From an optimization exercise on the open Yosys and OpenROAD flow, aimed at small area, a short achievable clock period and few clock cycles; shortcuts taken in it are not production practice.
RTL that was checked went through simulation tests only; none was proved equivalent to the original.
Not every run is shown, and edits may drop behaviour that the tests do not exercise.
For run 2, only the layout was checked, not whether the RTL still works.

==> design.v <==
module top(
    input             clk,          
    input             rst,          
    input             read_n,       
    input             start_in,     
    input             valid_input,  
    input      [7:0]  r_addr,        
    input      [7:0]  X_load,        
    output            ry,           
    output     [8:0]  data_out,     
    output            finish      
);
  wire web;
  wire xload_done;
  wire ALU_en;
  wire input_load_en;
  controller controller_inst (
      .clk           (clk          ),
      .rst           (rst          ),
      .start_in      (start_in     ),
      .web           (web          ),
      .xload_done    (xload_done   ),
      .valid_input   (valid_input  ),
      .ALU_en        (ALU_en       ),
      .input_load_en (input_load_en)
  );
  logic_top logic_top_inst (
      .clk           ( clk          ),
      .rst           ( rst          ),
      .read_n        ( read_n       ),
      .ALU_en        ( ALU_en       ),
      .r_addr        ( r_addr       ),
      .X_load        ( X_load       ),
      .valid_input   ( valid_input  ),
      .input_load_en ( input_load_en),
      .web           ( web          ),
      .xload_done    ( xload_done   ),
      .ry            ( ry           ),
      .data_out      ( data_out     ),
      .ALU_done      ( finish       )
  );
endmodule
module logic_top(
    input  clk,
    input  rst,
	input  read_n,
	input  ALU_en,
    input  input_load_en,
	input  [7:0] r_addr,
    input  [7:0] X_load,
    input  valid_input,
    output ry,
	output web,
	output ALU_done,
	output [8:0]data_out,
    output xload_done
);
wire [7:0] 	X_reg1;
wire [7:0] 	X_reg2;
wire [7:0] 	X_reg3;
wire [7:0] 	X_reg4;
X_buffer u_X_buffer(
	.clk           	( clk            ),
	.rst           	( rst            ),
	.valid_input   	( valid_input    ),
	.input_load_en 	( input_load_en  ),
	.X_load        	( X_load         ),
	.X_shift       	( ALU_en         ),
	.X_reg1        	( X_reg1         ),
	.X_reg2        	( X_reg2         ),
	.X_reg3        	( X_reg3         ),
	.X_reg4        	( X_reg4         ),
	.xload_done    	( xload_done     )
);
wire [13:0] 	A_input;
wire [3:0]      rom_addr;
A_rom u_A_rom(
	.clk     	( clk       ),
	.rst     	( rst       ),
	.rom_addr   ( rom_addr  ),
	.A_input 	( A_input   )
);
wire [17:0] 	MU1;
wire [17:0] 	MU2;
wire [17:0] 	MU3;
wire [17:0] 	MU4;
ALU u_ALU(
	.clk       	( clk        ),
	.rst       	( rst        ),
	.A_input   	( A_input    ),
	.ALU_en     ( ALU_en     ),
	.X_reg1    	( X_reg1     ),
	.X_reg2    	( X_reg2     ),
	.X_reg3    	( X_reg3     ),
	.X_reg4    	( X_reg4     ),
	.MU1       	( MU1        ),
	.MU2       	( MU2        ),
	.MU3       	( MU3        ),
	.MU4       	( MU4        ),
	.web        ( web        ),
	.ALU_done   ( ALU_done   ),
    .rom_addr   ( rom_addr   )
);
wire            we_n;
wire [7:0 ]     w_addr;
wire [31:0] 	dataRAM;
wb u_wb(
	.clk     	( clk      ),
	.rst     	( rst      ),
	.web     	( web      ),
	.MU1     	( MU1      ),
	.MU2     	( MU2      ),
	.MU3     	( MU3      ),
	.MU4     	( MU4      ),
	.we_n  	    ( we_n     ),
	.w_addr 	( w_addr   ),
	.dataRAM 	( dataRAM  ) 
);
sram_mem u_sram_mem(
	.clk        	( clk         ),
	.rst        	( rst         ),
	.we_n       	( we_n        ),
	.read_n     	( read_n      ),
	.w_addr     	( w_addr      ),
	.r_addr     	( r_addr      ),
	.write_data 	( dataRAM     ),
	.ry         	( ry          ),
	.data_out   	( data_out    )
);
endmodule
module controller(
    input  clk,
    input  rst,
    input  web,
    input  start_in,
    input  xload_done,
    input  valid_input,
    output input_load_en,
    output ALU_en
);  
    parameter IDLE        = 2'b00;
    parameter shift_input = 2'b01;
    parameter ALU         = 2'b10;
    parameter next_col    = 2'b11;
    reg [1:0] state;
    reg [1:0] state_next;
    reg [1:0] count_col;
    reg [1:0] count_col_next;
    assign ALU_en=(state == ALU) ? 1'b1 : 1'b0;
    assign input_load_en = (state == shift_input) ? 1'b1 : 1'b0;
always @(posedge clk or negedge rst) begin
    if(!rst) begin
        count_col   <= 2'b0;
        state <= IDLE;
    end
    else begin
        state <= state_next;
        count_col <= count_col_next;
    end
end
always @(*) begin
    count_col_next = count_col;
    state_next = state;
    case (state) 
        IDLE        : begin state_next = start_in ? shift_input : IDLE; count_col_next  = 2'b0; end 
        shift_input : state_next = (xload_done && valid_input) ? ALU : shift_input; 
        ALU         : state_next = web   ? next_col : ALU;         
        next_col    : begin state_next = (count_col == 2'b11) ? IDLE : ALU; count_col_next = count_col + 2'b1;end  
        default     : state_next = IDLE;
    endcase
end
endmodule
module X_buffer(
    input  clk,
    input  rst,
    input  valid_input,
    input  input_load_en,
    input  [7:0] X_load, 
    input  X_shift,
    output [7:0] X_reg1,
    output [7:0] X_reg2,
    output [7:0] X_reg3,
    output [7:0] X_reg4,
    output xload_done
);
    reg [4:0] count;
    reg [4:0] count_next;
    reg [63:0] s_reg1;
    reg [63:0] s_reg2;
    reg [63:0] s_reg3;
    reg [63:0] s_reg4;
    reg [63:0] s_reg1_next;
    reg [63:0] s_reg2_next;
    reg [63:0] s_reg3_next;
    reg [63:0] s_reg4_next;
    assign X_reg1 = s_reg1[63:56];
    assign X_reg2 = s_reg2[63:56];
    assign X_reg3 = s_reg3[63:56];
    assign X_reg4 = s_reg4[63:56];
    assign xload_done = (count == 5'b11111);
always @(posedge clk or negedge rst) begin
    if(!rst) begin
        s_reg1      <= 64'b0;
        s_reg2      <= 64'b0;
        s_reg3      <= 64'b0;
        s_reg4      <= 64'b0;
        count       <= 5'b0;
    end
    else begin
        count       <= count_next;
        s_reg1      <= s_reg1_next;
        s_reg2      <= s_reg2_next;
        s_reg3      <= s_reg3_next;
        s_reg4      <= s_reg4_next;
    end
end
always @(*) begin
    count_next     = count;
    s_reg1_next    = s_reg1;
    s_reg2_next    = s_reg2;
    s_reg3_next    = s_reg3;
    s_reg4_next    = s_reg4;
    if(input_load_en && valid_input)begin
        case(count[1:0])
        2'b00 : s_reg1_next = {s_reg1[55:0] , X_load} ;
        2'b01 : s_reg2_next = {s_reg2[55:0] , X_load} ;
        2'b10 : s_reg3_next = {s_reg3[55:0] , X_load} ;
        2'b11 : s_reg4_next = {s_reg4[55:0] , X_load} ;
        endcase
        count_next = count + 5'b1;
    end
    else if(X_shift) begin
        s_reg1_next = {s_reg1[55:0] , s_reg1[63:56]};
        s_reg2_next = {s_reg2[55:0] , s_reg2[63:56]};
        s_reg3_next = {s_reg3[55:0] , s_reg3[63:56]};
        s_reg4_next = {s_reg4[55:0] , s_reg4[63:56]};
    end
end
endmodule
module A_rom(
    input  clk,
    input  rst,
    input  [3:0]  rom_addr,
    output [13:0] A_input
);
    parameter num_1_1 = 7'b1100011;
    parameter num_2_1 = 7'b1000000;
    parameter num_3_1 = 7'b0110110;
    parameter num_4_1 = 7'b1001110;
    parameter num_5_1 = 7'b1101101;
    parameter num_6_1 = 7'b1010101;
    parameter num_7_1 = 7'b1000011;
    parameter num_8_1 = 7'b0100110;
    parameter num_1_2 = 7'b1011010;
    parameter num_2_2 = 7'b0110000;
    parameter num_3_2 = 7'b1001000;
    parameter num_4_2 = 7'b1110001;
    parameter num_5_2 = 7'b1101011;
    parameter num_6_2 = 7'b1110011;
    parameter num_7_2 = 7'b1111000;
    parameter num_8_2 = 7'b1101000;
    parameter num_1_3 = 7'b0000000;
    parameter num_2_3 = 7'b0000000;
    parameter num_3_3 = 7'b0001011;
    parameter num_4_3 = 7'b0100001;
    parameter num_5_3 = 7'b0000010;
    parameter num_6_3 = 7'b0110110;
    parameter num_7_3 = 7'b0101011;
    parameter num_8_3 = 7'b1000101;
    parameter num_1_4 = 7'b1110110;
    parameter num_2_4 = 7'b0100110;
    parameter num_3_4 = 7'b0101011;
    parameter num_4_4 = 7'b1101110;
    parameter num_5_4 = 7'b0101011;
    parameter num_6_4 = 7'b0010001;
    parameter num_7_4 = 7'b1000000;
    parameter num_8_4 = 7'b1101101;
    reg [13:0] rom_out;
    reg [13:0] rom_out_next;
    assign A_input = rom_out;
always @(posedge clk or negedge rst) begin
    if(!rst) begin
        rom_out <= 14'b0;
    end
    else begin
       rom_out <= rom_out_next;
    end
end
always @(*) begin
    case (rom_addr)
        4'b0000 : rom_out_next = {num_1_1 , num_2_1};
        4'b0001 : rom_out_next = {num_3_1 , num_4_1};
        4'b0010 : rom_out_next = {num_5_1 , num_6_1};
        4'b0011 : rom_out_next = {num_7_1 , num_8_1};
        4'b0100 : rom_out_next = {num_1_2 , num_2_2};
        4'b0101 : rom_out_next = {num_3_2 , num_4_2};
        4'b0110 : rom_out_next = {num_5_2 , num_6_2};
        4'b0111 : rom_out_next = {num_7_2 , num_8_2};
        4'b1000 : rom_out_next = {num_1_3 , num_2_3};
        4'b1001 : rom_out_next = {num_3_3 , num_4_3};
        4'b1010 : rom_out_next = {num_5_3 , num_6_3};
        4'b1011 : rom_out_next = {num_7_3 , num_8_3};
        4'b1100 : rom_out_next = {num_1_4 , num_2_4};
        4'b1101 : rom_out_next = {num_3_4 , num_4_4};
        4'b1110 : rom_out_next = {num_5_4 , num_6_4};
        4'b1111 : rom_out_next = {num_7_4 , num_8_4};
        default : rom_out_next = 14'b0;
    endcase
end
endmodule
module ALU(
    input  clk,
    input  rst,
    input [13:0] A_input,
    input [7:0] X_reg1,         
    input [7:0] X_reg2,
    input [7:0] X_reg3,  
    input [7:0] X_reg4,
    input       ALU_en,
    output [17:0] MU1,      
    output [17:0] MU2,
    output [17:0] MU3,
    output [17:0] MU4,
    output [3:0] rom_addr,      
    output web,
    output ALU_done   
);  
    reg [4:0] counter, counter_next;
    assign rom_addr  = counter_next[4:1];
    assign ALU_done= (counter[4:0] == 5'd31);
    assign web     = (counter[2:0] == 3'd7);
    reg [17:0]  MU1_r;
    reg [17:0]  MU2_r;
    reg [17:0]  MU3_r;
    reg [17:0]  MU4_r;
    reg [17:0]  MU1_next,MU2_next,MU3_next,MU4_next;
    assign MU1 = MU1_next;
    assign MU2 = MU2_next;
    assign MU3 = MU3_next;
    assign MU4 = MU4_next;
    wire [6:0]  data_even = A_input [13:7];
    wire [6:0]  data_odd  = A_input [6:0];
    wire [6:0]  A;
    assign A = (counter[0] == 1) ? data_odd : data_even;
    always @(posedge clk or negedge rst) begin
        if(!rst) begin
            MU1_r <= 0; MU2_r <= 0; MU3_r <= 0; MU4_r <= 0;
            counter <= 0; 
        end
        else begin
                counter <= counter_next;
                MU1_r <= MU1_next; 
                MU2_r <= MU2_next; 
                MU3_r <= MU3_next; 
                MU4_r <= MU4_next;
        end
    end
    always @(*) begin
        counter_next = counter;
        if (ALU_en) begin
            counter_next = counter + 1;
            MU1_next = A*X_reg1 + MU1_r;
            MU2_next = A*X_reg2 + MU2_r;
            MU3_next = A*X_reg3 + MU3_r;
            MU4_next = A*X_reg4 + MU4_r;
        end
        else begin
            MU1_next = 18'b0; MU2_next = 18'b0; MU3_next = 18'b0; MU4_next = 18'b0; 
        end
    end 
endmodule
module wb(
    input  clk,
    input  rst,
    input  web,
    input  [17:0] MU1,
    input  [17:0] MU2,
    input  [17:0] MU3,
    input  [17:0] MU4,
    output we_n,
    output [7:0]  w_addr,
    output [31:0] dataRAM
);
    reg wb_next;
    reg wb_state;
    localparam wb_IDLE  = 1'b0;
    localparam wb_start = 1'b1;
    reg [5:0] ram_addr;
    reg [5:0] ram_addr_next;
    assign w_addr = {3'b0 , ram_addr};
    reg [17:0] result [2:0];
    reg [17:0] result_next [2:0];
    wire [1:0] count;
    wire [1:0] num;
    assign count = ram_addr[1:0];
    assign num   = (count==0)? count : count - 1'b1; 
    assign dataRAM[31:18] = 14'b0;
    assign dataRAM[17: 0] = web ? MU1 : result[num]; 
    assign we_n =! (wb_state||web); 
always @(posedge clk or negedge rst) begin
    if(!rst) begin
        ram_addr    <= 6'b0;
        result [0]  <= 17'b0;
        result [1]  <= 17'b0;
        result [2]  <= 17'b0;
        wb_state    <= wb_IDLE;
    end
    else begin
        result [0] <= result_next[0];
        result [1] <= result_next[1];
        result [2] <= result_next[2];
        wb_state  <= wb_next;
        ram_addr  <= ram_addr_next;
    end
end
always @(*) begin
    wb_next = wb_state;
    ram_addr_next  = we_n? ram_addr : ram_addr + 6'b1 ;  
    result_next[0] = web ? MU2 : result[0];
    result_next[1] = web ? MU3 : result[1];
    result_next[2] = web ? MU4 : result[2];
    case(wb_state)                                   
        wb_IDLE  : wb_next = web ? wb_start : wb_IDLE; 
        wb_start : wb_next = (count == 2'b11) ?  wb_IDLE:wb_start; 
    endcase 
end
endmodule
module sram_mem(
    input         clk,
    input         rst,  
    input         we_n,
    input         read_n,
    input  [7:0]  w_addr,  
    input  [7:0]  r_addr,
    input  [31:0] write_data,
    output reg ry,
    output reg [8:0] data_out
);
    wire        ry_sram;   
    wire        cs_n;
    wire [7:0]  addr;
    wire [31:0] sram_data;
    assign addr = we_n ? r_addr:w_addr;
    assign cs_n = (read_n&&we_n);
    localparam IDLE      = 2'd0;
    localparam WAIT_DATA = 2'd1;
    localparam READ_DATA = 2'd2;
    localparam OUT_NEXT  = 2'd3;
    reg [1:0] state, next_state;
    reg [8:0] data_buffer;   
    reg [8:0] data_buffer_next;
    always @(posedge clk) begin
        if (!rst) begin
            state     <= IDLE;
            data_buffer  <= 32'b0;
        end 
        else begin
            state        <= next_state;
            data_buffer  <= data_buffer_next;
        end
    end
    always @(*) begin
        case(state)
            IDLE:      next_state = read_n||(!ry_sram) ? IDLE:WAIT_DATA;
            WAIT_DATA: next_state = READ_DATA;
            READ_DATA: next_state = OUT_NEXT;
            OUT_NEXT:  next_state = IDLE;
            default:   next_state = IDLE;
        endcase
    end
    always @(*) begin
        ry = 1'b0;
        data_out = 9'd0;
        data_buffer_next = data_buffer;
        case(state)
            IDLE: begin
                ry = 1'b0;
                data_out = 9'd0;
            end
            WAIT_DATA: begin
                ry = 1'b0;
                data_out = 9'd0;
            end
            READ_DATA: begin
                ry = 1'b1;
                data_out = sram_data[8:0];
                data_buffer_next =sram_data[17:9];
            end
            OUT_NEXT: begin
                ry = 1'b1;
                data_out = data_buffer;
            end
            default: begin
                ry = 1'b0;
                data_out = 9'd0;
            end
        endcase
    end
    sram_64x18 u_sram (
    .clk        (clk        ),
    .csn        (cs_n       ),
    .wen        (we_n       ),
    .a          (addr       ),
    .d          (write_data ),
    .q          (sram_data  )
    );
    assign ry_sram = 1'b1;
endmodule
module sram_64x18(
    input         clk,
    input         csn,
    input         wen,
    input  [7:0]  a,
    input  [31:0] d,
    output [31:0] q
);
    reg [17:0] mem [0:63];
    reg [17:0] q_r;
    assign q = {14'b0, q_r};
    always @(posedge clk) begin
        if (!csn) begin
            if (!wen)
                mem[a[5:0]] <= d[17:0];
            else
                q_r <= mem[a[5:0]];
        end
    end
endmodule
==> run.sh <==
#!/bin/bash
# synth_recipe.tcl (not shown) runs the flow's synth.tcl, then flattens the netlist and writes it again
# the make line also repeats each setting of config.mk as NAME=value (left out here)
make -C /OpenROAD-flow-scripts/flow DESIGN_CONFIG=/design/flow/config.mk WORK_HOME=/design/flow/orfs CLKGATE_MAP_FILE= SYNTH_SCRIPT=/design/flow/synth_recipe.tcl finish
==> config.mk <==
export PLATFORM = sky130hd
export DESIGN_NAME = top
export DESIGN_NICKNAME = top
export VERILOG_FILES = /design/flow/design.v
export SDC_FILE = /design/flow/constraint.sdc
export NUM_CORES = 4
export LEC_CHECK = 0
export CAP_MARGIN = 20
export CORE_MARGIN = 2
export CORE_UTILIZATION = 40
export SLEW_MARGIN = 20
==> constraint.sdc <==
create_clock -name core_clock -period 8.0 [get_ports {clk}]
set_input_delay 1.6000 -clock core_clock [delete_from_list [all_inputs] [get_ports {clk}]]
set_output_delay 1.6000 -clock core_clock [all_outputs]
set_load 0.01 [all_outputs]
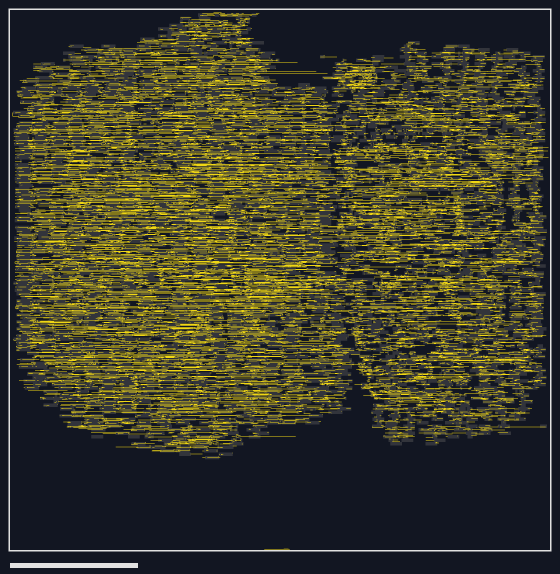
Figure 1: run 1, met1 routing.
Bar = 100 um.
wire length on this layer	76.2 mm
share of all routed wire	41%
nets with wire on the layer	5036
longest straight run	81.0 um
main direction	horizontal

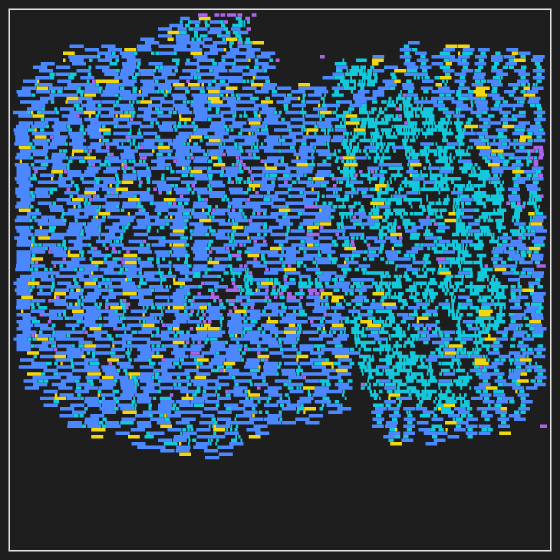
Figure 2: run 1, cell classes on the final placement.
color	class	cells	share of their area
cyan	all other logic	2972	31%
yellow	clock drivers and dummy loads	291	6.8%
purple	other buffers and delay cells	197	2.2%
blue	flip-flops	1598	60%

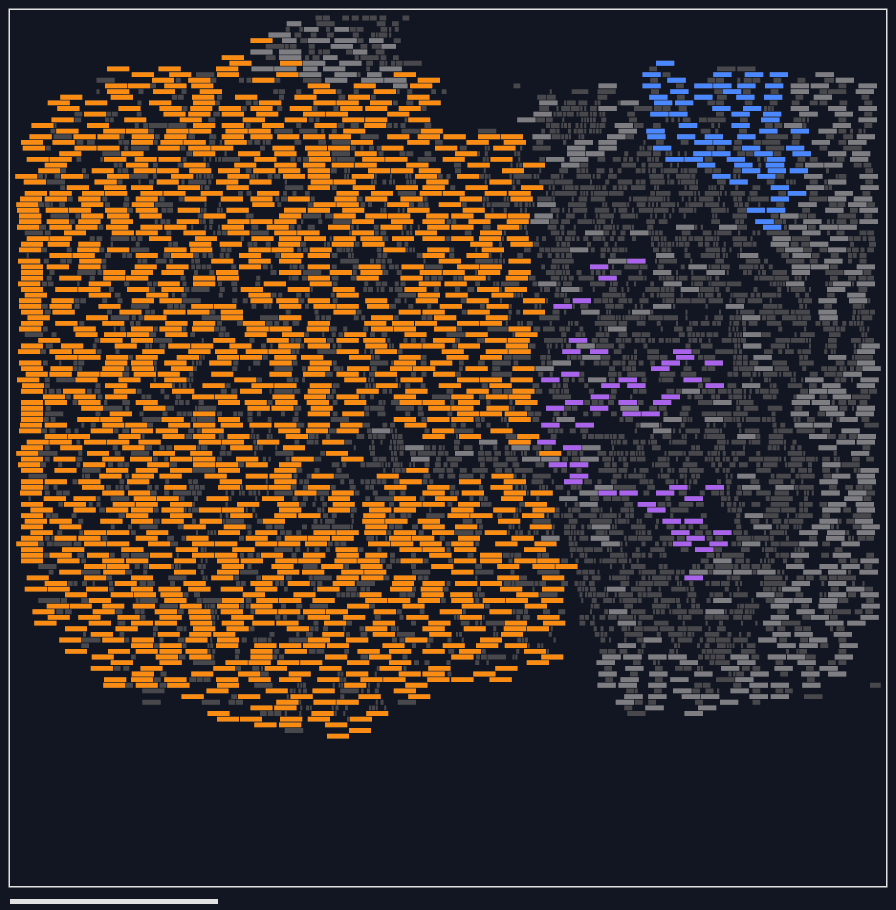
Figure 3: run 1, sequential cells grouped by signal name.
Bar = 100 um. Other sequential cells in the stronger gray, the rest of the logic in the fainter gray.
color	signal	placed flops
orange	logic_top_inst.u_sram_mem.u_sram.mem	1152
purple	logic_top_inst.u_wb.result	54
blue	logic_top_inst.u_X_buffer.s_reg1	64
not colored	328

==> run summary, run 1 <==
- Initial antenna violation count: 15
- CTS root buf: clkbuf_16
- Reg-to-reg critical path startpoint: logic_top_inst.u_ALU.counter[0]$_DFFE_PN0P_
- Synth-to-Final Area Change: 13.19%
- Initial Util: around two fifths
- CTS tree: yes
- Post-Syn Nets: approximately 5.2k
- Crit path arrival time: ~7 ns
- Iter 0 DRT Violations: approximately 4.5k
- Seq/Total Area, Yosys: 65.71%
- Tap Cells: around 2.3k
- WL final: between 150000 and 200000 um
- Post-CTS sizing: 0
- Final period util: 82.96%
- Async SR Flop Fraction: 26.10%
- Clock buf/inv share: between 6 and 7%
- First-pass GRT wire length: 276300 um
- Port Buf Inserts: 29
- Avg Vias per Cell: 5.631
- Xor-xnor portion of the synthesized cell area: 0.7038%
- Worst slew pin tran: roughly 1.2 ns
- Congestion Overflow GR: 0
- Mapped cell area: between 0.06 and 0.07 mm^2
- Relative slew slack: between 10% and 20%
- Hold Startpoint: logic_top_inst.u_X_buffer.count[3]$_DFFE_PN0P_
- Hpwl dp: about 110000 um
- CP endpoint kind: register
- Area contributors post-synth: edfxtp_1 (50%), dfrtp_1 (15%), fa_1 (4.8%), mux2_2 (4.7%), ha_1 (3.4%)
- Maximum fanout along the worst path: 64
- Synth top cells by count: edfxtp_1 (1170), dfrtp_1 (417), nand2_1 (355)
- Register Area: roughly 0.046 mm^2
- Met3 Resource Use GR: under 10%
- Status: timing/DRC/antenna clean
- #FFs+latches synth: 1598
- Predominant post-synthesis flop cell: edfxtp_1
- TNS Setup: 0 ns
- DR vias: roughly 42k
- Clock latency at the later pin of the worst-skew pair: 0.83 ns
- Ant. Diodes: 5
- Seq Cell Count: around 1.6k
- Avg Inst Size Synth: between 10 and 15 um^2
- Dominant class by area: flip-flops and latches
- Largest delay contributor family on the critical path: adder cells
- Pin count of the biggest net entering global routing: 156
- Clock buffer count from CTS: 157
- Antenna-violating nets left: 0
- Row cnt: between 150 and 200
- Hold Crit Class: register to register
- Core area: around 0.17 mm^2
- Multi-input logic portion of the cell area: about 28%
- Synth Area in Compound Gates: under 10%
- First drt pass iteration count: 8
- Reg clk slew, reported paths: roughly 0.06 ns
- Mux cell area share after synthesis: 5.979%
- Cells after Synth: between 4k and 5k
- Layout cells sized above 1: between 15 and 20%
- Crit path required time: 8.49 ns
- Critical-path cell list: mux2_2 -> nand2_1 -> fa_1 -> fa_1 -> inv_1 -> fa_1 -> inv_1 -> fa_1 -> inv_1 -> ha_1 -> o21ai_0 -> nor2_1 -> o211ai_1 -> nand3b_1 -> a31oi_1 -> or4b_2 -> o211ai_1 -> buf_4
- Synth area leader: edfxtp_1
- Top Usage Layer GRT: met2
- Setup Fix Bufs, Post-CTS: 0
- Hold-fix buffers at CTS: 0
- Logic inverters: around 270
- CLK BUF: about 220
- Signal buffers share of area: between 2 and 2.5%
- Largest family of logic cells by synthesized area: compound AO/OA/AOI/OAI gates
- Worst Setup SP: logic_top_inst.u_ALU.counter[0]$_DFFE_PN0P_
- Gpl congestion: between 0.8 and 0.9
- Final Setup Violations: 0
- Slowest-stage cell, CP: mux2_2
- Worst path bufs/invs: 4
- Avg WL per Cell: 25.25 um
- Minimum clock period: between 6 and 7 ns
- Final Skew: slightly above 0.05 ns
- Met2 Resource Use GR: 33.87%
- Final Hold Fails: 0
- Yosys top cell area share: 50.42%
- Total length of routed met2 wires: between 80000 and 90000 um
- Maximum clock rate: between 150 and 200 MHz
- Seq area share: 58.05%
- Most common cell in the netlist: edfxtp_1
- MaxCap Viol Count: 0
- WL met1: around 76000 um
- Die area: between 0.15 and 0.2 mm^2
- Top routing layer in use: met5
- RSZ-0062 raised after global routing: false
- Vias in the first global route: 41.15k
- GRT Util Overall: 20.85%
- Simple-Gate Fraction of Synth Area: slightly below 7%
- Met3 WL post-DR: between 10000 and 15000 um
- CTS H-Tree Depth: 4
- Yosys synthesis warning count: 9
Testbench counts for the RTL of run 1, summed over its fixed seeds: cycles 8,544.
## run 1: through the flow
| step | instance area [um^2] | cells | setup WS, ns | util, % | hold WS, ns |
|---|---|---|---|---|---|
| floorplan | 69690 | 4828 | 0.8714 | - | 0.4387 |
| global placement | 73630 | 7089 | 1.410 | 42.45 | 0.4570 |
| detailed placement | 73640 | 7090 | 1.419 | 42.46 | 0.4586 |
| CTS | 78800 | 7381 | 1.395 | 45.43 | 0.4707 |
| global route | 78870 | 7384 | 1.064 | 45.47 | 0.5036 |
| finish | 78880 | 7388 | 1.363 | 45.48 | 0.4738 |
## run 1: placed cells by master (no fill, tap or decap), types with 20 or more instances in the layout
cell	synthesis	layout
a2111oi_0	21	21
a211oi_1	20	20
a21oi_1	191	182
a222oi_1	23	23
a22o_1	38	38
a22oi_1	301	301
a31o_2	20	20
a31oi_1	88	83
a41oi_1	26	26
and2_1	227	227
and3_1	81	81
buf_4	5	157
clkbuf_1	158	41
clkbuf_16	0	161
clkdlybuf4s50_1	0	28
clkinv_1	1	22
clkinv_2	0	30
dfrtp_1	417	417
edfxtp_1	1170	1170
fa_1	168	168
ha_1	188	186
inv_1	267	267
mux2_2	291	291
mux2i_1	84	83
nand2_1	355	354
nor2_1	158	92
nor2_2	5	60
nor4_1	32	30
o21ai_0	68	66
o22a_1	23	23
o22ai_1	21	21
xnor2_1	36	36
xor2_1	20	20
## run 1: worst paths after layout
kind                       cells past startpoint  slack (ns)                                                endpoint
max in group asynchronous                      3        5.33                logic_top_inst.u_ALU.MU1_r[11]$_DFF_PN0_
min in group asynchronous                      1        0.75        logic_top_inst.u_X_buffer.s_reg3[25]$_DFFE_PN0P_
hold / removal                                 1        0.47          logic_top_inst.u_X_buffer.count[3]$_DFFE_PN0P_
setup reg to reg                              18        1.36  logic_top_inst.u_sram_mem.u_sram.mem[24][16]$_DFFE_PP_
hold reg to reg                                1        0.47          logic_top_inst.u_X_buffer.count[3]$_DFFE_PN0P_
setup / recovery                              18        1.36  logic_top_inst.u_sram_mem.u_sram.mem[24][16]$_DFFE_PP_
## run 1: registers in the layout, indices dropped and copies added, names as in the netlist, 54 cells and up
register	count
logic_top_inst.u_X_buffer.s_reg1	64
logic_top_inst.u_X_buffer.s_reg3	64
logic_top_inst.u_X_buffer.s_reg4	64
logic_top_inst.u_sram_mem.u_sram.mem	1152
logic_top_inst.u_wb.result	54
logic_top_inst.u_X_buffer.s_reg2	64
--- run 2 (changed files replaced; the others as in run 1) ---
==> design.v <==
module top(
    input             clk,
    input             rst,
    input             read_n,
    input             start_in,
    input             valid_input,
    input      [7:0]  r_addr,
    input      [7:0]  X_load,
    output            ry,
    output     [8:0]  data_out,
    output            finish
);
  reg [1:0] ph;
  always @(posedge clk or negedge rst)
    if (!rst) ph <= 2'd0;
    else      ph <= ph + 2'd1;
  wire [1:0] col_head = 2'd0 - ph;    
  wire [1:0] col_sel  = 2'd2 - ph;    
  reg       loading;
  reg [4:0] cnt;
  reg [1:0] jslot;
  reg       fin_r;
  reg       vr;
  reg [4:0] ir;
  reg [7:0] xr;
  always @(posedge clk or negedge rst)
    if (!rst) begin
      loading <= 1'b0;
      cnt     <= 5'd0;
      jslot   <= 2'd3;
      fin_r   <= 1'b0;
      vr      <= 1'b0;
      ir      <= 5'd0;
    end else begin
      fin_r <= valid_input & loading & (cnt == 5'd31);
      vr    <= valid_input & loading;
      ir    <= cnt;
      if (start_in) begin
        loading <= 1'b1;
        cnt     <= 5'd0;
        jslot   <= jslot + 2'd1;
      end else if (valid_input & loading) begin
        cnt <= cnt + 5'd1;
        if (cnt == 5'd31) loading <= 1'b0;
      end
    end
  always @(posedge clk) xr <= X_load;
  reg [7:0] xb0, xb1, xb2, xb3;
  reg [2:0] kb0, kb1, kb2, kb3;
  reg [1:0] tg0, tg1, tg2, tg3;
  reg [3:0] pend;
  wire [3:0] ld = {4{vr}} & (4'b0001 << ir[1:0]);
  wire [3:0] sl = 4'b0001 << col_sel;
  always @(posedge clk) begin
    if (ld[0]) begin xb0 <= xr; kb0 <= ir[4:2]; tg0 <= jslot; end
    if (ld[1]) begin xb1 <= xr; kb1 <= ir[4:2]; tg1 <= jslot; end
    if (ld[2]) begin xb2 <= xr; kb2 <= ir[4:2]; tg2 <= jslot; end
    if (ld[3]) begin xb3 <= xr; kb3 <= ir[4:2]; tg3 <= jslot; end
  end
  always @(posedge clk or negedge rst)
    if (!rst) pend <= 4'd0;
    else      pend <= ld | (pend & ~sl);
  reg [7:0] xs;
  reg [2:0] ks;
  reg [1:0] ts;
  reg       vs;
  always @(posedge clk) begin
    case (col_sel)
      2'd0: begin xs <= xb0; ks <= kb0; ts <= tg0; end
      2'd1: begin xs <= xb1; ks <= kb1; ts <= tg1; end
      2'd2: begin xs <= xb2; ks <= kb2; ts <= tg2; end
      default: begin xs <= xb3; ks <= kb3; ts <= tg3; end
    endcase
  end
  always @(posedge clk or negedge rst)
    if (!rst) vs <= 1'b0;
    else      vs <= |(pend & sl);
  function [6:0] coef;
    input [1:0] c;
    input [2:0] k;
    begin
      case ({c, k})
        5'd0:  coef = 7'b1100011;
        5'd1:  coef = 7'b1000000;
        5'd2:  coef = 7'b0110110;
        5'd3:  coef = 7'b1001110;
        5'd4:  coef = 7'b1101101;
        5'd5:  coef = 7'b1010101;
        5'd6:  coef = 7'b1000011;
        5'd7:  coef = 7'b0100110;
        5'd8:  coef = 7'b1011010;
        5'd9:  coef = 7'b0110000;
        5'd10: coef = 7'b1001000;
        5'd11: coef = 7'b1110001;
        5'd12: coef = 7'b1101011;
        5'd13: coef = 7'b1110011;
        5'd14: coef = 7'b1111000;
        5'd15: coef = 7'b1101000;
        5'd16: coef = 7'b0000000;
        5'd17: coef = 7'b0000000;
        5'd18: coef = 7'b0001011;
        5'd19: coef = 7'b0100001;
        5'd20: coef = 7'b0000010;
        5'd21: coef = 7'b0110110;
        5'd22: coef = 7'b0101011;
        5'd23: coef = 7'b1000101;
        5'd24: coef = 7'b1110110;
        5'd25: coef = 7'b0100110;
        5'd26: coef = 7'b0101011;
        5'd27: coef = 7'b1101110;
        5'd28: coef = 7'b0101011;
        5'd29: coef = 7'b0010001;
        5'd30: coef = 7'b1000000;
        default: coef = 7'b1101101;
      endcase
    end
  endfunction
  reg [14:0] p0, p1, p2, p3;
  reg        fm;
  reg        vm;
  reg [1:0]  tm;
  reg [3:0]  wr;
  reg [1:0]  msel;
  wire [5:0] pred_nx;
  always @(posedge clk) begin
    p0 <= coef(2'd0, ks) * xs;
    p1 <= coef(2'd1, ks) * xs;
    p2 <= coef(2'd2, ks) * xs;
    p3 <= coef(2'd3, ks) * xs;
    fm <= (ks == 3'd0);
  end
  always @(posedge clk or negedge rst)
    if (!rst) begin
      vm   <= 1'b0;
      tm   <= 2'd0;
      wr   <= 4'd0;
      msel <= 2'd0;
    end else begin
      vm   <= vs;
      tm   <= ts;
      wr   <= {4{vs}} & (4'b0001 << ts);
      msel <= vs ? ts : pred_nx[5:4];
    end
  wire [17:0] head0, head1, head3;
  wire [15:0] head2;
  wire [17:0] sum0 = (fm ? 18'd0 : head0) + {3'd0, p0};
  wire [17:0] sum1 = (fm ? 18'd0 : head1) + {3'd0, p1};
  wire [15:0] sum2 = (fm ? 16'd0 : head2) + {1'd0, p2};
  wire [17:0] sum3 = (fm ? 18'd0 : head3) + {3'd0, p3};
  ring_row #(.W(18)) u_row0 (.clk(clk), .wr(wr), .sel(msel), .sum(sum0), .head(head0));
  ring_row #(.W(18)) u_row1 (.clk(clk), .wr(wr), .sel(msel), .sum(sum1), .head(head1));
  ring_row #(.W(16)) u_row2 (.clk(clk), .wr(wr), .sel(msel), .sum(sum2), .head(head2));
  ring_row #(.W(18)) u_row3 (.clk(clk), .wr(wr), .sel(msel), .sum(sum3), .head(head3));
  localparam S_IDLE = 2'd0, S_B0 = 2'd1, S_B1 = 2'd2, S_WAIT = 2'd3;
  reg [1:0]  st;
  reg [5:0]  pred;
  reg        pfv;
  reg        ry_r;
  reg [8:0]  do_r;
  reg [17:0] pf;
  reg [17:0] cap;
  always @(*) begin
    case (pred[3:2])
      2'd0: cap = head0;
      2'd1: cap = head1;
      2'd2: cap = {2'd0, head2};
      default: cap = head3;
    endcase
  end
  wire [1:0] pn = pred[5:4];
  wire busy_pred = ((loading | vr) & (jslot == pn)) |
                   (pend[0] & (tg0 == pn)) | (pend[1] & (tg1 == pn)) |
                   (pend[2] & (tg2 == pn)) | (pend[3] & (tg3 == pn)) |
                   (vs & (ts == pn)) | (vm & (tm == pn));
  wire cap_now = ~pfv & (col_head == pred[1:0]) & ~busy_pred & ~vm;
  wire req     = ~read_n;
  wire hit     = (r_addr[5:0] == pred) & (pfv | cap_now);
  assign pred_nx = (st == S_IDLE && req) ? r_addr[5:0] :
                   (st == S_B0)          ? pred + 6'd1 : pred;
  always @(posedge clk or negedge rst)
    if (!rst) begin
      st   <= S_IDLE;
      pred <= 6'd0;
      pfv  <= 1'b0;
      ry_r <= 1'b0;
    end else begin
      pred <= pred_nx;
      case (st)
        S_IDLE: begin
          ry_r <= req & hit;
          if (req) st <= hit ? S_B0 : S_WAIT;
        end
        S_WAIT: begin
          ry_r <= cap_now;
          if (cap_now) st <= S_B0;
        end
        S_B0: begin
          ry_r <= 1'b1;
          st   <= S_B1;
        end
        default: begin
          ry_r <= 1'b0;
          st   <= S_IDLE;
        end
      endcase
      if (busy_pred || (st == S_IDLE && req) || st == S_B0) pfv <= 1'b0;
      else if (cap_now)                                       pfv <= 1'b1;
    end
  always @(posedge clk) begin
    if (cap_now) pf <= cap;
    case (st)
      S_IDLE:  do_r <= pfv ? pf[8:0] : cap[8:0];
      S_WAIT:  do_r <= cap[8:0];
      S_B0:    do_r <= pf[17:9];
      default: do_r <= do_r;
    endcase
  end
  assign ry       = ry_r;
  assign data_out = do_r;
  assign finish   = fin_r;
endmodule
module ring_row #(parameter W = 18) (
    input              clk,
    input      [3:0]   wr,
    input      [1:0]   sel,
    input      [W-1:0] sum,
    output reg [W-1:0] head
);
  reg [W-1:0] a0, a1, a2, a3;
  reg [W-1:0] b0, b1, b2, b3;
  reg [W-1:0] c0, c1, c2, c3;
  reg [W-1:0] d0, d1, d2, d3;
  always @(posedge clk) begin
    a0 <= a1; a1 <= a2; a2 <= a3; a3 <= wr[0] ? sum : a0;
    b0 <= b1; b1 <= b2; b2 <= b3; b3 <= wr[1] ? sum : b0;
    c0 <= c1; c1 <= c2; c2 <= c3; c3 <= wr[2] ? sum : c0;
    d0 <= d1; d1 <= d2; d2 <= d3; d3 <= wr[3] ? sum : d0;
  end
  always @(*) begin
    case (sel)
      2'd0: head = a0;
      2'd1: head = b0;
      2'd2: head = c0;
      default: head = d0;
    endcase
  end
endmodule
==> run 2 against run 1 <==
Still clean. Die area decreased by 35%. First-iteration DRC count decreased by 70%. Count of clock-buffer cells in the layout decreased by 41. Flip-flop and latch count decreased by 269. Global-route usage decreased by 5.1 points. Critical path depth decreased by 3. Design area decreased by 35%. Register-to-register slack improved by 1.1 ns. Highest routed layer is now met4.
==> run summary, run 2 <==
- Avg WL per Cell: 17.70 um
- Most frequent cells in the layout: dfxtp_1 (1208), ha_1 (214), mux2_2 (206), nor2_1 (171), inv_1 (158)
- Hold-fix buffers at CTS: 0
- First-pass GRT wire length: roughly 140000 um
- Hpwl dp: roughly 59000 um
- TNS Setup: 0 ns
- First drt pass iteration count: 5
- Maximum fanout along the worst path: 20
- Async SR Flop Fraction: between 3 and 4%
- Row cnt: 122
- Gpl congestion: 0.8081
- Leading cell type in the layout, fill and taps excluded: dfxtp_1
- Worst path bufs/invs: 1
- Relative slew slack: around 33%
- Final Hold Fails: 0
- Core area: roughly 0.11 mm^2
- Final worst slack: about 2.5 ns
- Synth top cells by count: dfxtp_1 (1209), ha_1 (215), mux2_2 (206)
- Maximum clock rate: approximately 180 MHz
- Crit path arrival time: about 6.2 ns
- Final Skew: 0.02564 ns
- Minimum clock period: 5.521 ns
- DR vias: 23.83k
- Cells after Synth: 3386
- Pin count of the biggest net entering global routing: approximately 50
- Crit path required time: approximately 8.6 ns
- Congestion Overflow GR: 0
- Post-Syn Nets: around 3.7k
- Initial Util: about two fifths
- Seq/Total Area, Yosys: about three fifths
- Reg clk slew, reported paths: 0.06 ns
- WL final: between 80000 and 90000 um
- Post-CTS sizing: 0
- Most common cell in the netlist: dfxtp_1
- Initial antenna violation count: 3
- Predominant post-synthesis flop cell: dfxtp_1
- RSZ-0062 raised after global routing: false
- GRT Util Overall: approximately 16%
- Status: timing/DRC/antenna clean
- Pre-CTS setup slack: approximately 2.3 ns
- #FFs+latches synth: approximately 1.3k
- MaxCap Viol Count: 0
- WHS: between 0.3 and 0.4 ns
==> run 2: changes by cell type in the layout (fill, tap and decap cells not counted), sizes merged, moves of 84 or more <==
cell | before | now
edfxtp | 1170 | 79
mux2 | 293 | 206
dfrtp | 417 | 39
mux4 | 1 | 85
buf | 169 | 27
a31oi | 89 | 5
nand2 | 355 | 138
inv | 270 | 169
a22oi | 301 | 25
nor2b | 19 | 113
dfxtp | 11 | 1209
and2 | 227 | 103
==> run 2: area by class of cell <==
| type | instances | share of cell area [%] |
|---|---|---|
| Antenna cell | 3 | 0.01473 |
| Clock buffer | 177 | 7.031 |
| Clock inverter | 52 | 1.254 |
| Inverter | 159 | 1.171 |
| Multi-Input combinational cell | 1790 | 31.70 |
| Sequential cell | 1329 | 54.21 |
| Tap cell | 1488 | 3.653 |
| Timing Repair Buffer | 55 | 0.9672 |
==> run 2: path summary, 6_finish.rpt <==
check / from / end / depth (start not counted)
min reg2reg: u_row3.a3[15]$_DFF_P_ / u_row3.a2[15]$_DFF_P_ / 0
min: u_row3.a3[15]$_DFF_P_ / u_row3.a2[15]$_DFF_P_ / 0
min in group asynchronous: rst / pred[1]$_DFFE_PN0P_ / 1
max reg2reg: ks[2]$_DFF_P_ / p3[14]$_DFF_P_ / 15
max: ks[2]$_DFF_P_ / p3[14]$_DFF_P_ / 15
max in group asynchronous: rst / wr[3]$_DFF_PN0_ / 1
==> run 2: kinds of logic after synthesis <==
family / Yosys count / synth area share (%)
flip-flops: 1329 / 61.66
AND/OR/NAND/NOR: 645 / 7.220
AO/OA/AOI/OAI: 384 / 5.506
buffers and inverters: 267 / 2.281
XOR/XNOR: 129 / 2.541
adder cells (fa/ha/maj): 327 / 11.02
multiplexers: 305 / 9.771
==> run 2: per-layer routing <==
| metal | up-vias | GRT usage (%) | routed length, um |
|---|---|---|---|
| met2 | 372 | 23.96 | 38490 |
| met5 | - | 0 | 0 |
| met4 | 0 | 4.824 | 2225 |
| met1 | 11664 | 22.81 | 44850 |
| met3 | 128 | 2.905 | 3880 |
| li1 | 11665 | - | - |
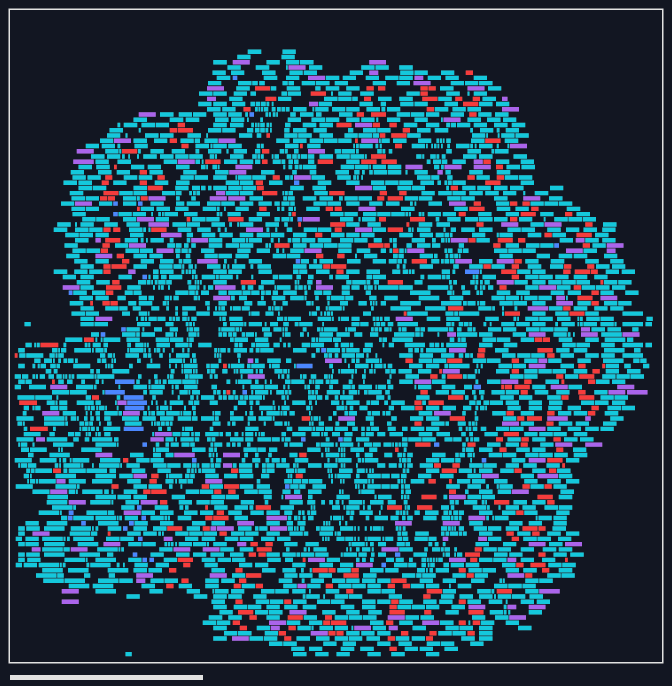
Figure 4: run 2, sizing map.
Bar = 100 um.
color	size	cells	share
red	drive 2	331	9.3%
purple	drive 6 and up	174	4.9%
blue	drive 3 to 4	44	1.2%
cyan	drive 1 or less	3013	85%

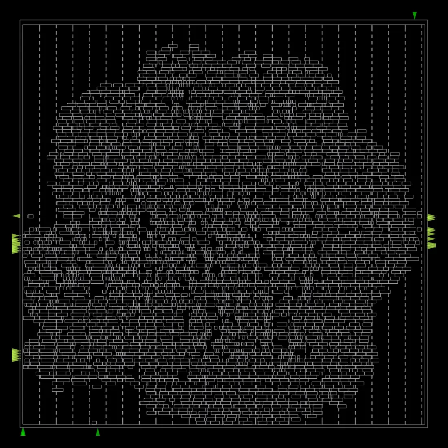
Figure 5: run 2, placement view.
Final Util: 45.99%
Seq area share: 54.21%
Tap Cells: 1488
Seq Cell Count: 1329

--- run 3 (changed files replaced; the others as in run 2) ---
removed: run.sh
==> design.v <==
module top(
    input             clk,
    input             rst,
    input             read_n,
    input             start_in,
    input             valid_input,
    input      [7:0]  r_addr,
    input      [7:0]  X_load,
    output            ry,
    output     [8:0]  data_out,
    output            finish
);
  reg [1:0] ph;
  always @(posedge clk or negedge rst)
    if (!rst) ph <= 2'd0;
    else      ph <= ph + 2'd1;
  wire [1:0] col_head = 2'd0 - ph;    
  reg [3:0] sl;
  always @(posedge clk or negedge rst)
    if (!rst) sl <= 4'b0010;
    else      sl <= {sl[0], sl[3:1]};
  reg       loading;
  reg [4:0] cnt;
  reg [1:0] jslot;
  reg       fin_r;
  always @(posedge clk or negedge rst)
    if (!rst) begin
      loading <= 1'b0;
      cnt     <= 5'd0;
      jslot   <= 2'd3;
      fin_r   <= 1'b0;
    end else begin
      fin_r <= valid_input & loading & (cnt == 5'd31);
      if (start_in) begin
        loading <= 1'b1;
        cnt     <= 5'd0;
        jslot   <= jslot + 2'd1;
      end else if (valid_input & loading) begin
        cnt <= cnt + 5'd1;
        if (cnt == 5'd31) loading <= 1'b0;
      end
    end
  reg [7:0] xb0, xb1, xb2, xb3;
  reg [2:0] kb0, kb1, kb2, kb3;
  reg [1:0] tg0, tg1, tg2, tg3;
  reg [3:0] pend;
  wire       vin = valid_input & loading;
  wire [3:0] ld  = {4{vin}} & (4'b0001 << cnt[1:0]);
  always @(posedge clk) begin
    if (ld[0]) begin xb0 <= X_load; kb0 <= cnt[4:2]; tg0 <= jslot; end
    if (ld[1]) begin xb1 <= X_load; kb1 <= cnt[4:2]; tg1 <= jslot; end
    if (ld[2]) begin xb2 <= X_load; kb2 <= cnt[4:2]; tg2 <= jslot; end
    if (ld[3]) begin xb3 <= X_load; kb3 <= cnt[4:2]; tg3 <= jslot; end
  end
  always @(posedge clk or negedge rst)
    if (!rst) pend <= 4'd0;
    else      pend <= ld | (pend & ~sl);
  function [6:0] coef;
    input [1:0] c;
    input [2:0] k;
    begin
      case ({c, k})
        5'd0:  coef = 7'b1100011;
        5'd1:  coef = 7'b1000000;
        5'd2:  coef = 7'b0110110;
        5'd3:  coef = 7'b1001110;
        5'd4:  coef = 7'b1101101;
        5'd5:  coef = 7'b1010101;
        5'd6:  coef = 7'b1000011;
        5'd7:  coef = 7'b0100110;
        5'd8:  coef = 7'b1011010;
        5'd9:  coef = 7'b0110000;
        5'd10: coef = 7'b1001000;
        5'd11: coef = 7'b1110001;
        5'd12: coef = 7'b1101011;
        5'd13: coef = 7'b1110011;
        5'd14: coef = 7'b1111000;
        5'd15: coef = 7'b1101000;
        5'd16: coef = 7'b0000000;
        5'd17: coef = 7'b0000000;
        5'd18: coef = 7'b0001011;
        5'd19: coef = 7'b0100001;
        5'd20: coef = 7'b0000010;
        5'd21: coef = 7'b0110110;
        5'd22: coef = 7'b0101011;
        5'd23: coef = 7'b1000101;
        5'd24: coef = 7'b1110110;
        5'd25: coef = 7'b0100110;
        5'd26: coef = 7'b0101011;
        5'd27: coef = 7'b1101110;
        5'd28: coef = 7'b0101011;
        5'd29: coef = 7'b0010001;
        5'd30: coef = 7'b1000000;
        default: coef = 7'b1101101;
      endcase
    end
  endfunction
  function [9:0] digits;
    input [6:0] a;
    begin
      digits[2:0] = {a[1:0] == 2'd3, a[1:0] == 2'd2, a[1:0] == 2'd1};
      digits[5:3] = {a[3:2] == 2'd3, a[3:2] == 2'd2, a[3:2] == 2'd1};
      digits[8:6] = {a[5:4] == 2'd3, a[5:4] == 2'd2, a[5:4] == 2'd1};
      digits[9]   = a[6];
    end
  endfunction
  reg [7:0] xsel;
  reg [2:0] ksel;
  reg [1:0] tsel;
  always @(*) begin
    xsel = ({8{sl[0]}} & xb0) | ({8{sl[1]}} & xb1) | ({8{sl[2]}} & xb2) | ({8{sl[3]}} & xb3);
    ksel = ({3{sl[0]}} & kb0) | ({3{sl[1]}} & kb1) | ({3{sl[2]}} & kb2) | ({3{sl[3]}} & kb3);
    tsel = ({2{sl[0]}} & tg0) | ({2{sl[1]}} & tg1) | ({2{sl[2]}} & tg2) | ({2{sl[3]}} & tg3);
  end
  reg [7:0] xs;
  reg [9:0] x3s;
  reg [2:0] ks;
  reg       fs;
  reg [1:0] ts;
  reg       vs;
  always @(posedge clk) begin
    xs  <= xsel;
    x3s <= {2'b00, xsel} + {1'b0, xsel, 1'b0};
    ks  <= ksel;
    fs  <= (ksel == 3'd0);
    ts  <= tsel;
  end
  always @(posedge clk or negedge rst)
    if (!rst) vs <= 1'b0;
    else      vs <= |(pend & sl);
  function [9:0] pp;
    input [2:0] d;
    input [7:0] x;
    input [9:0] x3;
    pp = ({10{d[0]}} & {2'b00, x}) | ({10{d[1]}} & {1'b0, x, 1'b0}) |
         ({10{d[2]}} & x3);
  endfunction
  function [29:0] csa4;
    input [9:0] dg;
    input [7:0] x;
    input [9:0] x3;
    reg [14:0] a, b, c, d, s1, c1, s2, c2;
    begin
      a  = {5'd0, pp(dg[2:0], x, x3)};
      b  = {3'd0, pp(dg[5:3], x, x3), 2'd0};
      c  = {1'd0, pp(dg[8:6], x, x3), 4'd0};
      d  = {1'd0, {8{dg[9]}} & x, 6'd0};
      s1 = a ^ b ^ c;
      c1 = {(a[13:0] & b[13:0]) | (a[13:0] & c[13:0]) | (b[13:0] & c[13:0]), 1'b0};
      s2 = s1 ^ c1 ^ d;
      c2 = {(s1[13:0] & c1[13:0]) | (s1[13:0] & d[13:0]) | (c1[13:0] & d[13:0]), 1'b0};
      csa4 = {c2, s2};
    end
  endfunction
  reg [29:0] cs0, cs1, cs2, cs3;
  reg        f1;
  reg [1:0]  t1;
  reg        v1;
  always @(posedge clk) begin
    cs0 <= csa4(digits(coef(2'd0, ks)), xs, x3s);
    cs1 <= csa4(digits(coef(2'd1, ks)), xs, x3s);
    cs2 <= csa4(digits(coef(2'd2, ks)), xs, x3s);
    cs3 <= csa4(digits(coef(2'd3, ks)), xs, x3s);
    f1  <= fs;
    t1  <= ts;
  end
  always @(posedge clk or negedge rst)
    if (!rst) v1 <= 1'b0;
    else      v1 <= vs;
  reg [14:0] p0, p1, p2, p3;
  reg [3:0]  wr;
  always @(posedge clk) begin
    p0 <= cs0[14:0] + cs0[29:15];
    p1 <= cs1[14:0] + cs1[29:15];
    p2 <= cs2[14:0] + cs2[29:15];
    p3 <= cs3[14:0] + cs3[29:15];
  end
  reg [1:0] t2;
  reg       v2;
  always @(posedge clk or negedge rst)
    if (!rst) begin
      wr <= 4'd0;
      t2 <= 2'd0;
      v2 <= 1'b0;
    end else begin
      wr <= {4{v1}} & (4'b0001 << t1);
      t2 <= t1;
      v2 <= v1;
    end
  wire [1:0]  msel;
  wire [17:0] hm0, hm1, hm3;
  wire [15:0] hm2;
  reg  [17:0] hr0, hr1, hr3;
  reg  [15:0] hr2;
  reg  [1:0]  hslot;
  wire        hz = v1 & f1;      
  always @(posedge clk) begin
    hr0 <= hz ? 18'd0 : hm0;
    hr1 <= hz ? 18'd0 : hm1;
    hr2 <= hz ? 16'd0 : hm2;
    hr3 <= hz ? 18'd0 : hm3;
  end
  always @(posedge clk or negedge rst)
    if (!rst) hslot <= 2'd0;
    else      hslot <= msel;
  wire [17:0] sum0 = hr0 + {3'd0, p0};
  wire [17:0] sum1 = hr1 + {3'd0, p1};
  wire [15:0] sum2 = hr2 + {1'd0, p2};
  wire [17:0] sum3 = hr3 + {3'd0, p3};
  ring_row #(.W(18)) u_row0 (.clk(clk), .wr(wr), .sel(msel), .sum(sum0), .head(hm0));
  ring_row #(.W(18)) u_row1 (.clk(clk), .wr(wr), .sel(msel), .sum(sum1), .head(hm1));
  ring_row #(.W(16)) u_row2 (.clk(clk), .wr(wr), .sel(msel), .sum(sum2), .head(hm2));
  ring_row #(.W(18)) u_row3 (.clk(clk), .wr(wr), .sel(msel), .sum(sum3), .head(hm3));
  localparam S_IDLE = 2'd0, S_B0 = 2'd1, S_B1 = 2'd2, S_WAIT = 2'd3;
  reg [1:0]  st;
  reg [5:0]  pred;
  reg        pfv;
  reg        ry_r;
  reg [8:0]  do_r;
  reg [17:0] pf;
  wire       nb0  = (st == S_B0);
  reg  [1:0] pinc;     
  wire [3:0] tgt  = nb0 ? pred[3:0] + 4'd1 : pred[3:0];
  wire [1:0] tn   = nb0 ? pinc : pred[5:4];
  wire [1:0] tn_h = (nb0 | (st == S_IDLE & pfv)) ? pinc : pred[5:4];
  assign msel = v1 ? t1 : tn_h;
  reg [17:0] cap;
  always @(*) begin
    case (tgt[3:2])
      2'd0: cap = hr0;
      2'd1: cap = hr1;
      2'd2: cap = {2'd0, hr2};
      default: cap = hr3;
    endcase
  end
  wire busy = (loading & (jslot == tn)) |
              (pend[0] & (tg0 == tn)) | (pend[1] & (tg1 == tn)) |
              (pend[2] & (tg2 == tn)) | (pend[3] & (tg3 == tn)) |
              (vs & (ts == tn)) | (v1 & (t1 == tn)) | (v2 & (t2 == tn));
  wire cap_now = ~pfv & (hslot == tn) & (col_head == tgt[1:0]) & ~busy;
  wire req     = ~read_n;
  wire hit     = (r_addr[5:0] == pred) & (pfv | cap_now);
  always @(posedge clk or negedge rst)
    if (!rst) begin
      st   <= S_IDLE;
      pred <= 6'd0;
      pinc <= 2'd0;
      pfv  <= 1'b0;
      ry_r <= 1'b0;
    end else begin
      case (st)
        S_IDLE: begin
          ry_r <= req & hit;
          if (req) begin
            st   <= hit ? S_B0 : S_WAIT;
            pred <= r_addr[5:0];
            pinc <= r_addr[5:4] + {1'b0, &r_addr[3:0]};
          end
        end
        S_WAIT: begin
          ry_r <= cap_now;
          if (cap_now) st <= S_B0;
        end
        S_B0: begin
          ry_r <= 1'b1;
          st   <= S_B1;
          pred <= pred + 6'd1;
          pinc <= pred[5:4] + {1'b0, &pred[3:0]} + {1'b0, pred[3:0] == 4'd14};
        end
        default: begin
          ry_r <= 1'b0;
          st   <= S_IDLE;
        end
      endcase
      if ((loading & (jslot == pred[5:4])) || (st == S_IDLE && req)) pfv <= 1'b0;
      else if (st == S_B0)                                            pfv <= cap_now;
      else if (cap_now)                                               pfv <= 1'b1;
    end
  always @(posedge clk) begin
    if (cap_now) pf <= cap;
    case (st)
      S_B0:    do_r <= pf[17:9];
      S_WAIT:  do_r <= cap[8:0];
      default: do_r <= pfv ? pf[8:0] : cap[8:0];
    endcase
  end
  assign ry       = ry_r;
  assign data_out = do_r;
  assign finish   = fin_r;
endmodule
module ring_row #(parameter W = 18) (
    input              clk,
    input      [3:0]   wr,
    input      [1:0]   sel,
    input      [W-1:0] sum,
    output reg [W-1:0] head
);
  reg [W-1:0] a0, a1, a2, a3;
  reg [W-1:0] b0, b1, b2, b3;
  reg [W-1:0] c0, c1, c2, c3;
  reg [W-1:0] d0, d1, d2, d3;
  always @(posedge clk) begin
    a0 <= a1; a1 <= a2; a2 <= a3; a3 <= wr[0] ? sum : a0;
    b0 <= b1; b1 <= b2; b2 <= b3; b3 <= wr[1] ? sum : b0;
    c0 <= c1; c1 <= c2; c2 <= c3; c3 <= wr[2] ? sum : c0;
    d0 <= d1; d1 <= d2; d2 <= d3; d3 <= wr[3] ? sum : d0;
  end
  always @(*) begin
    case (sel)
      2'd0: head = a1;
      2'd1: head = b1;
      2'd2: head = c1;
      default: head = d1;
    endcase
  end
endmodule
==> flow/run.sh <==
#!/bin/bash
set -euo pipefail
bash standard.sh SETUP_SLACK_MARGIN=5.3 finish > flow_make.log 2>&1
==> standard.sh <==
#!/bin/bash
# synth_recipe.tcl (not shown) runs the flow's synth.tcl, then flattens the netlist and writes it again
# the make line also repeats each setting of config.mk as NAME=value (left out here)
make -C /OpenROAD-flow-scripts/flow DESIGN_CONFIG=/design/flow/config.mk WORK_HOME=/design/flow/orfs CLKGATE_MAP_FILE= SYNTH_SCRIPT=/design/flow/synth_recipe.tcl "${@:-finish}"
==> config.mk <==
export PLATFORM = sky130hd
export DESIGN_NAME = top
export DESIGN_NICKNAME = top
export VERILOG_FILES = /design/flow/design.v
export SDC_FILE = /design/flow/constraint.sdc
export NUM_CORES = 4
export LEC_CHECK = 0
export CAP_MARGIN = 20
export CORE_MARGIN = 2
export CORE_UTILIZATION = 45
export CTS_CLUSTER_DIAMETER = 100
export CTS_CLUSTER_SIZE = 28
export SLEW_MARGIN = 20
==> run 3 against run 2 <==
Cell count fell by 2.5%. Design area rose by 2.8%. Wire length rose by 11%. Count of clock-buffer cells in the layout fell by 108. Clock skew rose by 0.016 ns.
==> run summary, run 3 <==
- Status: timing/DRC/antenna clean
- Most common cell in the netlist: dfxtp_1
- Hpwl dp: 61000 um
- Ant. Diodes: 0
- Synth-to-Final Area Change: 10.84%
- CTS H-Tree Depth: 2
- Synth top cells by count: dfxtp_1 (1391), mux2_2 (255), ha_1 (157)
- Worst slew pin tran: 0.9916 ns
- Post-Syn Nets: ~3.7k
- Cells after Synth: approximately 3.5k
- Crit path required time: ~6.4 ns
- Initial antenna violation count: 6
- Post-synth EDFFs: 70
- Final Setup Violations: 0
- Avg Inst Size Synth: ~14 um^2
- Iter 0 DRT Violations: approximately 1.9k
- Predominant post-synthesis flop cell: dfxtp_1
- TNS Setup: 0 ns
- CP max stage delay: just over 0.4 ns
- Synth area leader: dfxtp_1
- Filler Cells Inserted: roughly 9.0k
- Maximum clock rate: roughly 350 MHz
- Async SR Flop Fraction: around 2.8%
- Gpl congestion: 0.8402
- First drt pass iteration count: 8
- Initial Util: 45.53%
- Avg Vias per Cell: between 5 and 6
- Vias in the first global route: 24.75k
- RSZ-0062 raised after global routing: true
- Top Registers: cs0 x25, cs2 x25, cs3 x25
- Antenna-violating nets left: 0
- Seq/Total Area, Yosys: 65.60%
- WL final: a little under 100000 um
- Placed Area: 0.04888 mm^2
- Area contributors post-synth: dfxtp_1 (59%), mux2_2 (6.1%), edfxtp_1 (4.4%), ha_1 (4.2%), mux4_2 (4.1%)
- Worst path bufs/invs: 1
- Hold Crit Class: register to register
- Leading cell type in the layout, fill and taps excluded: dfxtp_1
- Final instance area: between 0.05 and 0.06 mm^2
- Avg WL per Cell: around 20 um
- Slowest-stage cell, CP: dfxtp_4
- Layout cells sized above 1: 19.54%
- Final Skew: 0.04137 ns
- Clock latency at the later pin of the worst-skew pair: slightly above 0.7 ns
- Mapped cell area: around 0.047 mm^2
- Crit path arrival time: 1.23 ns
- Final period util: a little over a third
- Maximum fanout along the worst path: 1
- Clock buffer count from CTS: 60
- MaxCap Viol Count: 0
- Final Hold Fails: 0
- CP Class: register to output pin
- Port Buf Inserts: 29
- CTS root buf: clkbuf_16
- DR vias: roughly 25k
- Pin count of the biggest net entering global routing: 62
- First-pass GRT wire length: between 100000 and 150000 um
- Die height: between 300 and 400 um
- Most frequent cells in the layout: dfxtp_1 (1357), mux2_2 (252), ha_1 (146), inv_1 (129), a21oi_1 (121)
- Yosys synthesis warning count: 3
- CP endpoint kind: output pin
- Die area: roughly 0.11 mm^2
- Largest delay contributor family on the critical path: flip-flops
- Congestion Overflow GR: 0
- Yosys top cell area share: between 50% and 60%
- Reg clk slew, reported paths: about 0.11 ns
- CTS tree: yes
- Core area: 0.1038 mm^2
- #FFs+latches synth: around 1.5k
- Minimum clock period: 2.834 ns
- Hold-fix buffers at CTS: 0
- Critical-path cell list: buf_6
- GRT Util Overall: 18.02%
- R2r setup slk: roughly 5.3 ns
- Relative slew slack: between 30% and 40%
Testbench counts for the RTL of run 3, summed over its fixed seeds: cycles 5,344.
==> run 3: per-layer routing <==
layer  global-route usage [%]  share of wire (%)
met4                    4.667                2.5
met2                    28.59                 45
met1                    26.34                 49
met3                    1.926                3.9
met5                        0                  0
==> run 3: cell families (layout without fill, tap and decap cells) <==
group                    count (synthesis)  in the layout  share of synthesized area [%]
other                                    1              1                       0.007935
adder cells (fa/ha/maj)                218            218                          6.741
AO/OA/AOI/OAI                          489            489                          6.809
AND/OR/NAND/NOR                        490            490                          5.216
buffers and inverters                  291            344                          2.383
flip-flops                            1503           1503                          65.60
XOR/XNOR                               125            125                          2.317
multiplexers                           376            377                          10.92
==> run 3: final timing paths <==
| check | depth (start not counted) | to | start |
|---|---|---|---|
| max | 1 | data_out[2] | do_r[2]$_DFF_P_ |
| min | 0 | u_row3.a2[9]$_DFF_P_ | u_row3.a3[9]$_DFF_P_ |
| max reg2reg | 12 | pf[11]$_DFFE_PP_ | st[1]$_DFFE_PN0P_ |
| min reg2reg | 0 | u_row3.a2[9]$_DFF_P_ | u_row3.a3[9]$_DFF_P_ |
| max in group asynchronous | 2 | wr[1]$_DFF_PN0_ | rst |
| min in group asynchronous | 2 | fin_r$_DFF_PN0_ | rst |
==> run 3: cell type report <==
class                   count  area (um^2)  area share [%]
repair buffers            131         1483           2.830
multi-input cells        1700        15850           30.25
flip-flops and latches   1503        31100           59.38
clock inverters             8        138.9          0.2651
clock buffers              69         1556           2.971
inverters                 135        521.8          0.9960
repair inverters            1        5.005        0.009554
well taps                1380         1727           3.296
==> run 3: per-stage QoR <==
stage	hold slack [ns]	cells	setup WS [ns]	utilization, %
2_1_floorplan	0.3096	3493	5.321	-
3_3_place_gp	0.3095	4769	4.007	47.10
3_5_place_dp	0.3121	4769	4.028	47.10
4_1_cts	0.2944	4883	5.129	49.56
5_1_grt	0.3053	4927	5.128	50.47
6_report	0.3025	4927	5.166	50.47
==> run 3: timing repair <==
item | in CTS | in global routing
buffers inserted | 32 | 32
setup endpoints to repair | 295 | 226
gates resized for setup | 172 | 105
gates cloned | 5 | 12
pin swaps | 18 | 54
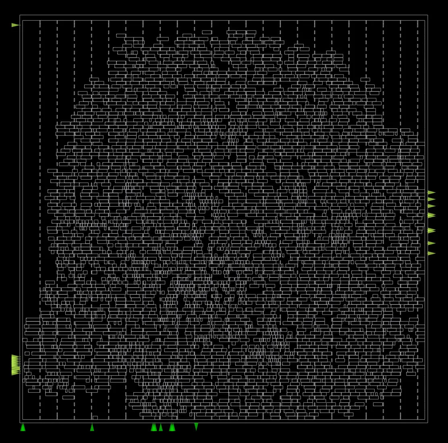
Figure 6: run 3, placement view.
Final Util: 50.47%
Non-Filler Instances: 4927
row cnt: 118
Seq area share: 59.38%
Tap Cells: 1380

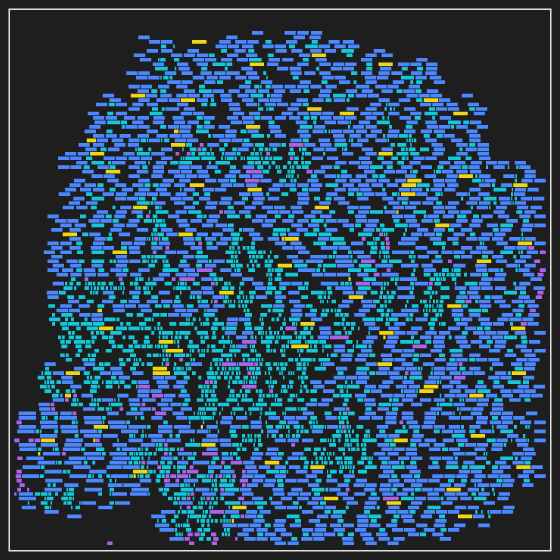
Figure 7: run 3, cell classes on the final placement.
color	class	cells	share of their area
cyan	all other logic	1836	32%
blue	flip-flops	1503	61%
yellow	clock drivers and dummy loads	77	3.3%
purple	other buffers and delay cells	131	2.9%

==> run 4: changes to the inputs <==
==> run.sh (new file) <==
#!/bin/bash
# synth_recipe.tcl (not shown) runs the flow's synth.tcl, then flattens the netlist and writes it again
# the make line also repeats each setting of config.mk as NAME=value (left out here)
make -C /OpenROAD-flow-scripts/flow DESIGN_CONFIG=/design/flow/config.mk WORK_HOME=/design/flow/orfs CLKGATE_MAP_FILE= SYNTH_SCRIPT=/design/flow/synth_recipe.tcl finish
--- a/config.mk
+++ b/config.mk
@@ -10,4 +10,5 @@
 export CORE_UTILIZATION = 45
 export CTS_CLUSTER_DIAMETER = 100
 export CTS_CLUSTER_SIZE = 28
+export SETUP_SLACK_MARGIN = 5
 export SLEW_MARGIN = 20
removed: flow/run.sh
removed: standard.sh
==> run 4 against run 3 <==
Non-clock buffer count decreased by 52. Design area decreased by 2.4%. Sequential share of layout area increased by 1.3 points. Synthesized cell count unchanged. Count of clock-buffer cells in the layout unchanged. Utilization decreased by 1.2 points. Critical path type unchanged. Highest routed layer unchanged.
==> run summary, run 4 <==
- Area contributors post-synth: dfxtp_1 (59%), mux2_2 (6.1%), edfxtp_1 (4.4%), ha_1 (4.2%), mux4_2 (4.1%)
- TNS Setup: 0 ns
- Non-Filler Instances: roughly 5k
- CTS root buf: clkbuf_16
- First drt pass iteration count: 7
- CP Class: register to output pin
- Avg Vias per Cell: roughly 5.0
- Placed Area: between 0.04 and 0.05 mm^2
- Met1 Usage GRT: 25.98%
- Initial antenna violation count: 7
- Hold Crit Depth: 0
- Hold-fix buffers at CTS: 0
- Avg WL per Cell: just under 20 um
- DR vias: 24.57k
- Final instance area: between 0.05 and 0.06 mm^2
- First-pass GRT wire length: 147600 um
- Post-synth EDFFs: 70
- Initial Util: ~46%
- Cells after Synth: between 3k and 4k
- CP max stage delay: roughly 0.38 ns
- Slowest-stage cell, CP: dfxtp_1
- Final Util: 49.25%
- Port Buf Inserts: 29
- Critical-path cell list: clkdlybuf4s15_1
- MaxCap Viol Count: 0
- Worst slew pin tran: just under 1 ns
- Async SR Flop Fraction: 2.794%
- CP endpoint kind: output pin
- Synth area leader: dfxtp_1
- Crit path arrival time: 1.34 ns
- Antenna-violating nets left: 0
- GRT Util Overall: roughly 18%
- DP Cell Count: roughly 4.8k
- Worst path bufs/invs: 1
- Most common cell in the netlist: dfxtp_1
- Largest delay contributor family on the critical path: flip-flops
- Most frequent cells in the layout: dfxtp_1 (1380), mux2_2 (254), ha_1 (155), inv_1 (132), a21oi_1 (123)
- Reg-to-reg critical path startpoint: st[1]$_DFFE_PN0P_
- Status: timing/DRC/antenna clean
- #FFs+latches synth: between 1.5k and 2k
- Predominant post-synthesis flop cell: dfxtp_1
- Synth-to-Final Area Change: 8.162%
- Hold Startpoint: u_row3.d3[9]$_DFF_P_
- Met3 Resource Use GR: about 3.4%
- Minimum clock period: between 2 and 3 ns
- R2R Path End: hr2[6]$_SDFF_PP0_
- R2r setup slk: around 5.1 ns
- Yosys synthesis warning count: 3
- Reg clk slew, reported paths: roughly 0.10 ns
- Hold Crit Class: register to register
[run 4: logic make-up after synthesis]
| group | share of synthesized area (%) |
|---|---|
| compound gates | 6.809 |
| xor+xnor | 2.317 |
| fa+ha+maj | 6.741 |
| buf+inv | 2.383 |
| flops | 65.60 |
| mux | 10.92 |
| other cells | 0.007935 |
| simple gates | 5.216 |
[run 4: per-layer routing]
metal  up-vias  share of wire (%)
met1     12105                 49
met2       451                 44
li1      11898                  -
met4         0                2.4
met3       120                5.0
met5         -                  0
[run 4: how the worst max path moves through the flow]
| stage | start | end | slack [ns] | cells past startpoint |
|---|---|---|---|---|
| global placement | st[1]$_DFFE_PN0P_ | pf[16]$_DFFE_PP_ | 3.92 | 9 |
| global route | ks[0]$_DFF_P_ | cs3[6]$_DFF_P_ | 4.98 | 8 |
| detailed placement | st[1]$_DFFE_PN0P_ | pf[16]$_DFFE_PP_ | 4.02 | 9 |
| CTS | do_r[0]$_DFF_P_ | data_out[0] | 5.00 | 1 |
| floorplan | ks[0]$_DFF_P_ | cs3[7]$_DFF_P_ | 5.26 | 10 |
| finish | do_r[6]$_DFF_P_ | data_out[6] | 5.06 | 1 |
[run 4: metrics by stage]
stage	hold slack, ns	setup WS (ns)
final	0.2929	5.064
after global routing	0.2970	4.978
after CTS	0.2889	5.002
after detailed placement	0.3121	4.025
after global placement	0.3098	3.924
after floorplan	0.3096	5.255
[run 4: final cells by class]
type                       instances  area (um^2)
clock buffer                      69         1556
clock inverter                     7        96.34
fill                            9055        52680
inverter                         135        518.0
multi-input combinational       1700        15400
sequential                      1503        31040
tap                             1380         1727
timing repair buffer              79        773.2
timing repair inverter             1        5.005
[run 4: timing repair]
| action | CTS | global route |
|---|---|---|
| setup buffers | 7 | 15 |
| pin swaps | 3 | 2 |
| setup endpoints to repair | 176 | 191 |
| cloned | 2 | 3 |
| resized for setup | 63 | 38 |
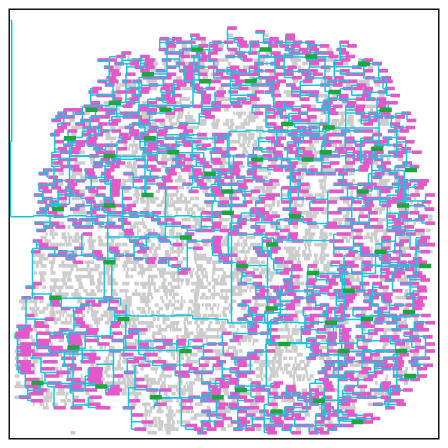
Figure 8: run 4, routed clock nets over the placement.
[magenta] flip-flops | count: 1503
[cyan] clock wires | length: 14000 um
[green] cells driving clock nets | count: 60
routed clock nets	61
flops lie	spread over the die

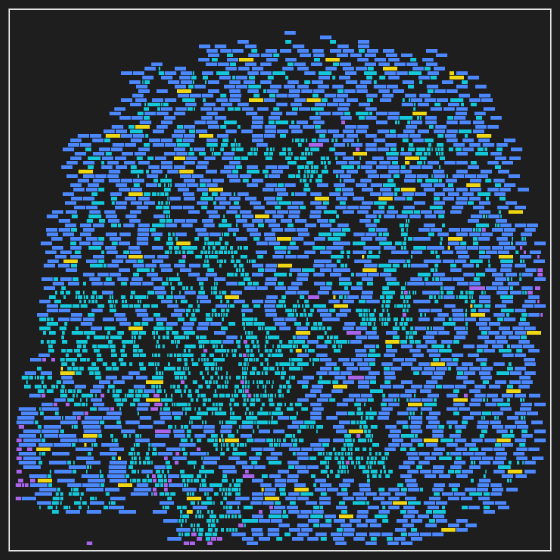
Figure 9: run 4, cell classes on the final placement.
color	class	cells	share of their area
yellow	clock drivers and dummy loads	76	3.3%
cyan	all other logic	1836	32%
blue	flip-flops	1503	63%
purple	other buffers and delay cells	79	1.6%

## Run 5: files that changed since run 4, shown whole
removed: run.sh
==> design.v <==
module top(
    input             clk,
    input             rst,
    input             read_n,
    input             start_in,
    input             valid_input,
    input      [7:0]  r_addr,
    input      [7:0]  X_load,
    output            ry,
    output     [8:0]  data_out,
    output            finish
);
  reg [1:0] ph;
  always @(posedge clk or negedge rst)
    if (!rst) ph <= 2'd0;
    else      ph <= ph + 2'd1;
  wire [1:0] col_head = 2'd0 - ph;    
  reg [3:0] sl;
  always @(posedge clk or negedge rst)
    if (!rst) sl <= 4'b0100;
    else      sl <= {sl[0], sl[3:1]};
  reg       loading;
  reg [4:0] cnt;
  reg [1:0] jslot;      
  reg       fin_r;
  always @(posedge clk or negedge rst)
    if (!rst) begin
      loading <= 1'b0;
      cnt     <= 5'd0;
      jslot   <= 2'd3;
      fin_r   <= 1'b0;
    end else begin
      fin_r <= valid_input & loading & (cnt == 5'd31);
      if (start_in) begin
        loading <= 1'b1;
        cnt     <= 5'd0;
        jslot   <= jslot + 2'd1;
      end else if (valid_input & loading) begin
        cnt <= cnt + 5'd1;
        if (cnt == 5'd31) loading <= 1'b0;
      end
    end
  reg [7:0] xb0, xb1, xb2, xb3;
  reg [2:0] kb0, kb1, kb2, kb3;
  reg [3:0] pend;
  wire       vin = valid_input & loading;
  wire [3:0] ld  = {4{vin}} & (4'b0001 << cnt[1:0]);
  always @(posedge clk) begin
    if (ld[0]) begin xb0 <= X_load; kb0 <= cnt[4:2]; end
    if (ld[1]) begin xb1 <= X_load; kb1 <= cnt[4:2]; end
    if (ld[2]) begin xb2 <= X_load; kb2 <= cnt[4:2]; end
    if (ld[3]) begin xb3 <= X_load; kb3 <= cnt[4:2]; end
  end
  always @(posedge clk or negedge rst)
    if (!rst) pend <= 4'd0;
    else      pend <= ld | (pend & ~sl);
  function [6:0] coef;
    input [1:0] c;
    input [2:0] k;
    begin
      case ({c, k})
        5'd0:  coef = 7'b1100011;
        5'd1:  coef = 7'b1000000;
        5'd2:  coef = 7'b0110110;
        5'd3:  coef = 7'b1001110;
        5'd4:  coef = 7'b1101101;
        5'd5:  coef = 7'b1010101;
        5'd6:  coef = 7'b1000011;
        5'd7:  coef = 7'b0100110;
        5'd8:  coef = 7'b1011010;
        5'd9:  coef = 7'b0110000;
        5'd10: coef = 7'b1001000;
        5'd11: coef = 7'b1110001;
        5'd12: coef = 7'b1101011;
        5'd13: coef = 7'b1110011;
        5'd14: coef = 7'b1111000;
        5'd15: coef = 7'b1101000;
        5'd16: coef = 7'b0000000;
        5'd17: coef = 7'b0000000;
        5'd18: coef = 7'b0001011;
        5'd19: coef = 7'b0100001;
        5'd20: coef = 7'b0000010;
        5'd21: coef = 7'b0110110;
        5'd22: coef = 7'b0101011;
        5'd23: coef = 7'b1000101;
        5'd24: coef = 7'b1110110;
        5'd25: coef = 7'b0100110;
        5'd26: coef = 7'b0101011;
        5'd27: coef = 7'b1101110;
        5'd28: coef = 7'b0101011;
        5'd29: coef = 7'b0010001;
        5'd30: coef = 7'b1000000;
        default: coef = 7'b1101101;
      endcase
    end
  endfunction
  function [9:0] digits;
    input [6:0] a;
    begin
      digits[2:0] = {a[1:0] == 2'd3, a[1:0] == 2'd2, a[1:0] == 2'd1};
      digits[5:3] = {a[3:2] == 2'd3, a[3:2] == 2'd2, a[3:2] == 2'd1};
      digits[8:6] = {a[5:4] == 2'd3, a[5:4] == 2'd2, a[5:4] == 2'd1};
      digits[9]   = a[6];
    end
  endfunction
  reg [7:0] xsel;
  reg [2:0] ksel;
  always @(*) begin
    xsel = ({8{sl[0]}} & xb0) | ({8{sl[1]}} & xb1) | ({8{sl[2]}} & xb2) | ({8{sl[3]}} & xb3);
    ksel = ({3{sl[0]}} & kb0) | ({3{sl[1]}} & kb1) | ({3{sl[2]}} & kb2) | ({3{sl[3]}} & kb3);
  end
  reg [7:0] xs;
  reg [9:0] x3s;
  reg [2:0] ks;
  reg       fs;
  reg       vs;
  always @(posedge clk) begin
    xs  <= xsel;
    x3s <= {2'b00, xsel} + {1'b0, xsel, 1'b0};
    ks  <= ksel;
    fs  <= (ksel == 3'd0);
  end
  always @(posedge clk or negedge rst)
    if (!rst) vs <= 1'b0;
    else      vs <= |(pend & sl);
  function [9:0] pp;
    input [2:0] d;
    input [7:0] x;
    input [9:0] x3;
    pp = ({10{d[0]}} & {2'b00, x}) | ({10{d[1]}} & {1'b0, x, 1'b0}) |
         ({10{d[2]}} & x3);
  endfunction
  function [29:0] csa4;
    input [9:0] dg;
    input [7:0] x;
    input [9:0] x3;
    reg [14:0] a, b, c, d, s1, c1, s2, c2;
    begin
      a  = {5'd0, pp(dg[2:0], x, x3)};
      b  = {3'd0, pp(dg[5:3], x, x3), 2'd0};
      c  = {1'd0, pp(dg[8:6], x, x3), 4'd0};
      d  = {1'd0, {8{dg[9]}} & x, 6'd0};
      s1 = a ^ b ^ c;
      c1 = {(a[13:0] & b[13:0]) | (a[13:0] & c[13:0]) | (b[13:0] & c[13:0]), 1'b0};
      s2 = s1 ^ c1 ^ d;
      c2 = {(s1[13:0] & c1[13:0]) | (s1[13:0] & d[13:0]) | (c1[13:0] & d[13:0]), 1'b0};
      csa4 = {c2, s2};
    end
  endfunction
  reg [29:0] cs0, cs1, cs2, cs3;
  wire       z1 = vs & fs;     
  always @(posedge clk) begin
    cs0 <= csa4(digits(coef(2'd0, ks)), xs, x3s);
    cs1 <= csa4(digits(coef(2'd1, ks)), xs, x3s);
    cs2 <= csa4(digits(coef(2'd2, ks)), xs, x3s);
    cs3 <= csa4(digits(coef(2'd3, ks)), xs, x3s);
  end
  reg v2;      
  reg sh;      
  always @(posedge clk or negedge rst)
    if (!rst) begin
      v2 <= 1'b0;
      sh <= 1'b0;
    end else begin
      v2 <= vs;
      sh <= vs & fs;
    end
  wire [1:0]  rsel;                    
  wire [17:0] h0, h1, h3;              
  wire [15:0] h2;
  wire [17:0] q0, q1, q3;              
  wire [15:0] q2;
  wire [17:0] sum0 = h0 + {3'd0, cs0[14:0]} + {3'd0, cs0[29:15]};
  wire [17:0] sum1 = h1 + {3'd0, cs1[14:0]} + {3'd0, cs1[29:15]};
  wire [15:0] sum2 = h2 + {1'd0, cs2[14:0]} + {1'd0, cs2[29:15]};
  wire [17:0] sum3 = h3 + {3'd0, cs3[14:0]} + {3'd0, cs3[29:15]};
  ring_row #(.W(18)) u_row0 (.clk(clk), .wr(v2), .mv(z1), .sel(rsel), .sum(sum0), .acc(h0), .head(q0));
  ring_row #(.W(18)) u_row1 (.clk(clk), .wr(v2), .mv(z1), .sel(rsel), .sum(sum1), .acc(h1), .head(q1));
  ring_row #(.W(16)) u_row2 (.clk(clk), .wr(v2), .mv(z1), .sel(rsel), .sum(sum2), .acc(h2), .head(q2));
  ring_row #(.W(18)) u_row3 (.clk(clk), .wr(v2), .mv(z1), .sel(rsel), .sum(sum3), .acc(h3), .head(q3));
  reg [3:0] shd;
  always @(posedge clk or negedge rst)
    if (!rst)          shd <= 4'b1111;
    else if (start_in) shd <= 4'b0000;
    else if (sh)       shd <= shd | (4'b0001 << col_head);
  localparam S_IDLE = 2'd0, S_B0 = 2'd1, S_B1 = 2'd2, S_WAIT = 2'd3;
  reg [1:0]  st;
  reg [5:0]  pred;
  reg [1:0]  pinc;      
  reg        pfv;
  reg        ry_r;
  reg [8:0]  do_r;
  reg [17:0] pf;
  wire       nb0 = (st == S_B0);
  wire [3:0] tgt = nb0 ? pred[3:0] + 4'd1 : pred[3:0];
  wire [1:0] tn  = nb0 ? pinc : pred[5:4];
  reg  [1:0] ra, rb;
  assign rsel = nb0 ? rb : ra;
  reg [17:0] cap;
  always @(*) begin
    case (tgt[3:2])
      2'd0: cap = q0;
      2'd1: cap = q1;
      2'd2: cap = {2'd0, q2};
      default: cap = q3;
    endcase
  end
  wire busy = ~&shd | ((jslot == tn) & (loading | (|pend) | vs | v2));
  wire cap_now = ~pfv & (col_head == tgt[1:0]) & ~busy;
  wire [1:0] jslot_nx = jslot + {1'b0, start_in};
  reg  [5:0] pred_nx;
  reg  [1:0] pinc_nx;
  always @(*) begin
    pred_nx = pred;
    pinc_nx = pinc;
    if (st == S_IDLE && ~read_n) begin
      pred_nx = r_addr[5:0];
      pinc_nx = r_addr[5:4] + {1'b0, &r_addr[3:0]};
    end else if (st == S_B0) begin
      pred_nx = pred + 6'd1;
      pinc_nx = pred[5:4] + {1'b0, &pred[3:0]} + {1'b0, pred[3:0] == 4'd14};
    end
  end
  wire req     = ~read_n;
  wire hit     = (r_addr[5:0] == pred) & (pfv | cap_now);
  always @(posedge clk or negedge rst)
    if (!rst) begin
      st   <= S_IDLE;
      pred <= 6'd0;
      pinc <= 2'd0;
      ra   <= 2'd3;
      rb   <= 2'd3;
      pfv  <= 1'b0;
      ry_r <= 1'b0;
    end else begin
      pred <= pred_nx;
      pinc <= pinc_nx;
      ra   <= jslot_nx - pred_nx[5:4];
      rb   <= jslot_nx - pinc_nx;
      case (st)
        S_IDLE: begin
          ry_r <= req & hit;
          if (req) st <= hit ? S_B0 : S_WAIT;
        end
        S_WAIT: begin
          ry_r <= cap_now;
          if (cap_now) st <= S_B0;
        end
        S_B0: begin
          ry_r <= 1'b1;
          st   <= S_B1;
        end
        default: begin
          ry_r <= 1'b0;
          st   <= S_IDLE;
        end
      endcase
      if ((loading & (jslot == pred[5:4])) || (st == S_IDLE && req)) pfv <= 1'b0;
      else if (st == S_B0)                                            pfv <= cap_now;
      else if (cap_now)                                               pfv <= 1'b1;
    end
  always @(posedge clk) begin
    if (cap_now) pf <= cap;
    case (st)
      S_B0:    do_r <= pf[17:9];
      S_WAIT:  do_r <= cap[8:0];
      default: do_r <= pfv ? pf[8:0] : cap[8:0];
    endcase
  end
  assign ry       = ry_r;
  assign data_out = do_r;
  assign finish   = fin_r;
endmodule
module ring_row #(parameter W = 18) (
    input              clk,
    input              wr,
    input              mv,
    input      [1:0]   sel,
    input      [W-1:0] sum,
    output     [W-1:0] acc,
    output reg [W-1:0] head
);
  reg [W-1:0] a0, a1, a2, a3;
  reg [W-1:0] b0, b1, b2, b3;
  reg [W-1:0] c0, c1, c2, c3;
  reg [W-1:0] d0, d1, d2, d3;
  always @(posedge clk) begin
    a0 <= mv ? {W{1'b0}} : a1; a1 <= a2; a2 <= a3; a3 <= wr ? sum : a0;
    b0 <= mv ? a1 : b1;        b1 <= b2; b2 <= b3; b3 <= b0;
    c0 <= mv ? b1 : c1;        c1 <= c2; c2 <= c3; c3 <= c0;
    d0 <= mv ? c1 : d1;        d1 <= d2; d2 <= d3; d3 <= d0;
  end
  assign acc = a0;
  always @(*) begin
    case (sel)
      2'd0: head = a0;
      2'd1: head = b0;
      2'd2: head = c0;
      default: head = d0;
    endcase
  end
endmodule
==> flow/run.sh <==
#!/bin/bash
set -euo pipefail
bash standard.sh SETUP_SLACK_MARGIN=5.3 finish > flow_make.log 2>&1
==> standard.sh <==
#!/bin/bash
# synth_recipe.tcl (not shown) runs the flow's synth.tcl, then flattens the netlist and writes it again
# the make line also repeats each setting of config.mk as NAME=value (left out here)
make -C /OpenROAD-flow-scripts/flow DESIGN_CONFIG=/design/flow/config.mk WORK_HOME=/design/flow/orfs CLKGATE_MAP_FILE= SYNTH_SCRIPT=/design/flow/synth_recipe.tcl "${@:-finish}"
==> config.mk <==
export PLATFORM = sky130hd
export DESIGN_NAME = top
export DESIGN_NICKNAME = top
export VERILOG_FILES = /design/flow/design.v
export SDC_FILE = /design/flow/constraint.sdc
export NUM_CORES = 4
export LEC_CHECK = 0
export CAP_MARGIN = 20
export CORE_MARGIN = 2
export CORE_UTILIZATION = 45
export CTS_CLUSTER_DIAMETER = 100
export CTS_CLUSTER_SIZE = 28
export SLEW_MARGIN = 20
==> run 5 against run 4 <==
Still clean on timing, DRC and antenna. Setup slack got worse by 0.14 ns. Global-route usage rose by 1.3 points. Design area fell by 4.0%. Non-clock buffer count rose by 81. Wire length barely moved. Fmax fell by 4.5%. Die area fell by 7.4%. Critical path type is now register to register. Highest routed layer unchanged.
==> run summary, run 5 <==
- Post-synth EDFFs: between 60 and 70
- Avg Inst Size Synth: ~14 um^2
- Area contributors post-synth: dfxtp_1 (58%), mux2_2 (7.0%), fa_1 (4.4%), edfxtp_1 (4.3%), ha_1 (4.2%)
- Cells after Synth: around 3.2k
- DP Cell Count: about 4.4k
- Pin count of the biggest net entering global routing: 77
- Reg-to-reg critical path startpoint: st[1]$_DFFE_PN0P_
- Worst slew pin tran: 1.069 ns
- CTS H-Tree Depth: 2
- Relative slew slack: ~28%
- Core area: between 0.09 and 0.1 mm^2
- Final Setup Violations: 0
- Met3 Resource Use GR: between 2 and 2.5%
- Initial Util: a little under half
- Final Hold Fails: 0
- Worst Setup SP: st[1]$_DFFE_PN0P_
- Yosys top cell area share: 57.54%
- TNS Setup: 0 ns
- CTS tree: yes
- Predominant post-synthesis flop cell: dfxtp_1
- Layout cells sized above 1: 22.39%
- R2R Path End: pf[9]$_DFFE_PP_
- #FFs+latches synth: between 1k and 1.5k
- Met1 Usage GRT: roughly 27%
- Yosys synthesis warning count: 3
- Iter 0 DRT Violations: about 1.8k
- First drt pass iteration count: 7
- First-pass GRT wire length: approximately 150000 um
- Initial antenna violation count: 2
- Congestion Overflow GR: 0
- Gpl congestion: roughly 0.83
- Leading cell type in the layout, fill and taps excluded: dfxtp_1
- Crit path arrival time: roughly 3.4 ns
- Minimum clock period: 3.076 ns
- CP Class: register to register
- MaxCap Viol Count: 0
- Die area: roughly 0.1 mm^2
- Hold Crit Class: register to register
- WL final: about 96000 um
- Status: timing/DRC/antenna clean
- GRT Util Overall: 19.16%
- RSZ-0062 raised after global routing: true
- Top Registers: cs0 x25, cs2 x25, cs3 x25
- CTS root buf: clkbuf_16
Testbench counts for the RTL of run 5, summed over its fixed seeds: cycles 5,344.
==> run 5: how the worst min path moves through the flow <==
stage                                     start                     to  slack, ns  cells past startpoint
after floorplan            u_row0.a2[0]$_DFF_P_   u_row0.a1[0]$_DFF_P_       0.31                      0
after global placement     u_row1.c3[1]$_DFF_P_   u_row1.c2[1]$_DFF_P_       0.31                      0
after detailed placement  u_row1.a2[14]$_DFF_P_  u_row1.a1[14]$_DFF_P_       0.31                      0
after CTS                 u_row0.c2[16]$_DFF_P_  u_row0.c1[16]$_DFF_P_       0.32                      0
after global routing       u_row1.b3[4]$_DFF_P_   u_row1.b2[4]$_DFF_P_       0.33                      0
final                     u_row0.d2[16]$_DFF_P_  u_row0.d1[16]$_DFF_P_       0.32                      0
==> run 5: logic make-up (layout without fill, tap and decap cells) <==
group,Yosys count,count (layout),share of synthesized area (%)
compound gates,457,457,7.359
xor+xnor,74,74,1.483
fa+ha+maj,242,242,8.578
buf+inv,258,350,2.348
flops,1360,1360,64.24
mux,356,357,10.68
other cells,1,2,0.008582
simple gates,469,469,5.303
==> run 5: area by class of cell <==
class / instances / area (um^2) / share of cell area (%)
diodes: 1 / 2.502 / 0.005097
well taps: 1276 / 1597 / 3.252
clock buffers: 74 / 1490 / 3.035
multi-input cells: 1600 / 15470 / 31.52
repair inverters: 1 / 5.005 / 0.01019
inverters: 110 / 435.4 / 0.8869
clock inverters: 5 / 48.80 / 0.09940
flip-flops and latches: 1360 / 28150 / 57.33
repair buffers: 160 / 1894 / 3.859
==> run 5: critical path, cell delays in order, from the launching register on <==
cell	delay, ns
dfrtp_1	0.41
inv_2	0.08
ha_4	0.14
buf_12	0.11
mux2i_4	0.23
buf_12	0.15
buf_12	0.13
buf_16	0.14
mux4_2	0.51
a222oi_1	0.75
nand2_1	0.11
==> run 5: through the flow <==
step	area, um^2	worst slack, ns
4_1_cts	48470	4.970
3_3_place_gp	45260	3.634
6_report	49090	4.924
2_1_floorplan	43720	5.262
3_5_place_dp	45260	3.593
5_1_grt	49090	4.867
==> run 5: metal layers <==
layer	vias up	wire length, um
met5	-	0
met2	566	44320
li1	11238	-
met1	11937	45010
met3	145	4491
met4	0	2620
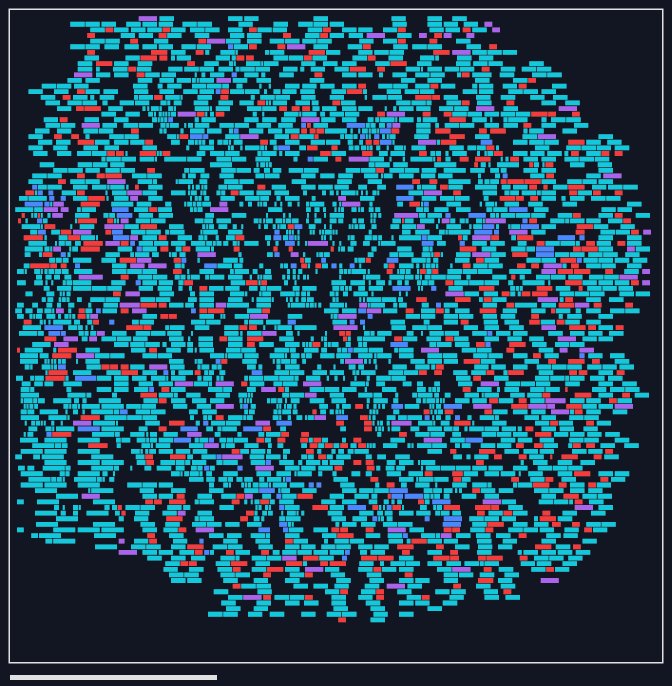
Figure 10: run 5, sizing map.
Bar = 100 um.
color	size	cells	share
blue	drive 3 to 4	137	4.1%
red	drive 2	476	14%
cyan	drive 1 or less	2569	78%
purple	drive 6 and up	128	3.9%
Plain + repair buffers: 160
final worst slack: 4.924 ns
Synth-to-Final Area Change: 12.35%
final instance area: 0.04909 mm^2

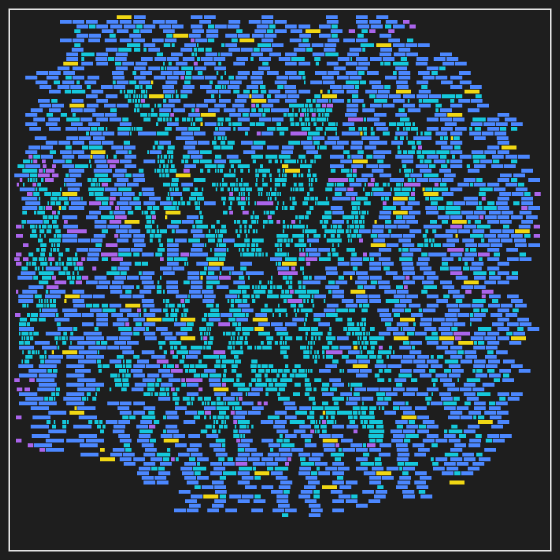
Figure 11: run 5, cell classes on the final placement.
color	class	cells	share of their area
cyan	all other logic	1711	34%
blue	flip-flops	1360	59%
yellow	clock drivers and dummy loads	79	3.2%
purple	other buffers and delay cells	160	4.0%

==> run 6: changes to the inputs <==
==> run.sh (new file) <==
#!/bin/bash
# synth_recipe.tcl (not shown) runs the flow's synth.tcl, then flattens the netlist and writes it again
# the make line also repeats each setting of config.mk as NAME=value (left out here)
make -C /OpenROAD-flow-scripts/flow DESIGN_CONFIG=/design/flow/config.mk WORK_HOME=/design/flow/orfs CLKGATE_MAP_FILE= SYNTH_SCRIPT=/design/flow/synth_recipe.tcl finish
--- a/config.mk
+++ b/config.mk
@@ -10,4 +10,5 @@
 export CORE_UTILIZATION = 45
 export CTS_CLUSTER_DIAMETER = 100
 export CTS_CLUSTER_SIZE = 28
+export SETUP_SLACK_MARGIN = 5
 export SLEW_MARGIN = 20
removed: flow/run.sh
removed: standard.sh
==> run 6 against run 5 <==
Still clean on timing, DRC and antenna. Flip-flop and latch count unchanged. Cell count decreased by 1.3%. Largest cell class unchanged. Highest routed layer unchanged.
==> run summary, run 6 <==
- Status: timing/DRC/antenna clean
- Iter 0 DRT Violations: roughly 1.8k
- Multi-input logic area: between 0.015 and 0.02 mm^2
- Mapped cell area: about 0.044 mm^2
- Final Setup Violations: 0
- Synth top cells by count: dfxtp_1 (1256), mux2_2 (273), nand2_1 (163)
- Register Area: around 0.028 mm^2
- Avg Vias per Cell: about 5.2
- #FFs+latches synth: about 1.4k
- Cells after Synth: 3217
- GRT Util Overall: 18.66%
- Die area: between 0.09 and 0.1 mm^2
- Yosys synthesis warning count: 3
- Most frequent cells in the layout: dfxtp_1 (1241), mux2_2 (272), nand2_1 (156), ha_1 (136), inv_1 (105)
- Hpwl dp: just over 60000 um
- MaxCap Viol Count: 0
- Relative slew slack: approximately a third
- Pre-CTS setup slack: 3.694 ns
- Synth-to-Final Area Change: 9.523%
- Maximum fanout along the worst path: 5
- Leading cell type in the layout, fill and taps excluded: dfxtp_1
- Initial antenna violation count: 6
- CTS root buf: clkbuf_16
- Post-Syn Nets: ~3.5k
- Yosys top cell area share: roughly 58%
- Minimum clock period: a little over 3 ns
- CP endpoint kind: register
- Port Buf Inserts: 29
- Top Registers: cs0 x25, cs2 x25, cs3 x25
- DR vias: between 20k and 25k
- First drt pass iteration count: 8
- Final worst slack: around 5.0 ns
- Final period util: around 38%
- Top Usage Layer GRT: met2
- Clock buffer count from CTS: 55
- Final Skew: ~0.026 ns
- First-pass GRT wire length: approximately 140000 um
- Worst slew pin tran: just over 1 ns
- Post-synth EDFFs: between 60 and 70
- Avg WL per Cell: approximately 21 um
- Avg Inst Size Synth: 13.58 um^2
- CTS tree: yes
- WHS: 0.3219 ns
- Hold Crit Class: register to register
- Gpl congestion: between 0.8 and 0.9
- Met1 Usage GRT: about a quarter
- Hold-fix buffers at CTS: 0
- Crit path required time: 8.38 ns
## run 6: path summary, 6_finish.rpt
path	startpoint	end	slack, ns	cells after the start
min in group asynchronous	rst	ry_r$_DFF_PN0_	1.07	1
max in group asynchronous	rst	v2$_DFF_PN0_	6.26	1
max	st[1]$_DFFE_PN0P_	pf[10]$_DFFE_PP_	4.97	11
min	u_row0.a3[13]$_DFF_P_	u_row0.a2[13]$_DFF_P_	0.32	0
min reg2reg	u_row0.a3[13]$_DFF_P_	u_row0.a2[13]$_DFF_P_	0.32	0
max reg2reg	st[1]$_DFFE_PN0P_	pf[10]$_DFFE_PP_	4.97	11
## run 6: metal layers
metal,part of all wire (%),vias to the layer above
li1,-,11108
met1,47,11654
met2,45,520
met3,4.6,137
met4,3.2,0
met5,0,-
## run 6: timing repair
action	CTS	global route
pin swaps	22	31
cloned	7	1
setup buffers	22	13
gates resized for setup	93	52
endpoints found under the setup margin	101	47
## run 6: kinds of logic after synthesis
logic type / share of synthesized area, %
compound gates: 7.359
xor+xnor: 1.483
fa+ha+maj: 8.578
buf+inv: 2.348
flops: 64.24
mux: 10.68
other cells: 0.008582
simple gates: 5.303
## run 6: area by class of cell
cell class	count	area share, %
inverters	110	0.8915
clock inverters	6	0.1569
repair inverters	1	0.01046
clock buffers	73	3.082
multi-input cells	1600	31.35
repair buffers	103	2.450
flip-flops and latches	1360	58.72
well taps	1276	3.336
## run 6: critical path: stages, from the launching register on
cell      delay [ns]
dfrtp_1         0.40
inv_2           0.08
ha_4            0.14
buf_12          0.12
mux2i_4         0.24
buf_12          0.14
buf_12          0.12
buf_16          0.11
buf_12          0.10
mux4_2          0.49
a222oi_1        0.74
nand2_1         0.09
## run 6: metrics by stage
stage	area [um^2]	utilization, %
after floorplan	43700	-
after global placement	45290	46.97
after detailed placement	45290	46.97
after CTS	47550	49.31
after global routing	47860	49.64
final	47860	49.64
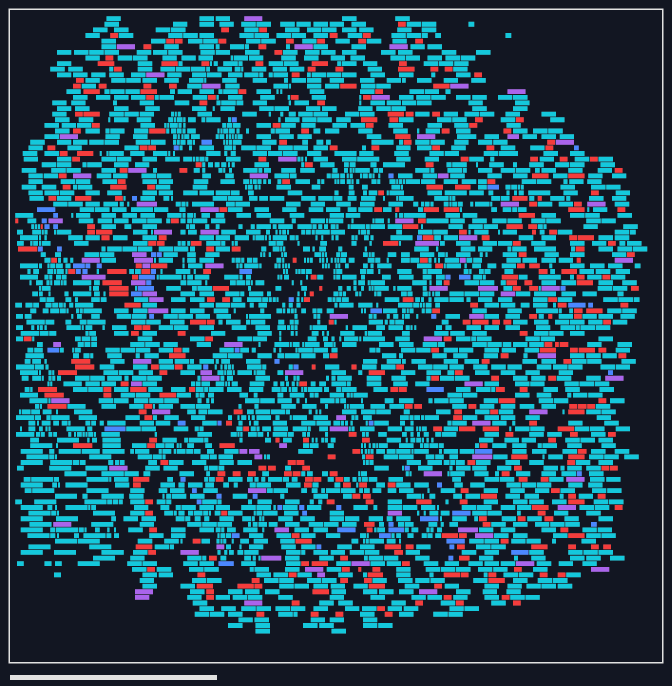
Figure 12: run 6, sizing map.
Bar = 100 um.
color	size	cells	share
blue	drive 3 to 4	75	2.3%
purple	drive 6 and up	90	2.8%
cyan	drive 1 or less	2673	82%
red	drive 2	415	13%

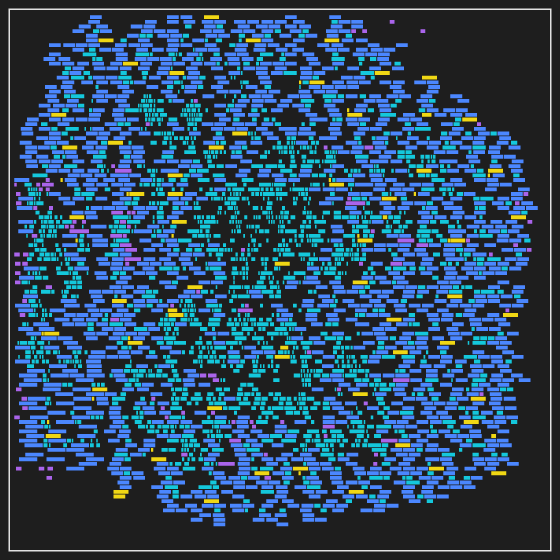
Figure 13: run 6, cell classes on the final placement.
color	class	cells	share of their area
cyan	all other logic	1711	33%
blue	flip-flops	1360	61%
purple	other buffers and delay cells	103	2.5%
yellow	clock drivers and dummy loads	79	3.4%
row cnt: 114
Seq area share: 58.72%
core area: 0.09642 mm^2
final instance area: 0.04786 mm^2

==> run 7: changes to the inputs <==
--- a/config.mk
+++ b/config.mk
@@ -7,7 +7,7 @@
 export LEC_CHECK = 0
 export CAP_MARGIN = 20
 export CORE_MARGIN = 2
-export CORE_UTILIZATION = 45
+export CORE_UTILIZATION = 60
 export CTS_CLUSTER_DIAMETER = 100
 export CTS_CLUSTER_SIZE = 28
 export SETUP_SLACK_MARGIN = 5
==> run 7 against run 6 <==
Still clean on timing, DRC and antenna. Die area decreased by 25%. Non-clock buffer count increased by 7. Cell count decreased by 7.2%. Setup slack got worse by 0.079 ns. Worst hold slack got worse by 0.010 ns. Synthesized cell count unchanged. Via count increased by 0.45%. Critical path type unchanged. Highest routed layer unchanged.
==> run summary, run 7 <==
- Pin count of the biggest net entering global routing: between 60 and 70
- Cells after Synth: roughly 3.2k
- Chip width: 273.9 um
- Area contributors post-synth: dfxtp_1 (58%), mux2_2 (7.0%), fa_1 (4.4%), edfxtp_1 (4.3%), ha_1 (4.2%)
- Initial antenna violation count: 2
- Reg clk slew, reported paths: around 0.11 ns
- Synth area leader: dfxtp_1
- Antenna-violating nets left: 0
- Seq/Total Area, Yosys: between 60% and 70%
- TNS Setup: 0 ns
- Maximum fanout along the worst path: 5
- R2r setup slk: between 4 and 5 ns
- Minimum clock period: roughly 3.1 ns
- Startpoint types: register
- Avg Vias per Cell: ~5.6
- Pre-CTS setup slack: between 3 and 4 ns
- Hold Crit Class: register to register
- Crit path arrival time: roughly 3.5 ns
- Congestion Overflow GR: 0
- Avg Inst Size Synth: 13.58 um^2
- Predominant post-synthesis flop cell: dfxtp_1
- Layout cells sized above 1: 17.92%
- RSZ-0062 raised after global routing: true
- Library cells used by synthesis: 76
- DR vias: about 24k
- Final #Nets: between 3k and 4k
- First drt pass iteration count: 11
- Relative slew slack: between 30% and 40%
- First-pass GRT wire length: 138800 um
- Final Setup Violations: 0
- CTS root buf: clkbuf_16
- CTS tree: yes
- Yosys synthesis warning count: 3
- Clock buffer count from CTS: 55
- Hold-fix buffers at CTS: 0
- Die height: between 200 and 300 um
- Mapped cell area: approximately 0.044 mm^2
- Clock latency at the later pin of the worst-skew pair: ~0.66 ns
- CP Class: register to register
- Final Skew: 0.03147 ns
- #FFs+latches synth: 1360
- CP endpoint kind: register
- Vias in the first global route: around 24k
- Most common cell in the netlist: dfxtp_1
- Initial Util: ~61%
- Port Buf Inserts: 29
- Die area: between 0.07 and 0.08 mm^2
- Avg WL per Cell: between 20 and 25 um
- GRT Util Overall: around 24%
- CTS H-Tree Depth: 2
- Crit path required time: about 8.4 ns
- MaxCap Viol Count: 0
- Most frequent cells in the layout: dfxtp_1 (1248), mux2_2 (272), nand2_1 (154), ha_1 (143), inv_1 (105)
- Async SR Flop Fraction: a little over 3%
- DRC errors left: 0
- CTS Sinks: between 1k and 1.5k
- Status: timing/DRC/antenna clean
- Yosys top cell area share: roughly 58%
- Hpwl dp: between 50000 and 60000 um
- Post-synth EDFFs: 62
- Pins Over Slew Limit: 0
- Final worst slack: roughly 5 ns
- Worst slew pin tran: roughly 0.99 ns
- Core area: around 0.072 mm^2
- Clk buf depth: 3
- I/O pins: 32
- Gpl congestion: a little under 0.9
- Leading cell type in the layout, fill and taps excluded: dfxtp_1
- Top Registers: cs0 x25, cs2 x25, cs3 x25
- WL final: approximately 90000 um
- Post-Syn Nets: 3480
- Iter 0 DRT Violations: 1730
- Final period util: 38.84%
- Synth top cells by count: dfxtp_1 (1256), mux2_2 (273), nand2_1 (163)
- Final Hold Fails: 0
- Synth-to-Final Area Change: 8.455%
- Maximum clock rate: between 300 and 400 MHz
run 7: cell families (layout without fill, tap and decap cells):
family          Yosys count  after routing  synth area share [%]
mux                     356            356                 10.68
other cells               1              2              0.008582
buf+inv                 258            295                 2.348
fa+ha+maj               242            242                 8.578
compound gates          457            457                 7.359
simple gates            469            469                 5.303
flops                  1360           1360                 64.24
xor+xnor                 74             74                 1.483
run 7: repair_timing:
item / CTS / global route
endpoints found under the setup margin: 143 / 63
gates resized for setup: 80 / 69
setup buffers: 17 / 27
gates cloned: 4 / 3
pin swaps: 16 / 25
run 7: metrics by stage:
stage,hold slack [ns],instance area [um^2],std cells
detailed placement,0.3121,44840,4079
global route,0.3268,47390,4204
finish,0.3117,47390,4205
floorplan,0.3096,43700,3217
global placement,0.3095,44840,4079
CTS,0.3035,46850,4174
run 7: final timing paths:
path                                        from                     to  depth (start not counted)
max in group asynchronous                    rst           v2$_DFF_PN0_                          1
min in group asynchronous                    rst    pred[2]$_DFFE_PN0P_                          1
hold / removal             u_row1.b2[10]$_DFF_P_  u_row1.b1[10]$_DFF_P_                          0
setup / recovery               st[1]$_DFFE_PN0P_        pf[9]$_DFFE_PP_                         10
hold reg to reg            u_row1.b2[10]$_DFF_P_  u_row1.b1[10]$_DFF_P_                          0
setup reg to reg               st[1]$_DFFE_PN0P_        pf[9]$_DFFE_PP_                         10
run 7: layer usage:
| layer | share of wire, % | global-route usage, % | up-vias |
|---|---|---|---|
| met4 | 2.5 | 6.836 | 0 |
| met5 | 0 | 0 | - |
| met2 | 46 | 39.10 | 534 |
| met3 | 4.5 | 2.995 | 125 |
| met1 | 47 | 33.99 | 11753 |
| li1 | - | - | 11112 |
run 7: worst max-delay path: stages (launching register included):
cell and delay, ns:
dfrtp_1 0.41, inv_2 0.08, ha_4 0.14, buf_12 0.12
mux2i_4 0.24, buf_12 0.14, buf_4 0.15, buf_16 0.14
mux4_2 0.54, a222oi_1 0.76, nand2_1 0.12
run 7: final cells by class:
class | count | area [um^2]
fill | 5362 | 24460
sequential | 1360 | 28090
timing repair inverter | 1 | 5.005
inverter | 110 | 426.7
clock buffer | 71 | 1436
multi-input combinational | 1599 | 15020
antenna | 1 | 2.502
tap | 950 | 1189
clock inverter | 3 | 55.05
timing repair buffer | 110 | 1174
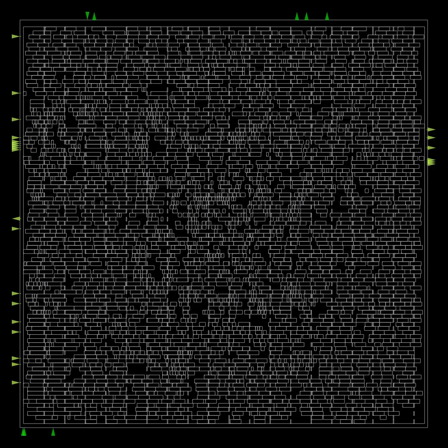
Figure 14: run 7, placement view.
row cnt: 98
Final Util: 65.96%

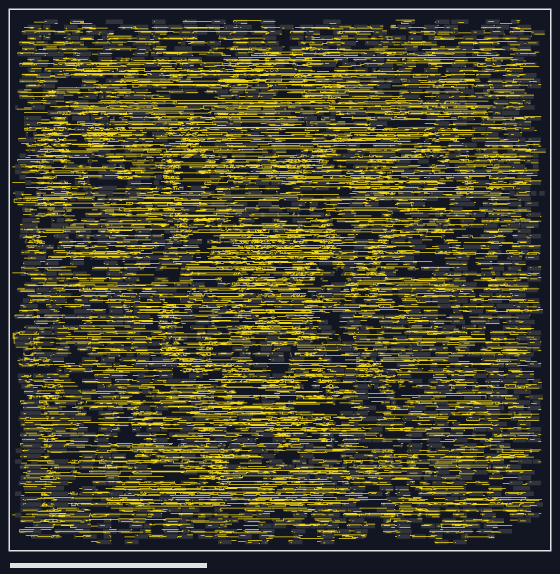
Figure 15: run 7, met1 routing.
Bar = 100 um.
wire length on this layer	42.2 mm
nets with wire on the layer	3330
share of all routed wire	47%
longest straight run	116 um

==> run 8: changes to the inputs <==
--- a/design.v
+++ b/design.v
@@ -105,8 +105,9 @@
   endfunction
   reg [7:0] xsel;
   reg [2:0] ksel;
+  wire [3:0] sp = sl & pend;
   always @(*) begin
-    xsel = ({8{sl[0]}} & xb0) | ({8{sl[1]}} & xb1) | ({8{sl[2]}} & xb2) | ({8{sl[3]}} & xb3);
+    xsel = ({8{sp[0]}} & xb0) | ({8{sp[1]}} & xb1) | ({8{sp[2]}} & xb2) | ({8{sp[3]}} & xb3);
     ksel = ({3{sl[0]}} & kb0) | ({3{sl[1]}} & kb1) | ({3{sl[2]}} & kb2) | ({3{sl[3]}} & kb3);
   end
   reg [7:0] xs;
@@ -122,7 +123,7 @@
   end
   always @(posedge clk or negedge rst)
     if (!rst) vs <= 1'b0;
-    else      vs <= |(pend & sl);
+    else      vs <= |sp;
   function [9:0] pp;
     input [2:0] d;
     input [7:0] x;
@@ -174,10 +175,10 @@
   wire [17:0] sum1 = h1 + {3'd0, cs1[14:0]} + {3'd0, cs1[29:15]};
   wire [15:0] sum2 = h2 + {1'd0, cs2[14:0]} + {1'd0, cs2[29:15]};
   wire [17:0] sum3 = h3 + {3'd0, cs3[14:0]} + {3'd0, cs3[29:15]};
-  ring_row #(.W(18)) u_row0 (.clk(clk), .wr(v2), .mv(z1), .sel(rsel), .sum(sum0), .acc(h0), .head(q0));
-  ring_row #(.W(18)) u_row1 (.clk(clk), .wr(v2), .mv(z1), .sel(rsel), .sum(sum1), .acc(h1), .head(q1));
-  ring_row #(.W(16)) u_row2 (.clk(clk), .wr(v2), .mv(z1), .sel(rsel), .sum(sum2), .acc(h2), .head(q2));
-  ring_row #(.W(18)) u_row3 (.clk(clk), .wr(v2), .mv(z1), .sel(rsel), .sum(sum3), .acc(h3), .head(q3));
+  ring_row #(.W(18)) u_row0 (.clk(clk), .mv(z1), .sel(rsel), .sum(sum0), .acc(h0), .head(q0));
+  ring_row #(.W(18)) u_row1 (.clk(clk), .mv(z1), .sel(rsel), .sum(sum1), .acc(h1), .head(q1));
+  ring_row #(.W(16)) u_row2 (.clk(clk), .mv(z1), .sel(rsel), .sum(sum2), .acc(h2), .head(q2));
+  ring_row #(.W(18)) u_row3 (.clk(clk), .mv(z1), .sel(rsel), .sum(sum3), .acc(h3), .head(q3));
   reg [3:0] shd;
   always @(posedge clk or negedge rst)
     if (!rst)          shd <= 4'b1111;
@@ -192,9 +193,10 @@
   reg [8:0]  do_r;
   reg [17:0] pf;
   wire       nb0 = (st == S_B0);
-  wire [3:0] tgt = nb0 ? pred[3:0] + 4'd1 : pred[3:0];
-  wire [1:0] tn  = nb0 ? pinc : pred[5:4];
   reg  [1:0] ra, rb;
+  reg  [3:0] ta, tb;
+  wire [3:0] tgt = nb0 ? tb : ta;
+  wire [1:0] tn  = nb0 ? pinc : pred[5:4];
   assign rsel = nb0 ? rb : ra;
   reg [17:0] cap;
   always @(*) begin
@@ -230,12 +232,16 @@
       pinc <= 2'd0;
       ra   <= 2'd3;
       rb   <= 2'd3;
+      ta   <= 4'd0;
+      tb   <= 4'd1;
       pfv  <= 1'b0;
       ry_r <= 1'b0;
     end else begin
       pred <= pred_nx;
       pinc <= pinc_nx;
       ra   <= jslot_nx - pred_nx[5:4];
+      ta   <= pred_nx[3:0];
+      tb   <= pred_nx[3:0] + 4'd1;
       rb   <= jslot_nx - pinc_nx;
       case (st)
         S_IDLE: begin
@@ -273,7 +279,6 @@
 endmodule
 module ring_row #(parameter W = 18) (
     input              clk,
-    input              wr,
     input              mv,
     input      [1:0]   sel,
     input      [W-1:0] sum,
@@ -285,7 +290,7 @@
   reg [W-1:0] c0, c1, c2, c3;
   reg [W-1:0] d0, d1, d2, d3;
   always @(posedge clk) begin
-    a0 <= mv ? {W{1'b0}} : a1; a1 <= a2; a2 <= a3; a3 <= wr ? sum : a0;
+    a0 <= mv ? {W{1'b0}} : a1; a1 <= a2; a2 <= a3; a3 <= sum;
     b0 <= mv ? a1 : b1;        b1 <= b2; b2 <= b3; b3 <= b0;
     c0 <= mv ? b1 : c1;        c1 <= c2; c2 <= c3; c3 <= c0;
     d0 <= mv ? c1 : d1;        d1 <= d2; d2 <= d3; d3 <= d0;
==> flow/run.sh (new file) <==
#!/bin/bash
set -euo pipefail
bash standard.sh SETUP_SLACK_MARGIN=5.3 finish > flow_make.log 2>&1
==> standard.sh (new file) <==
#!/bin/bash
# synth_recipe.tcl (not shown) runs the flow's synth.tcl, then flattens the netlist and writes it again
# the make line also repeats each setting of config.mk as NAME=value (left out here)
make -C /OpenROAD-flow-scripts/flow DESIGN_CONFIG=/design/flow/config.mk WORK_HOME=/design/flow/orfs CLKGATE_MAP_FILE= SYNTH_SCRIPT=/design/flow/synth_recipe.tcl "${@:-finish}"
--- a/config.mk
+++ b/config.mk
@@ -7,8 +7,7 @@
 export LEC_CHECK = 0
 export CAP_MARGIN = 20
 export CORE_MARGIN = 2
-export CORE_UTILIZATION = 60
+export CORE_UTILIZATION = 45
 export CTS_CLUSTER_DIAMETER = 100
 export CTS_CLUSTER_SIZE = 28
-export SETUP_SLACK_MARGIN = 5
 export SLEW_MARGIN = 20
removed: run.sh
==> run 8 against run 7 <==
Utilization decreased by 14 points. Synthesized cell count is 1.3% lower. Flip-flop and latch count is 4 higher. Design area increased by 2.0%. Clock skew down 0.0015 ns. Count of clock-buffer cells in the layout rose by 2. Via count barely moved. First-iteration DRC count is 0.12% higher. Register-to-register slack improved by 0.11 ns. Worst hold slack better by 0.0090 ns. Critical endpoint is now u_row2.a3[15]$_DFF_P_. Highest routed layer unchanged.
==> run summary, run 8 <==
- Status: timing/DRC/antenna clean
- Cells after Synth: roughly 3.2k
- First drt pass iteration count: 8
- Pin count of the biggest net entering global routing: roughly 70
- Antenna-violating nets left: 0
- Port Buf Inserts: 29
- Most frequent cells in the layout: dfxtp_1 (1211), mux2_2 (236), nand2_1 (184), ha_1 (122), and2_1 (94)
- Leading cell type in the layout, fill and taps excluded: dfxtp_1
- WHS: 0.3207 ns
- Hold Crit Depth: 0
- WL final: 98380 um
- First-pass GRT wire length: about 150000 um
- Crit path required time: ~8.6 ns
- Avg Inst Size Synth: approximately 13 um^2
- Top Registers: cs0 x25, cs2 x25, cs3 x25
- Avg Vias per Cell: 5.202
- Synth area leader: dfxtp_1
- TNS Setup: 0 ns
- Maximum clock rate: about 330 MHz
- Core area: 0.09361 mm^2
- Synth top cells by count: dfxtp_1 (1256), mux2_2 (237), nand2_1 (197)
- Reg clk slew, reported paths: between 0.1 and 0.15 ns
- Post-CTS sizing: about 270
- Hold worst-path end: u_row3.c1[12]$_DFF_P_
- Hold Crit Class: register to register
- Critical path endpoint: u_row2.a3[15]$_DFF_P_
- R2R Path End: u_row2.a3[15]$_DFF_P_
- Clk buf depth: 3
- Reg-to-reg critical path startpoint: cs2[1]$_DFF_P_
- CP endpoint kind: register
- Async SR Flop Fraction: ~3.4%
- CP max stage delay: 0.44 ns
- Final #Nets: between 3k and 4k
- Filler Cells Inserted: roughly 7.9k
- Die area: between 0.09 and 0.1 mm^2
- Congestion Overflow GR: 0
- Final Skew: approximately 0.03 ns
- Worst Reg-to-Reg Cells: 11
- Vias in the first global route: 24.52k
- Initial Util: roughly 46%
- Worst slew pin tran: 0.9160 ns
- CP Class: register to register
- Crit path arrival time: approximately 3.6 ns
- Post-synth EDFFs: 62
- Row cnt: between 100 and 150
- Startpoint types: register
- Setup Fix Bufs, Post-CTS: 50
- Worst Setup SP: cs2[1]$_DFF_P_
- Area contributors post-synth: dfxtp_1 (59%), mux2_2 (6.3%), fa_1 (4.5%), edfxtp_1 (4.4%), ha_1 (4.3%)
- Yosys synthesis warning count: 3
- RSZ-0062 raised after global routing: true
- Hold-fix buffers at CTS: 0
- Final Hold Fails: 0
- DRC errors left: 0
- Critical-path cell list: ha_4 -> ha_4 -> fa_2 -> a21o_1 -> a21oi_4 -> nor2_4 -> or4_4 -> a221o_1 -> a31o_1 -> a21oi_2 -> xnor2_1
- Slowest-stage cell, CP: or4_4
- R2r setup slk: about 5.0 ns
- Post-Syn Nets: 3437
- Most common cell in the netlist: dfxtp_1
- CTS Sinks: between 1k and 1.5k
- Minimum clock period: approximately 3 ns
- Chip width: 311.8 um
- Ant. Diodes: 0
- Hpwl dp: approximately 60000 um
- Iter 0 DRT Violations: ~1.7k
- Library cells used by synthesis: 81
- Initial antenna violation count: 1
- CTS root buf: clkbuf_16
- Clock buffer count from CTS: 56
- #FFs+latches synth: around 1.4k
- Maximum fanout along the worst path: 3
- Relative slew slack: 38.93%
- GRT Util Overall: between 10% and 20%
- Seq/Total Area, Yosys: roughly two thirds
- Final Setup Violations: 0
- Synth-to-Final Area Change: 13.36%
- Most frequent CP cell: ha_4
- Pre-CTS setup slack: 3.715 ns
- MaxCap Viol Count: 0
- Hold Startpoint: u_row3.c2[12]$_DFF_P_
- Yosys top cell area share: around 59%
- Predominant post-synthesis flop cell: dfxtp_1
- Pins Over Slew Limit: 0
- CTS H-Tree Depth: 2
- Layout cells sized above 1: a little over a fifth
- Gpl congestion: slightly below 0.9
- CTS tree: yes
- Final period util: a little under two fifths
- I/O pins: 32
- Clock latency at the later pin of the worst-skew pair: approximately 0.65 ns
- Mapped cell area: ~0.043 mm^2
- Die height: 311.8 um
- Avg WL per Cell: 21.75 um
Testbench counts for the RTL of run 8, summed over its fixed seeds: cycles 5,344.
==> run 8: changes by cell type after synthesis, moves of 10 or more <==
cell,before,now
a21o_1,39,26
a21oi_1,68,99
a22oi_1,69,49
a31oi_1,16,46
buf_2,13,24
inv_1,107,76
mux2_2,273,237
mux4_2,58,6
nand2_1,163,197
nand3_1,27,17
o221ai_1,2,43
xnor2_1,49,67
==> run 8: cell type report <==
| type | count | area [um^2] | share of cell area (%) |
|---|---|---|---|
| Clock buffer | 73 | 1508 | 3.120 |
| Clock inverter | 7 | 93.84 | 0.1942 |
| Inverter | 78 | 302.8 | 0.6266 |
| Multi-Input combinational cell | 1587 | 14630 | 30.28 |
| Sequential cell | 1364 | 28250 | 58.46 |
| Tap cell | 1254 | 1569 | 3.247 |
| Timing Repair Buffer | 158 | 1959 | 4.054 |
| Timing Repair inverter | 1 | 7.507 | 0.01553 |
==> run 8: layer usage <==
layer | part of all wire (%) | GRT usage [%] | wire length [um]
met2 | 47 | 33.26 | 46720
met4 | 2.6 | 5.485 | 2552
met5 | 0 | 0 | 0
met3 | 4.6 | 2.735 | 4499
met1 | 45 | 26.73 | 44600
==> run 8: stage by stage <==
stage / utilization, % / area [um^2] / instances
final: 51.63 / 48330 / 4522
after floorplan: - / 42660 / 3174
after global routing: 51.63 / 48330 / 4522
after detailed placement: 47.20 / 44190 / 4337
after global placement: 47.20 / 44190 / 4337
after CTS: 50.80 / 47550 / 4483
==> run 8: critical path, delay by kind of cell, from the launching register on <==
family	cells	cell delay [ns]
AO/OA/AOI/OAI	5	1.13
adder cells (fa/ha/maj)	3	0.82
AND/OR/NAND/NOR	2	0.51
flip-flops	1	0.35
XOR/XNOR	1	0.13
==> run 8: cell families (layout without fill, tap and decap cells) <==
family / Yosys count / count (layout) / synth area share (%)
flops: 1364 / 1364 / 66.08
compound gates: 501 / 501 / 8.168
simple gates: 469 / 469 / 5.283
mux: 276 / 277 / 7.575
fa+ha+maj: 242 / 242 / 8.793
buf+inv: 224 / 317 / 2.096
xor+xnor: 97 / 97 / 1.993
other cells: 1 / 1 / 0.008796
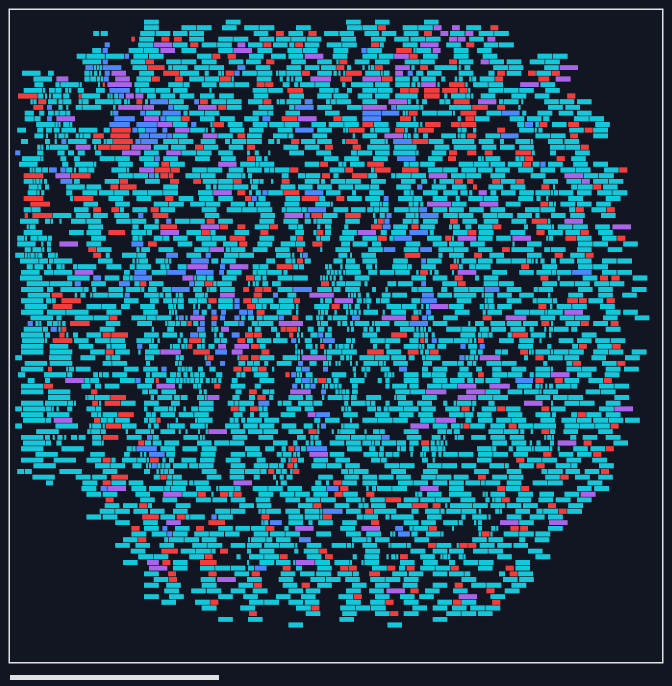
Figure 16: run 8, sizing map.
Bar = 100 um.
color	size	cells	share
red	drive 2	394	12%
purple	drive 6 and up	123	3.8%
cyan	drive 1 or less	2585	79%
blue	drive 3 to 4	166	5.1%
Plain + repair buffers: 158
final worst slack: 5.004 ns

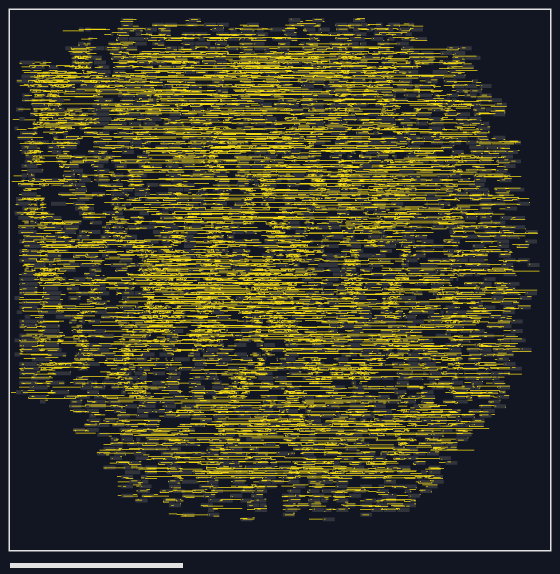
Figure 17: run 8, met1 routing.
Bar = 100 um.
longest straight run	111 um
main direction	horizontal
met1 Usage GRT: 26.73%
DR vias: 23.53k

==> run 9: changes to the inputs <==
==> run.sh (new file) <==
#!/bin/bash
# synth_recipe.tcl (not shown) runs the flow's synth.tcl, then flattens the netlist and writes it again
# the make line also repeats each setting of config.mk as NAME=value (left out here)
make -C /OpenROAD-flow-scripts/flow DESIGN_CONFIG=/design/flow/config.mk WORK_HOME=/design/flow/orfs CLKGATE_MAP_FILE= SYNTH_SCRIPT=/design/flow/synth_recipe.tcl finish
--- a/config.mk
+++ b/config.mk
@@ -10,4 +10,5 @@
 export CORE_UTILIZATION = 45
 export CTS_CLUSTER_DIAMETER = 100
 export CTS_CLUSTER_SIZE = 28
+export SETUP_SLACK_MARGIN = 5
 export SLEW_MARGIN = 20
removed: flow/run.sh
removed: standard.sh
==> run 9 against run 8 <==
Utilization is 1.8 points lower. Worst hold slack worse by 0.0097 ns. Sequential share of layout area is 2.0 points higher. Setup slack better by 0.012 ns. Area after synthesis stayed put. Fmax is 0.41% higher. Global-route usage is 0.81 points lower.
==> run summary, run 9 <==
- Status: timing/DRC/antenna clean
- Synth-to-Final Area Change: 9.339%
- Predominant post-synthesis flop cell: dfxtp_1
- DR vias: about 23k
- Hold Crit Class: register to register
- Avg Vias per Cell: 5.166
- Most common cell in the netlist: dfxtp_1
- RSZ-0062 raised after global routing: true
- CTS tree: yes
- Clk buf depth: 3
- CP endpoint kind: register
- Iter 0 DRT Violations: between 1.5k and 2k
- Area contributors post-synth: dfxtp_1 (59%), mux2_2 (6.3%), fa_1 (4.5%), edfxtp_1 (4.4%), ha_1 (4.3%)
- Final Hold Fails: 0
- Final Setup Violations: 0
- Core area: roughly 0.094 mm^2
- Async SR Flop Fraction: 3.372%
- Avg Inst Size Synth: 13.43 um^2
- Chip width: 311.8 um
- Reg clk slew, reported paths: around 0.12 ns
- Port Buf Inserts: 29
- Most frequent cells in the layout: dfxtp_1 (1241), mux2_2 (237), nand2_1 (195), ha_1 (138), and2_1 (97)
- Yosys top cell area share: between 50% and 60%
- Pins Over Slew Limit: 0
- Die area: just under 0.1 mm^2
- WHS: around 0.31 ns
- Synth area leader: dfxtp_1
- Maximum fanout along the worst path: 3
- CTS root buf: clkbuf_16
- Clock buffer count from CTS: 55
- Startpoint types: register
- Worst slew pin tran: 1.238 ns
- Synth top cells by count: dfxtp_1 (1256), mux2_2 (237), nand2_1 (197)
- Hpwl dp: approximately 60000 um
- TNS Setup: 0 ns
- DP Cell Count: ~4.3k
- CP Class: register to register
- Final period util: around 37%
- Layout cells sized above 1: between 10% and 20%
- Initial antenna violation count: 5
- Crit path required time: ~8.6 ns
- Row cnt: between 100 and 150
- Avg WL per Cell: roughly 21 um
- Seq/Total Area, Yosys: about two thirds
- Cells after Synth: approximately 3.2k
- Library cells used by synthesis: 81
- Yosys synthesis warning count: 3
- Leading cell type in the layout, fill and taps excluded: dfxtp_1
- Vias in the first global route: 23.81k
- Post-synth EDFFs: 62
- Mapped cell area: 0.04263 mm^2
- Final Util: between 40% and 50%
- I/O pins: 32
- CTS H-Tree Depth: 2
- WL final: approximately 93000 um
- CTS Sinks: around 1.4k
- Minimum clock period: around 3 ns
- Filler Cells Inserted: 8110
- #FFs+latches synth: approximately 1.4k
- Final Skew: 0.03196 ns
- Pin count of the biggest net entering global routing: 134
- Initial Util: 45.54%
- Die height: slightly above 300 um
- Relative slew slack: about 17%
- Congestion Overflow GR: 0
- DRC errors left: 0
- Final #Nets: approximately 3.4k
- First-pass GRT wire length: around 140000 um
- Post-Syn Nets: roughly 3.4k
- Antenna-violating nets left: 0
- Clock latency at the later pin of the worst-skew pair: 0.67 ns
- Non-Filler Instances: 4447
- Top Registers: cs0 x25, cs2 x25, cs3 x25
- MaxCap Viol Count: 0
- Gpl congestion: ~0.87
- GRT Util Overall: a little under a fifth
- Crit path arrival time: between 3 and 4 ns
- Hold-fix buffers at CTS: 0
- Maximum clock rate: between 300 and 400 MHz
- First drt pass iteration count: 8
## run 9: worst paths after layout
check	from	end	slack, ns	cells after the start
max reg2reg	cs3[20]$_DFF_P_	u_row3.a3[17]$_DFF_P_	5.02	10
max in group asynchronous	rst	vs$_DFF_PN0_	6.66	1
min in group asynchronous	rst	pinc[1]$_DFF_PN0_	0.92	1
max	cs3[20]$_DFF_P_	u_row3.a3[17]$_DFF_P_	5.02	10
min	u_row3.b2[14]$_DFF_P_	u_row3.b1[14]$_DFF_P_	0.31	0
min reg2reg	u_row3.b2[14]$_DFF_P_	u_row3.b1[14]$_DFF_P_	0.31	0
## run 9: worst max-delay path: stages, from the launching register on
cell and delay [ns]:
dfxtp_1 0.34, fa_1 0.58, ha_4 0.22, o21a_1 0.22, a2111oi_4 0.34, buf_4 0.20, o31ai_4 0.07, o311a_4 0.36
o21a_1 0.22, o21ai_2 0.21, xnor2_1 0.15
## run 9: stage by stage
stage	area [um^2]	setup slack, ns
2_1_floorplan	42630	5.045
3_3_place_gp	44150	3.928
3_5_place_dp	44150	3.841
4_1_cts	46370	4.918
5_1_grt	46610	4.916
6_report	46610	5.016
## run 9: kinds of logic after synthesis
logic type | after synthesis | synth area share (%)
other | 1 | 0.008796
AND/OR/NAND/NOR | 469 | 5.283
AO/OA/AOI/OAI | 501 | 8.168
flip-flops | 1364 | 66.08
multiplexers | 276 | 7.575
buffers and inverters | 224 | 2.096
XOR/XNOR | 97 | 1.993
adder cells (fa/ha/maj) | 242 | 8.793
## run 9: cell type report
type	count	area (um^2)	area share [%]
Clock buffer	72	1493	3.202
Multi-Input combinational cell	1586	13940	29.92
Sequential cell	1364	28200	60.50
Clock inverter	6	70.07	0.1503
Timing Repair Buffer	84	1022	2.193
Inverter	78	302.8	0.6496
Antenna cell	1	2.502	0.005369
Timing Repair inverter	2	10.01	0.02147
Tap cell	1254	1569	3.366
## run 9: timing repair
action	in CTS	in global routing
endpoints found under the setup margin	115	35
resized for setup	102	31
gates cloned	6	3
pin swaps	23	14
setup buffers	19	6
## run 9: routing by layer
layer / wire length [um] / GRT usage (%)
met4: 2793 / 5.463
met1: 42920 / 26.25
met2: 43240 / 31.27
met5: 13 / 0
met3: 4485 / 2.369
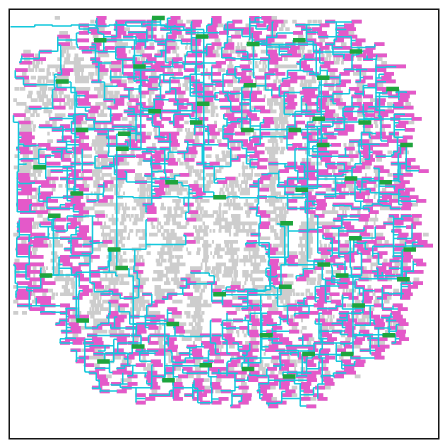
Figure 18: run 9, routed clock nets over the placement.
[green] cells driving clock nets | count: 55
[cyan] clock wires | length: 12600 um
[magenta] flip-flops | count: 1364
flops lie	spread over the die
routed clock nets	56

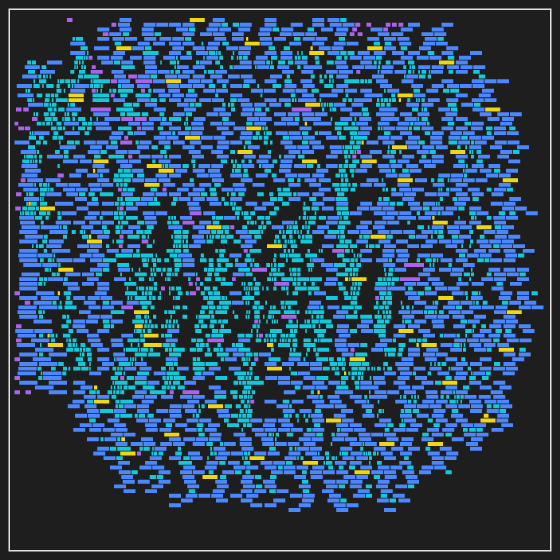
Figure 19: run 9, cell classes on the final placement.
color	class	cells	share of their area
purple	other buffers and delay cells	84	2.3%
cyan	all other logic	1666	32%
yellow	clock drivers and dummy loads	78	3.5%
blue	flip-flops	1364	63%

-- port drivers added, routing unchanged --
The results above use ideal ports. As a check the final layouts listed here were re-extracted and re-timed, cells and wires unchanged.
Step 1 assumes that a clkbuf_16 drives the clock port and a buf_2 every other input.
Step 2 times the ports against the registers' clock, not the clock port: input delays grow and output delays shrink by t, the midpoint of the rising clock arrivals with the driver on.
a / b / c = no drivers / after step 1 / after step 2; a / b = the first two.
run	t (ns)	slack for setup (ns)	hold slack, ns	worst setup path after step 2	worst data-port slew with drivers (ns)
run 1	0.883	1.363 / 1.363 / 1.363	0.474 / 0.474 / 0.474	register to register	0.16
run 2	0.770	2.479 / 2.479 / 2.479	0.314 / 0.314 / 0.314	register to register	0.03
run 3	0.761	5.166 / 5.100 / 4.677	0.303 / 0.303 / 0.303	input to register	0.04
run 4	0.774	5.064 / 4.999 / 4.516	0.293 / 0.293 / 0.293	input to register	0.04
run 5	0.714	4.924 / 4.924 / 4.691	0.320 / 0.320 / 0.320	input to register	0.04
run 6	0.722	4.972 / 4.972 / 4.589	0.322 / 0.322 / 0.322	input to register	0.04
run 7	0.714	4.893 / 4.893 / 4.581	0.312 / 0.312 / 0.312	input to register	0.05
run 8	0.710	5.004 / 5.004 / 4.773	0.321 / 0.321 / 0.321	input to register	0.06
run 9	0.724	5.016 / 5.001 / 4.553	0.311 / 0.311 / 0.311	input to register	0.05
After both steps every run listed still meets setup and hold. The setup slack of run 4, which loses most, moves by -0.065 ns with the drivers and by -0.548 ns with both steps.
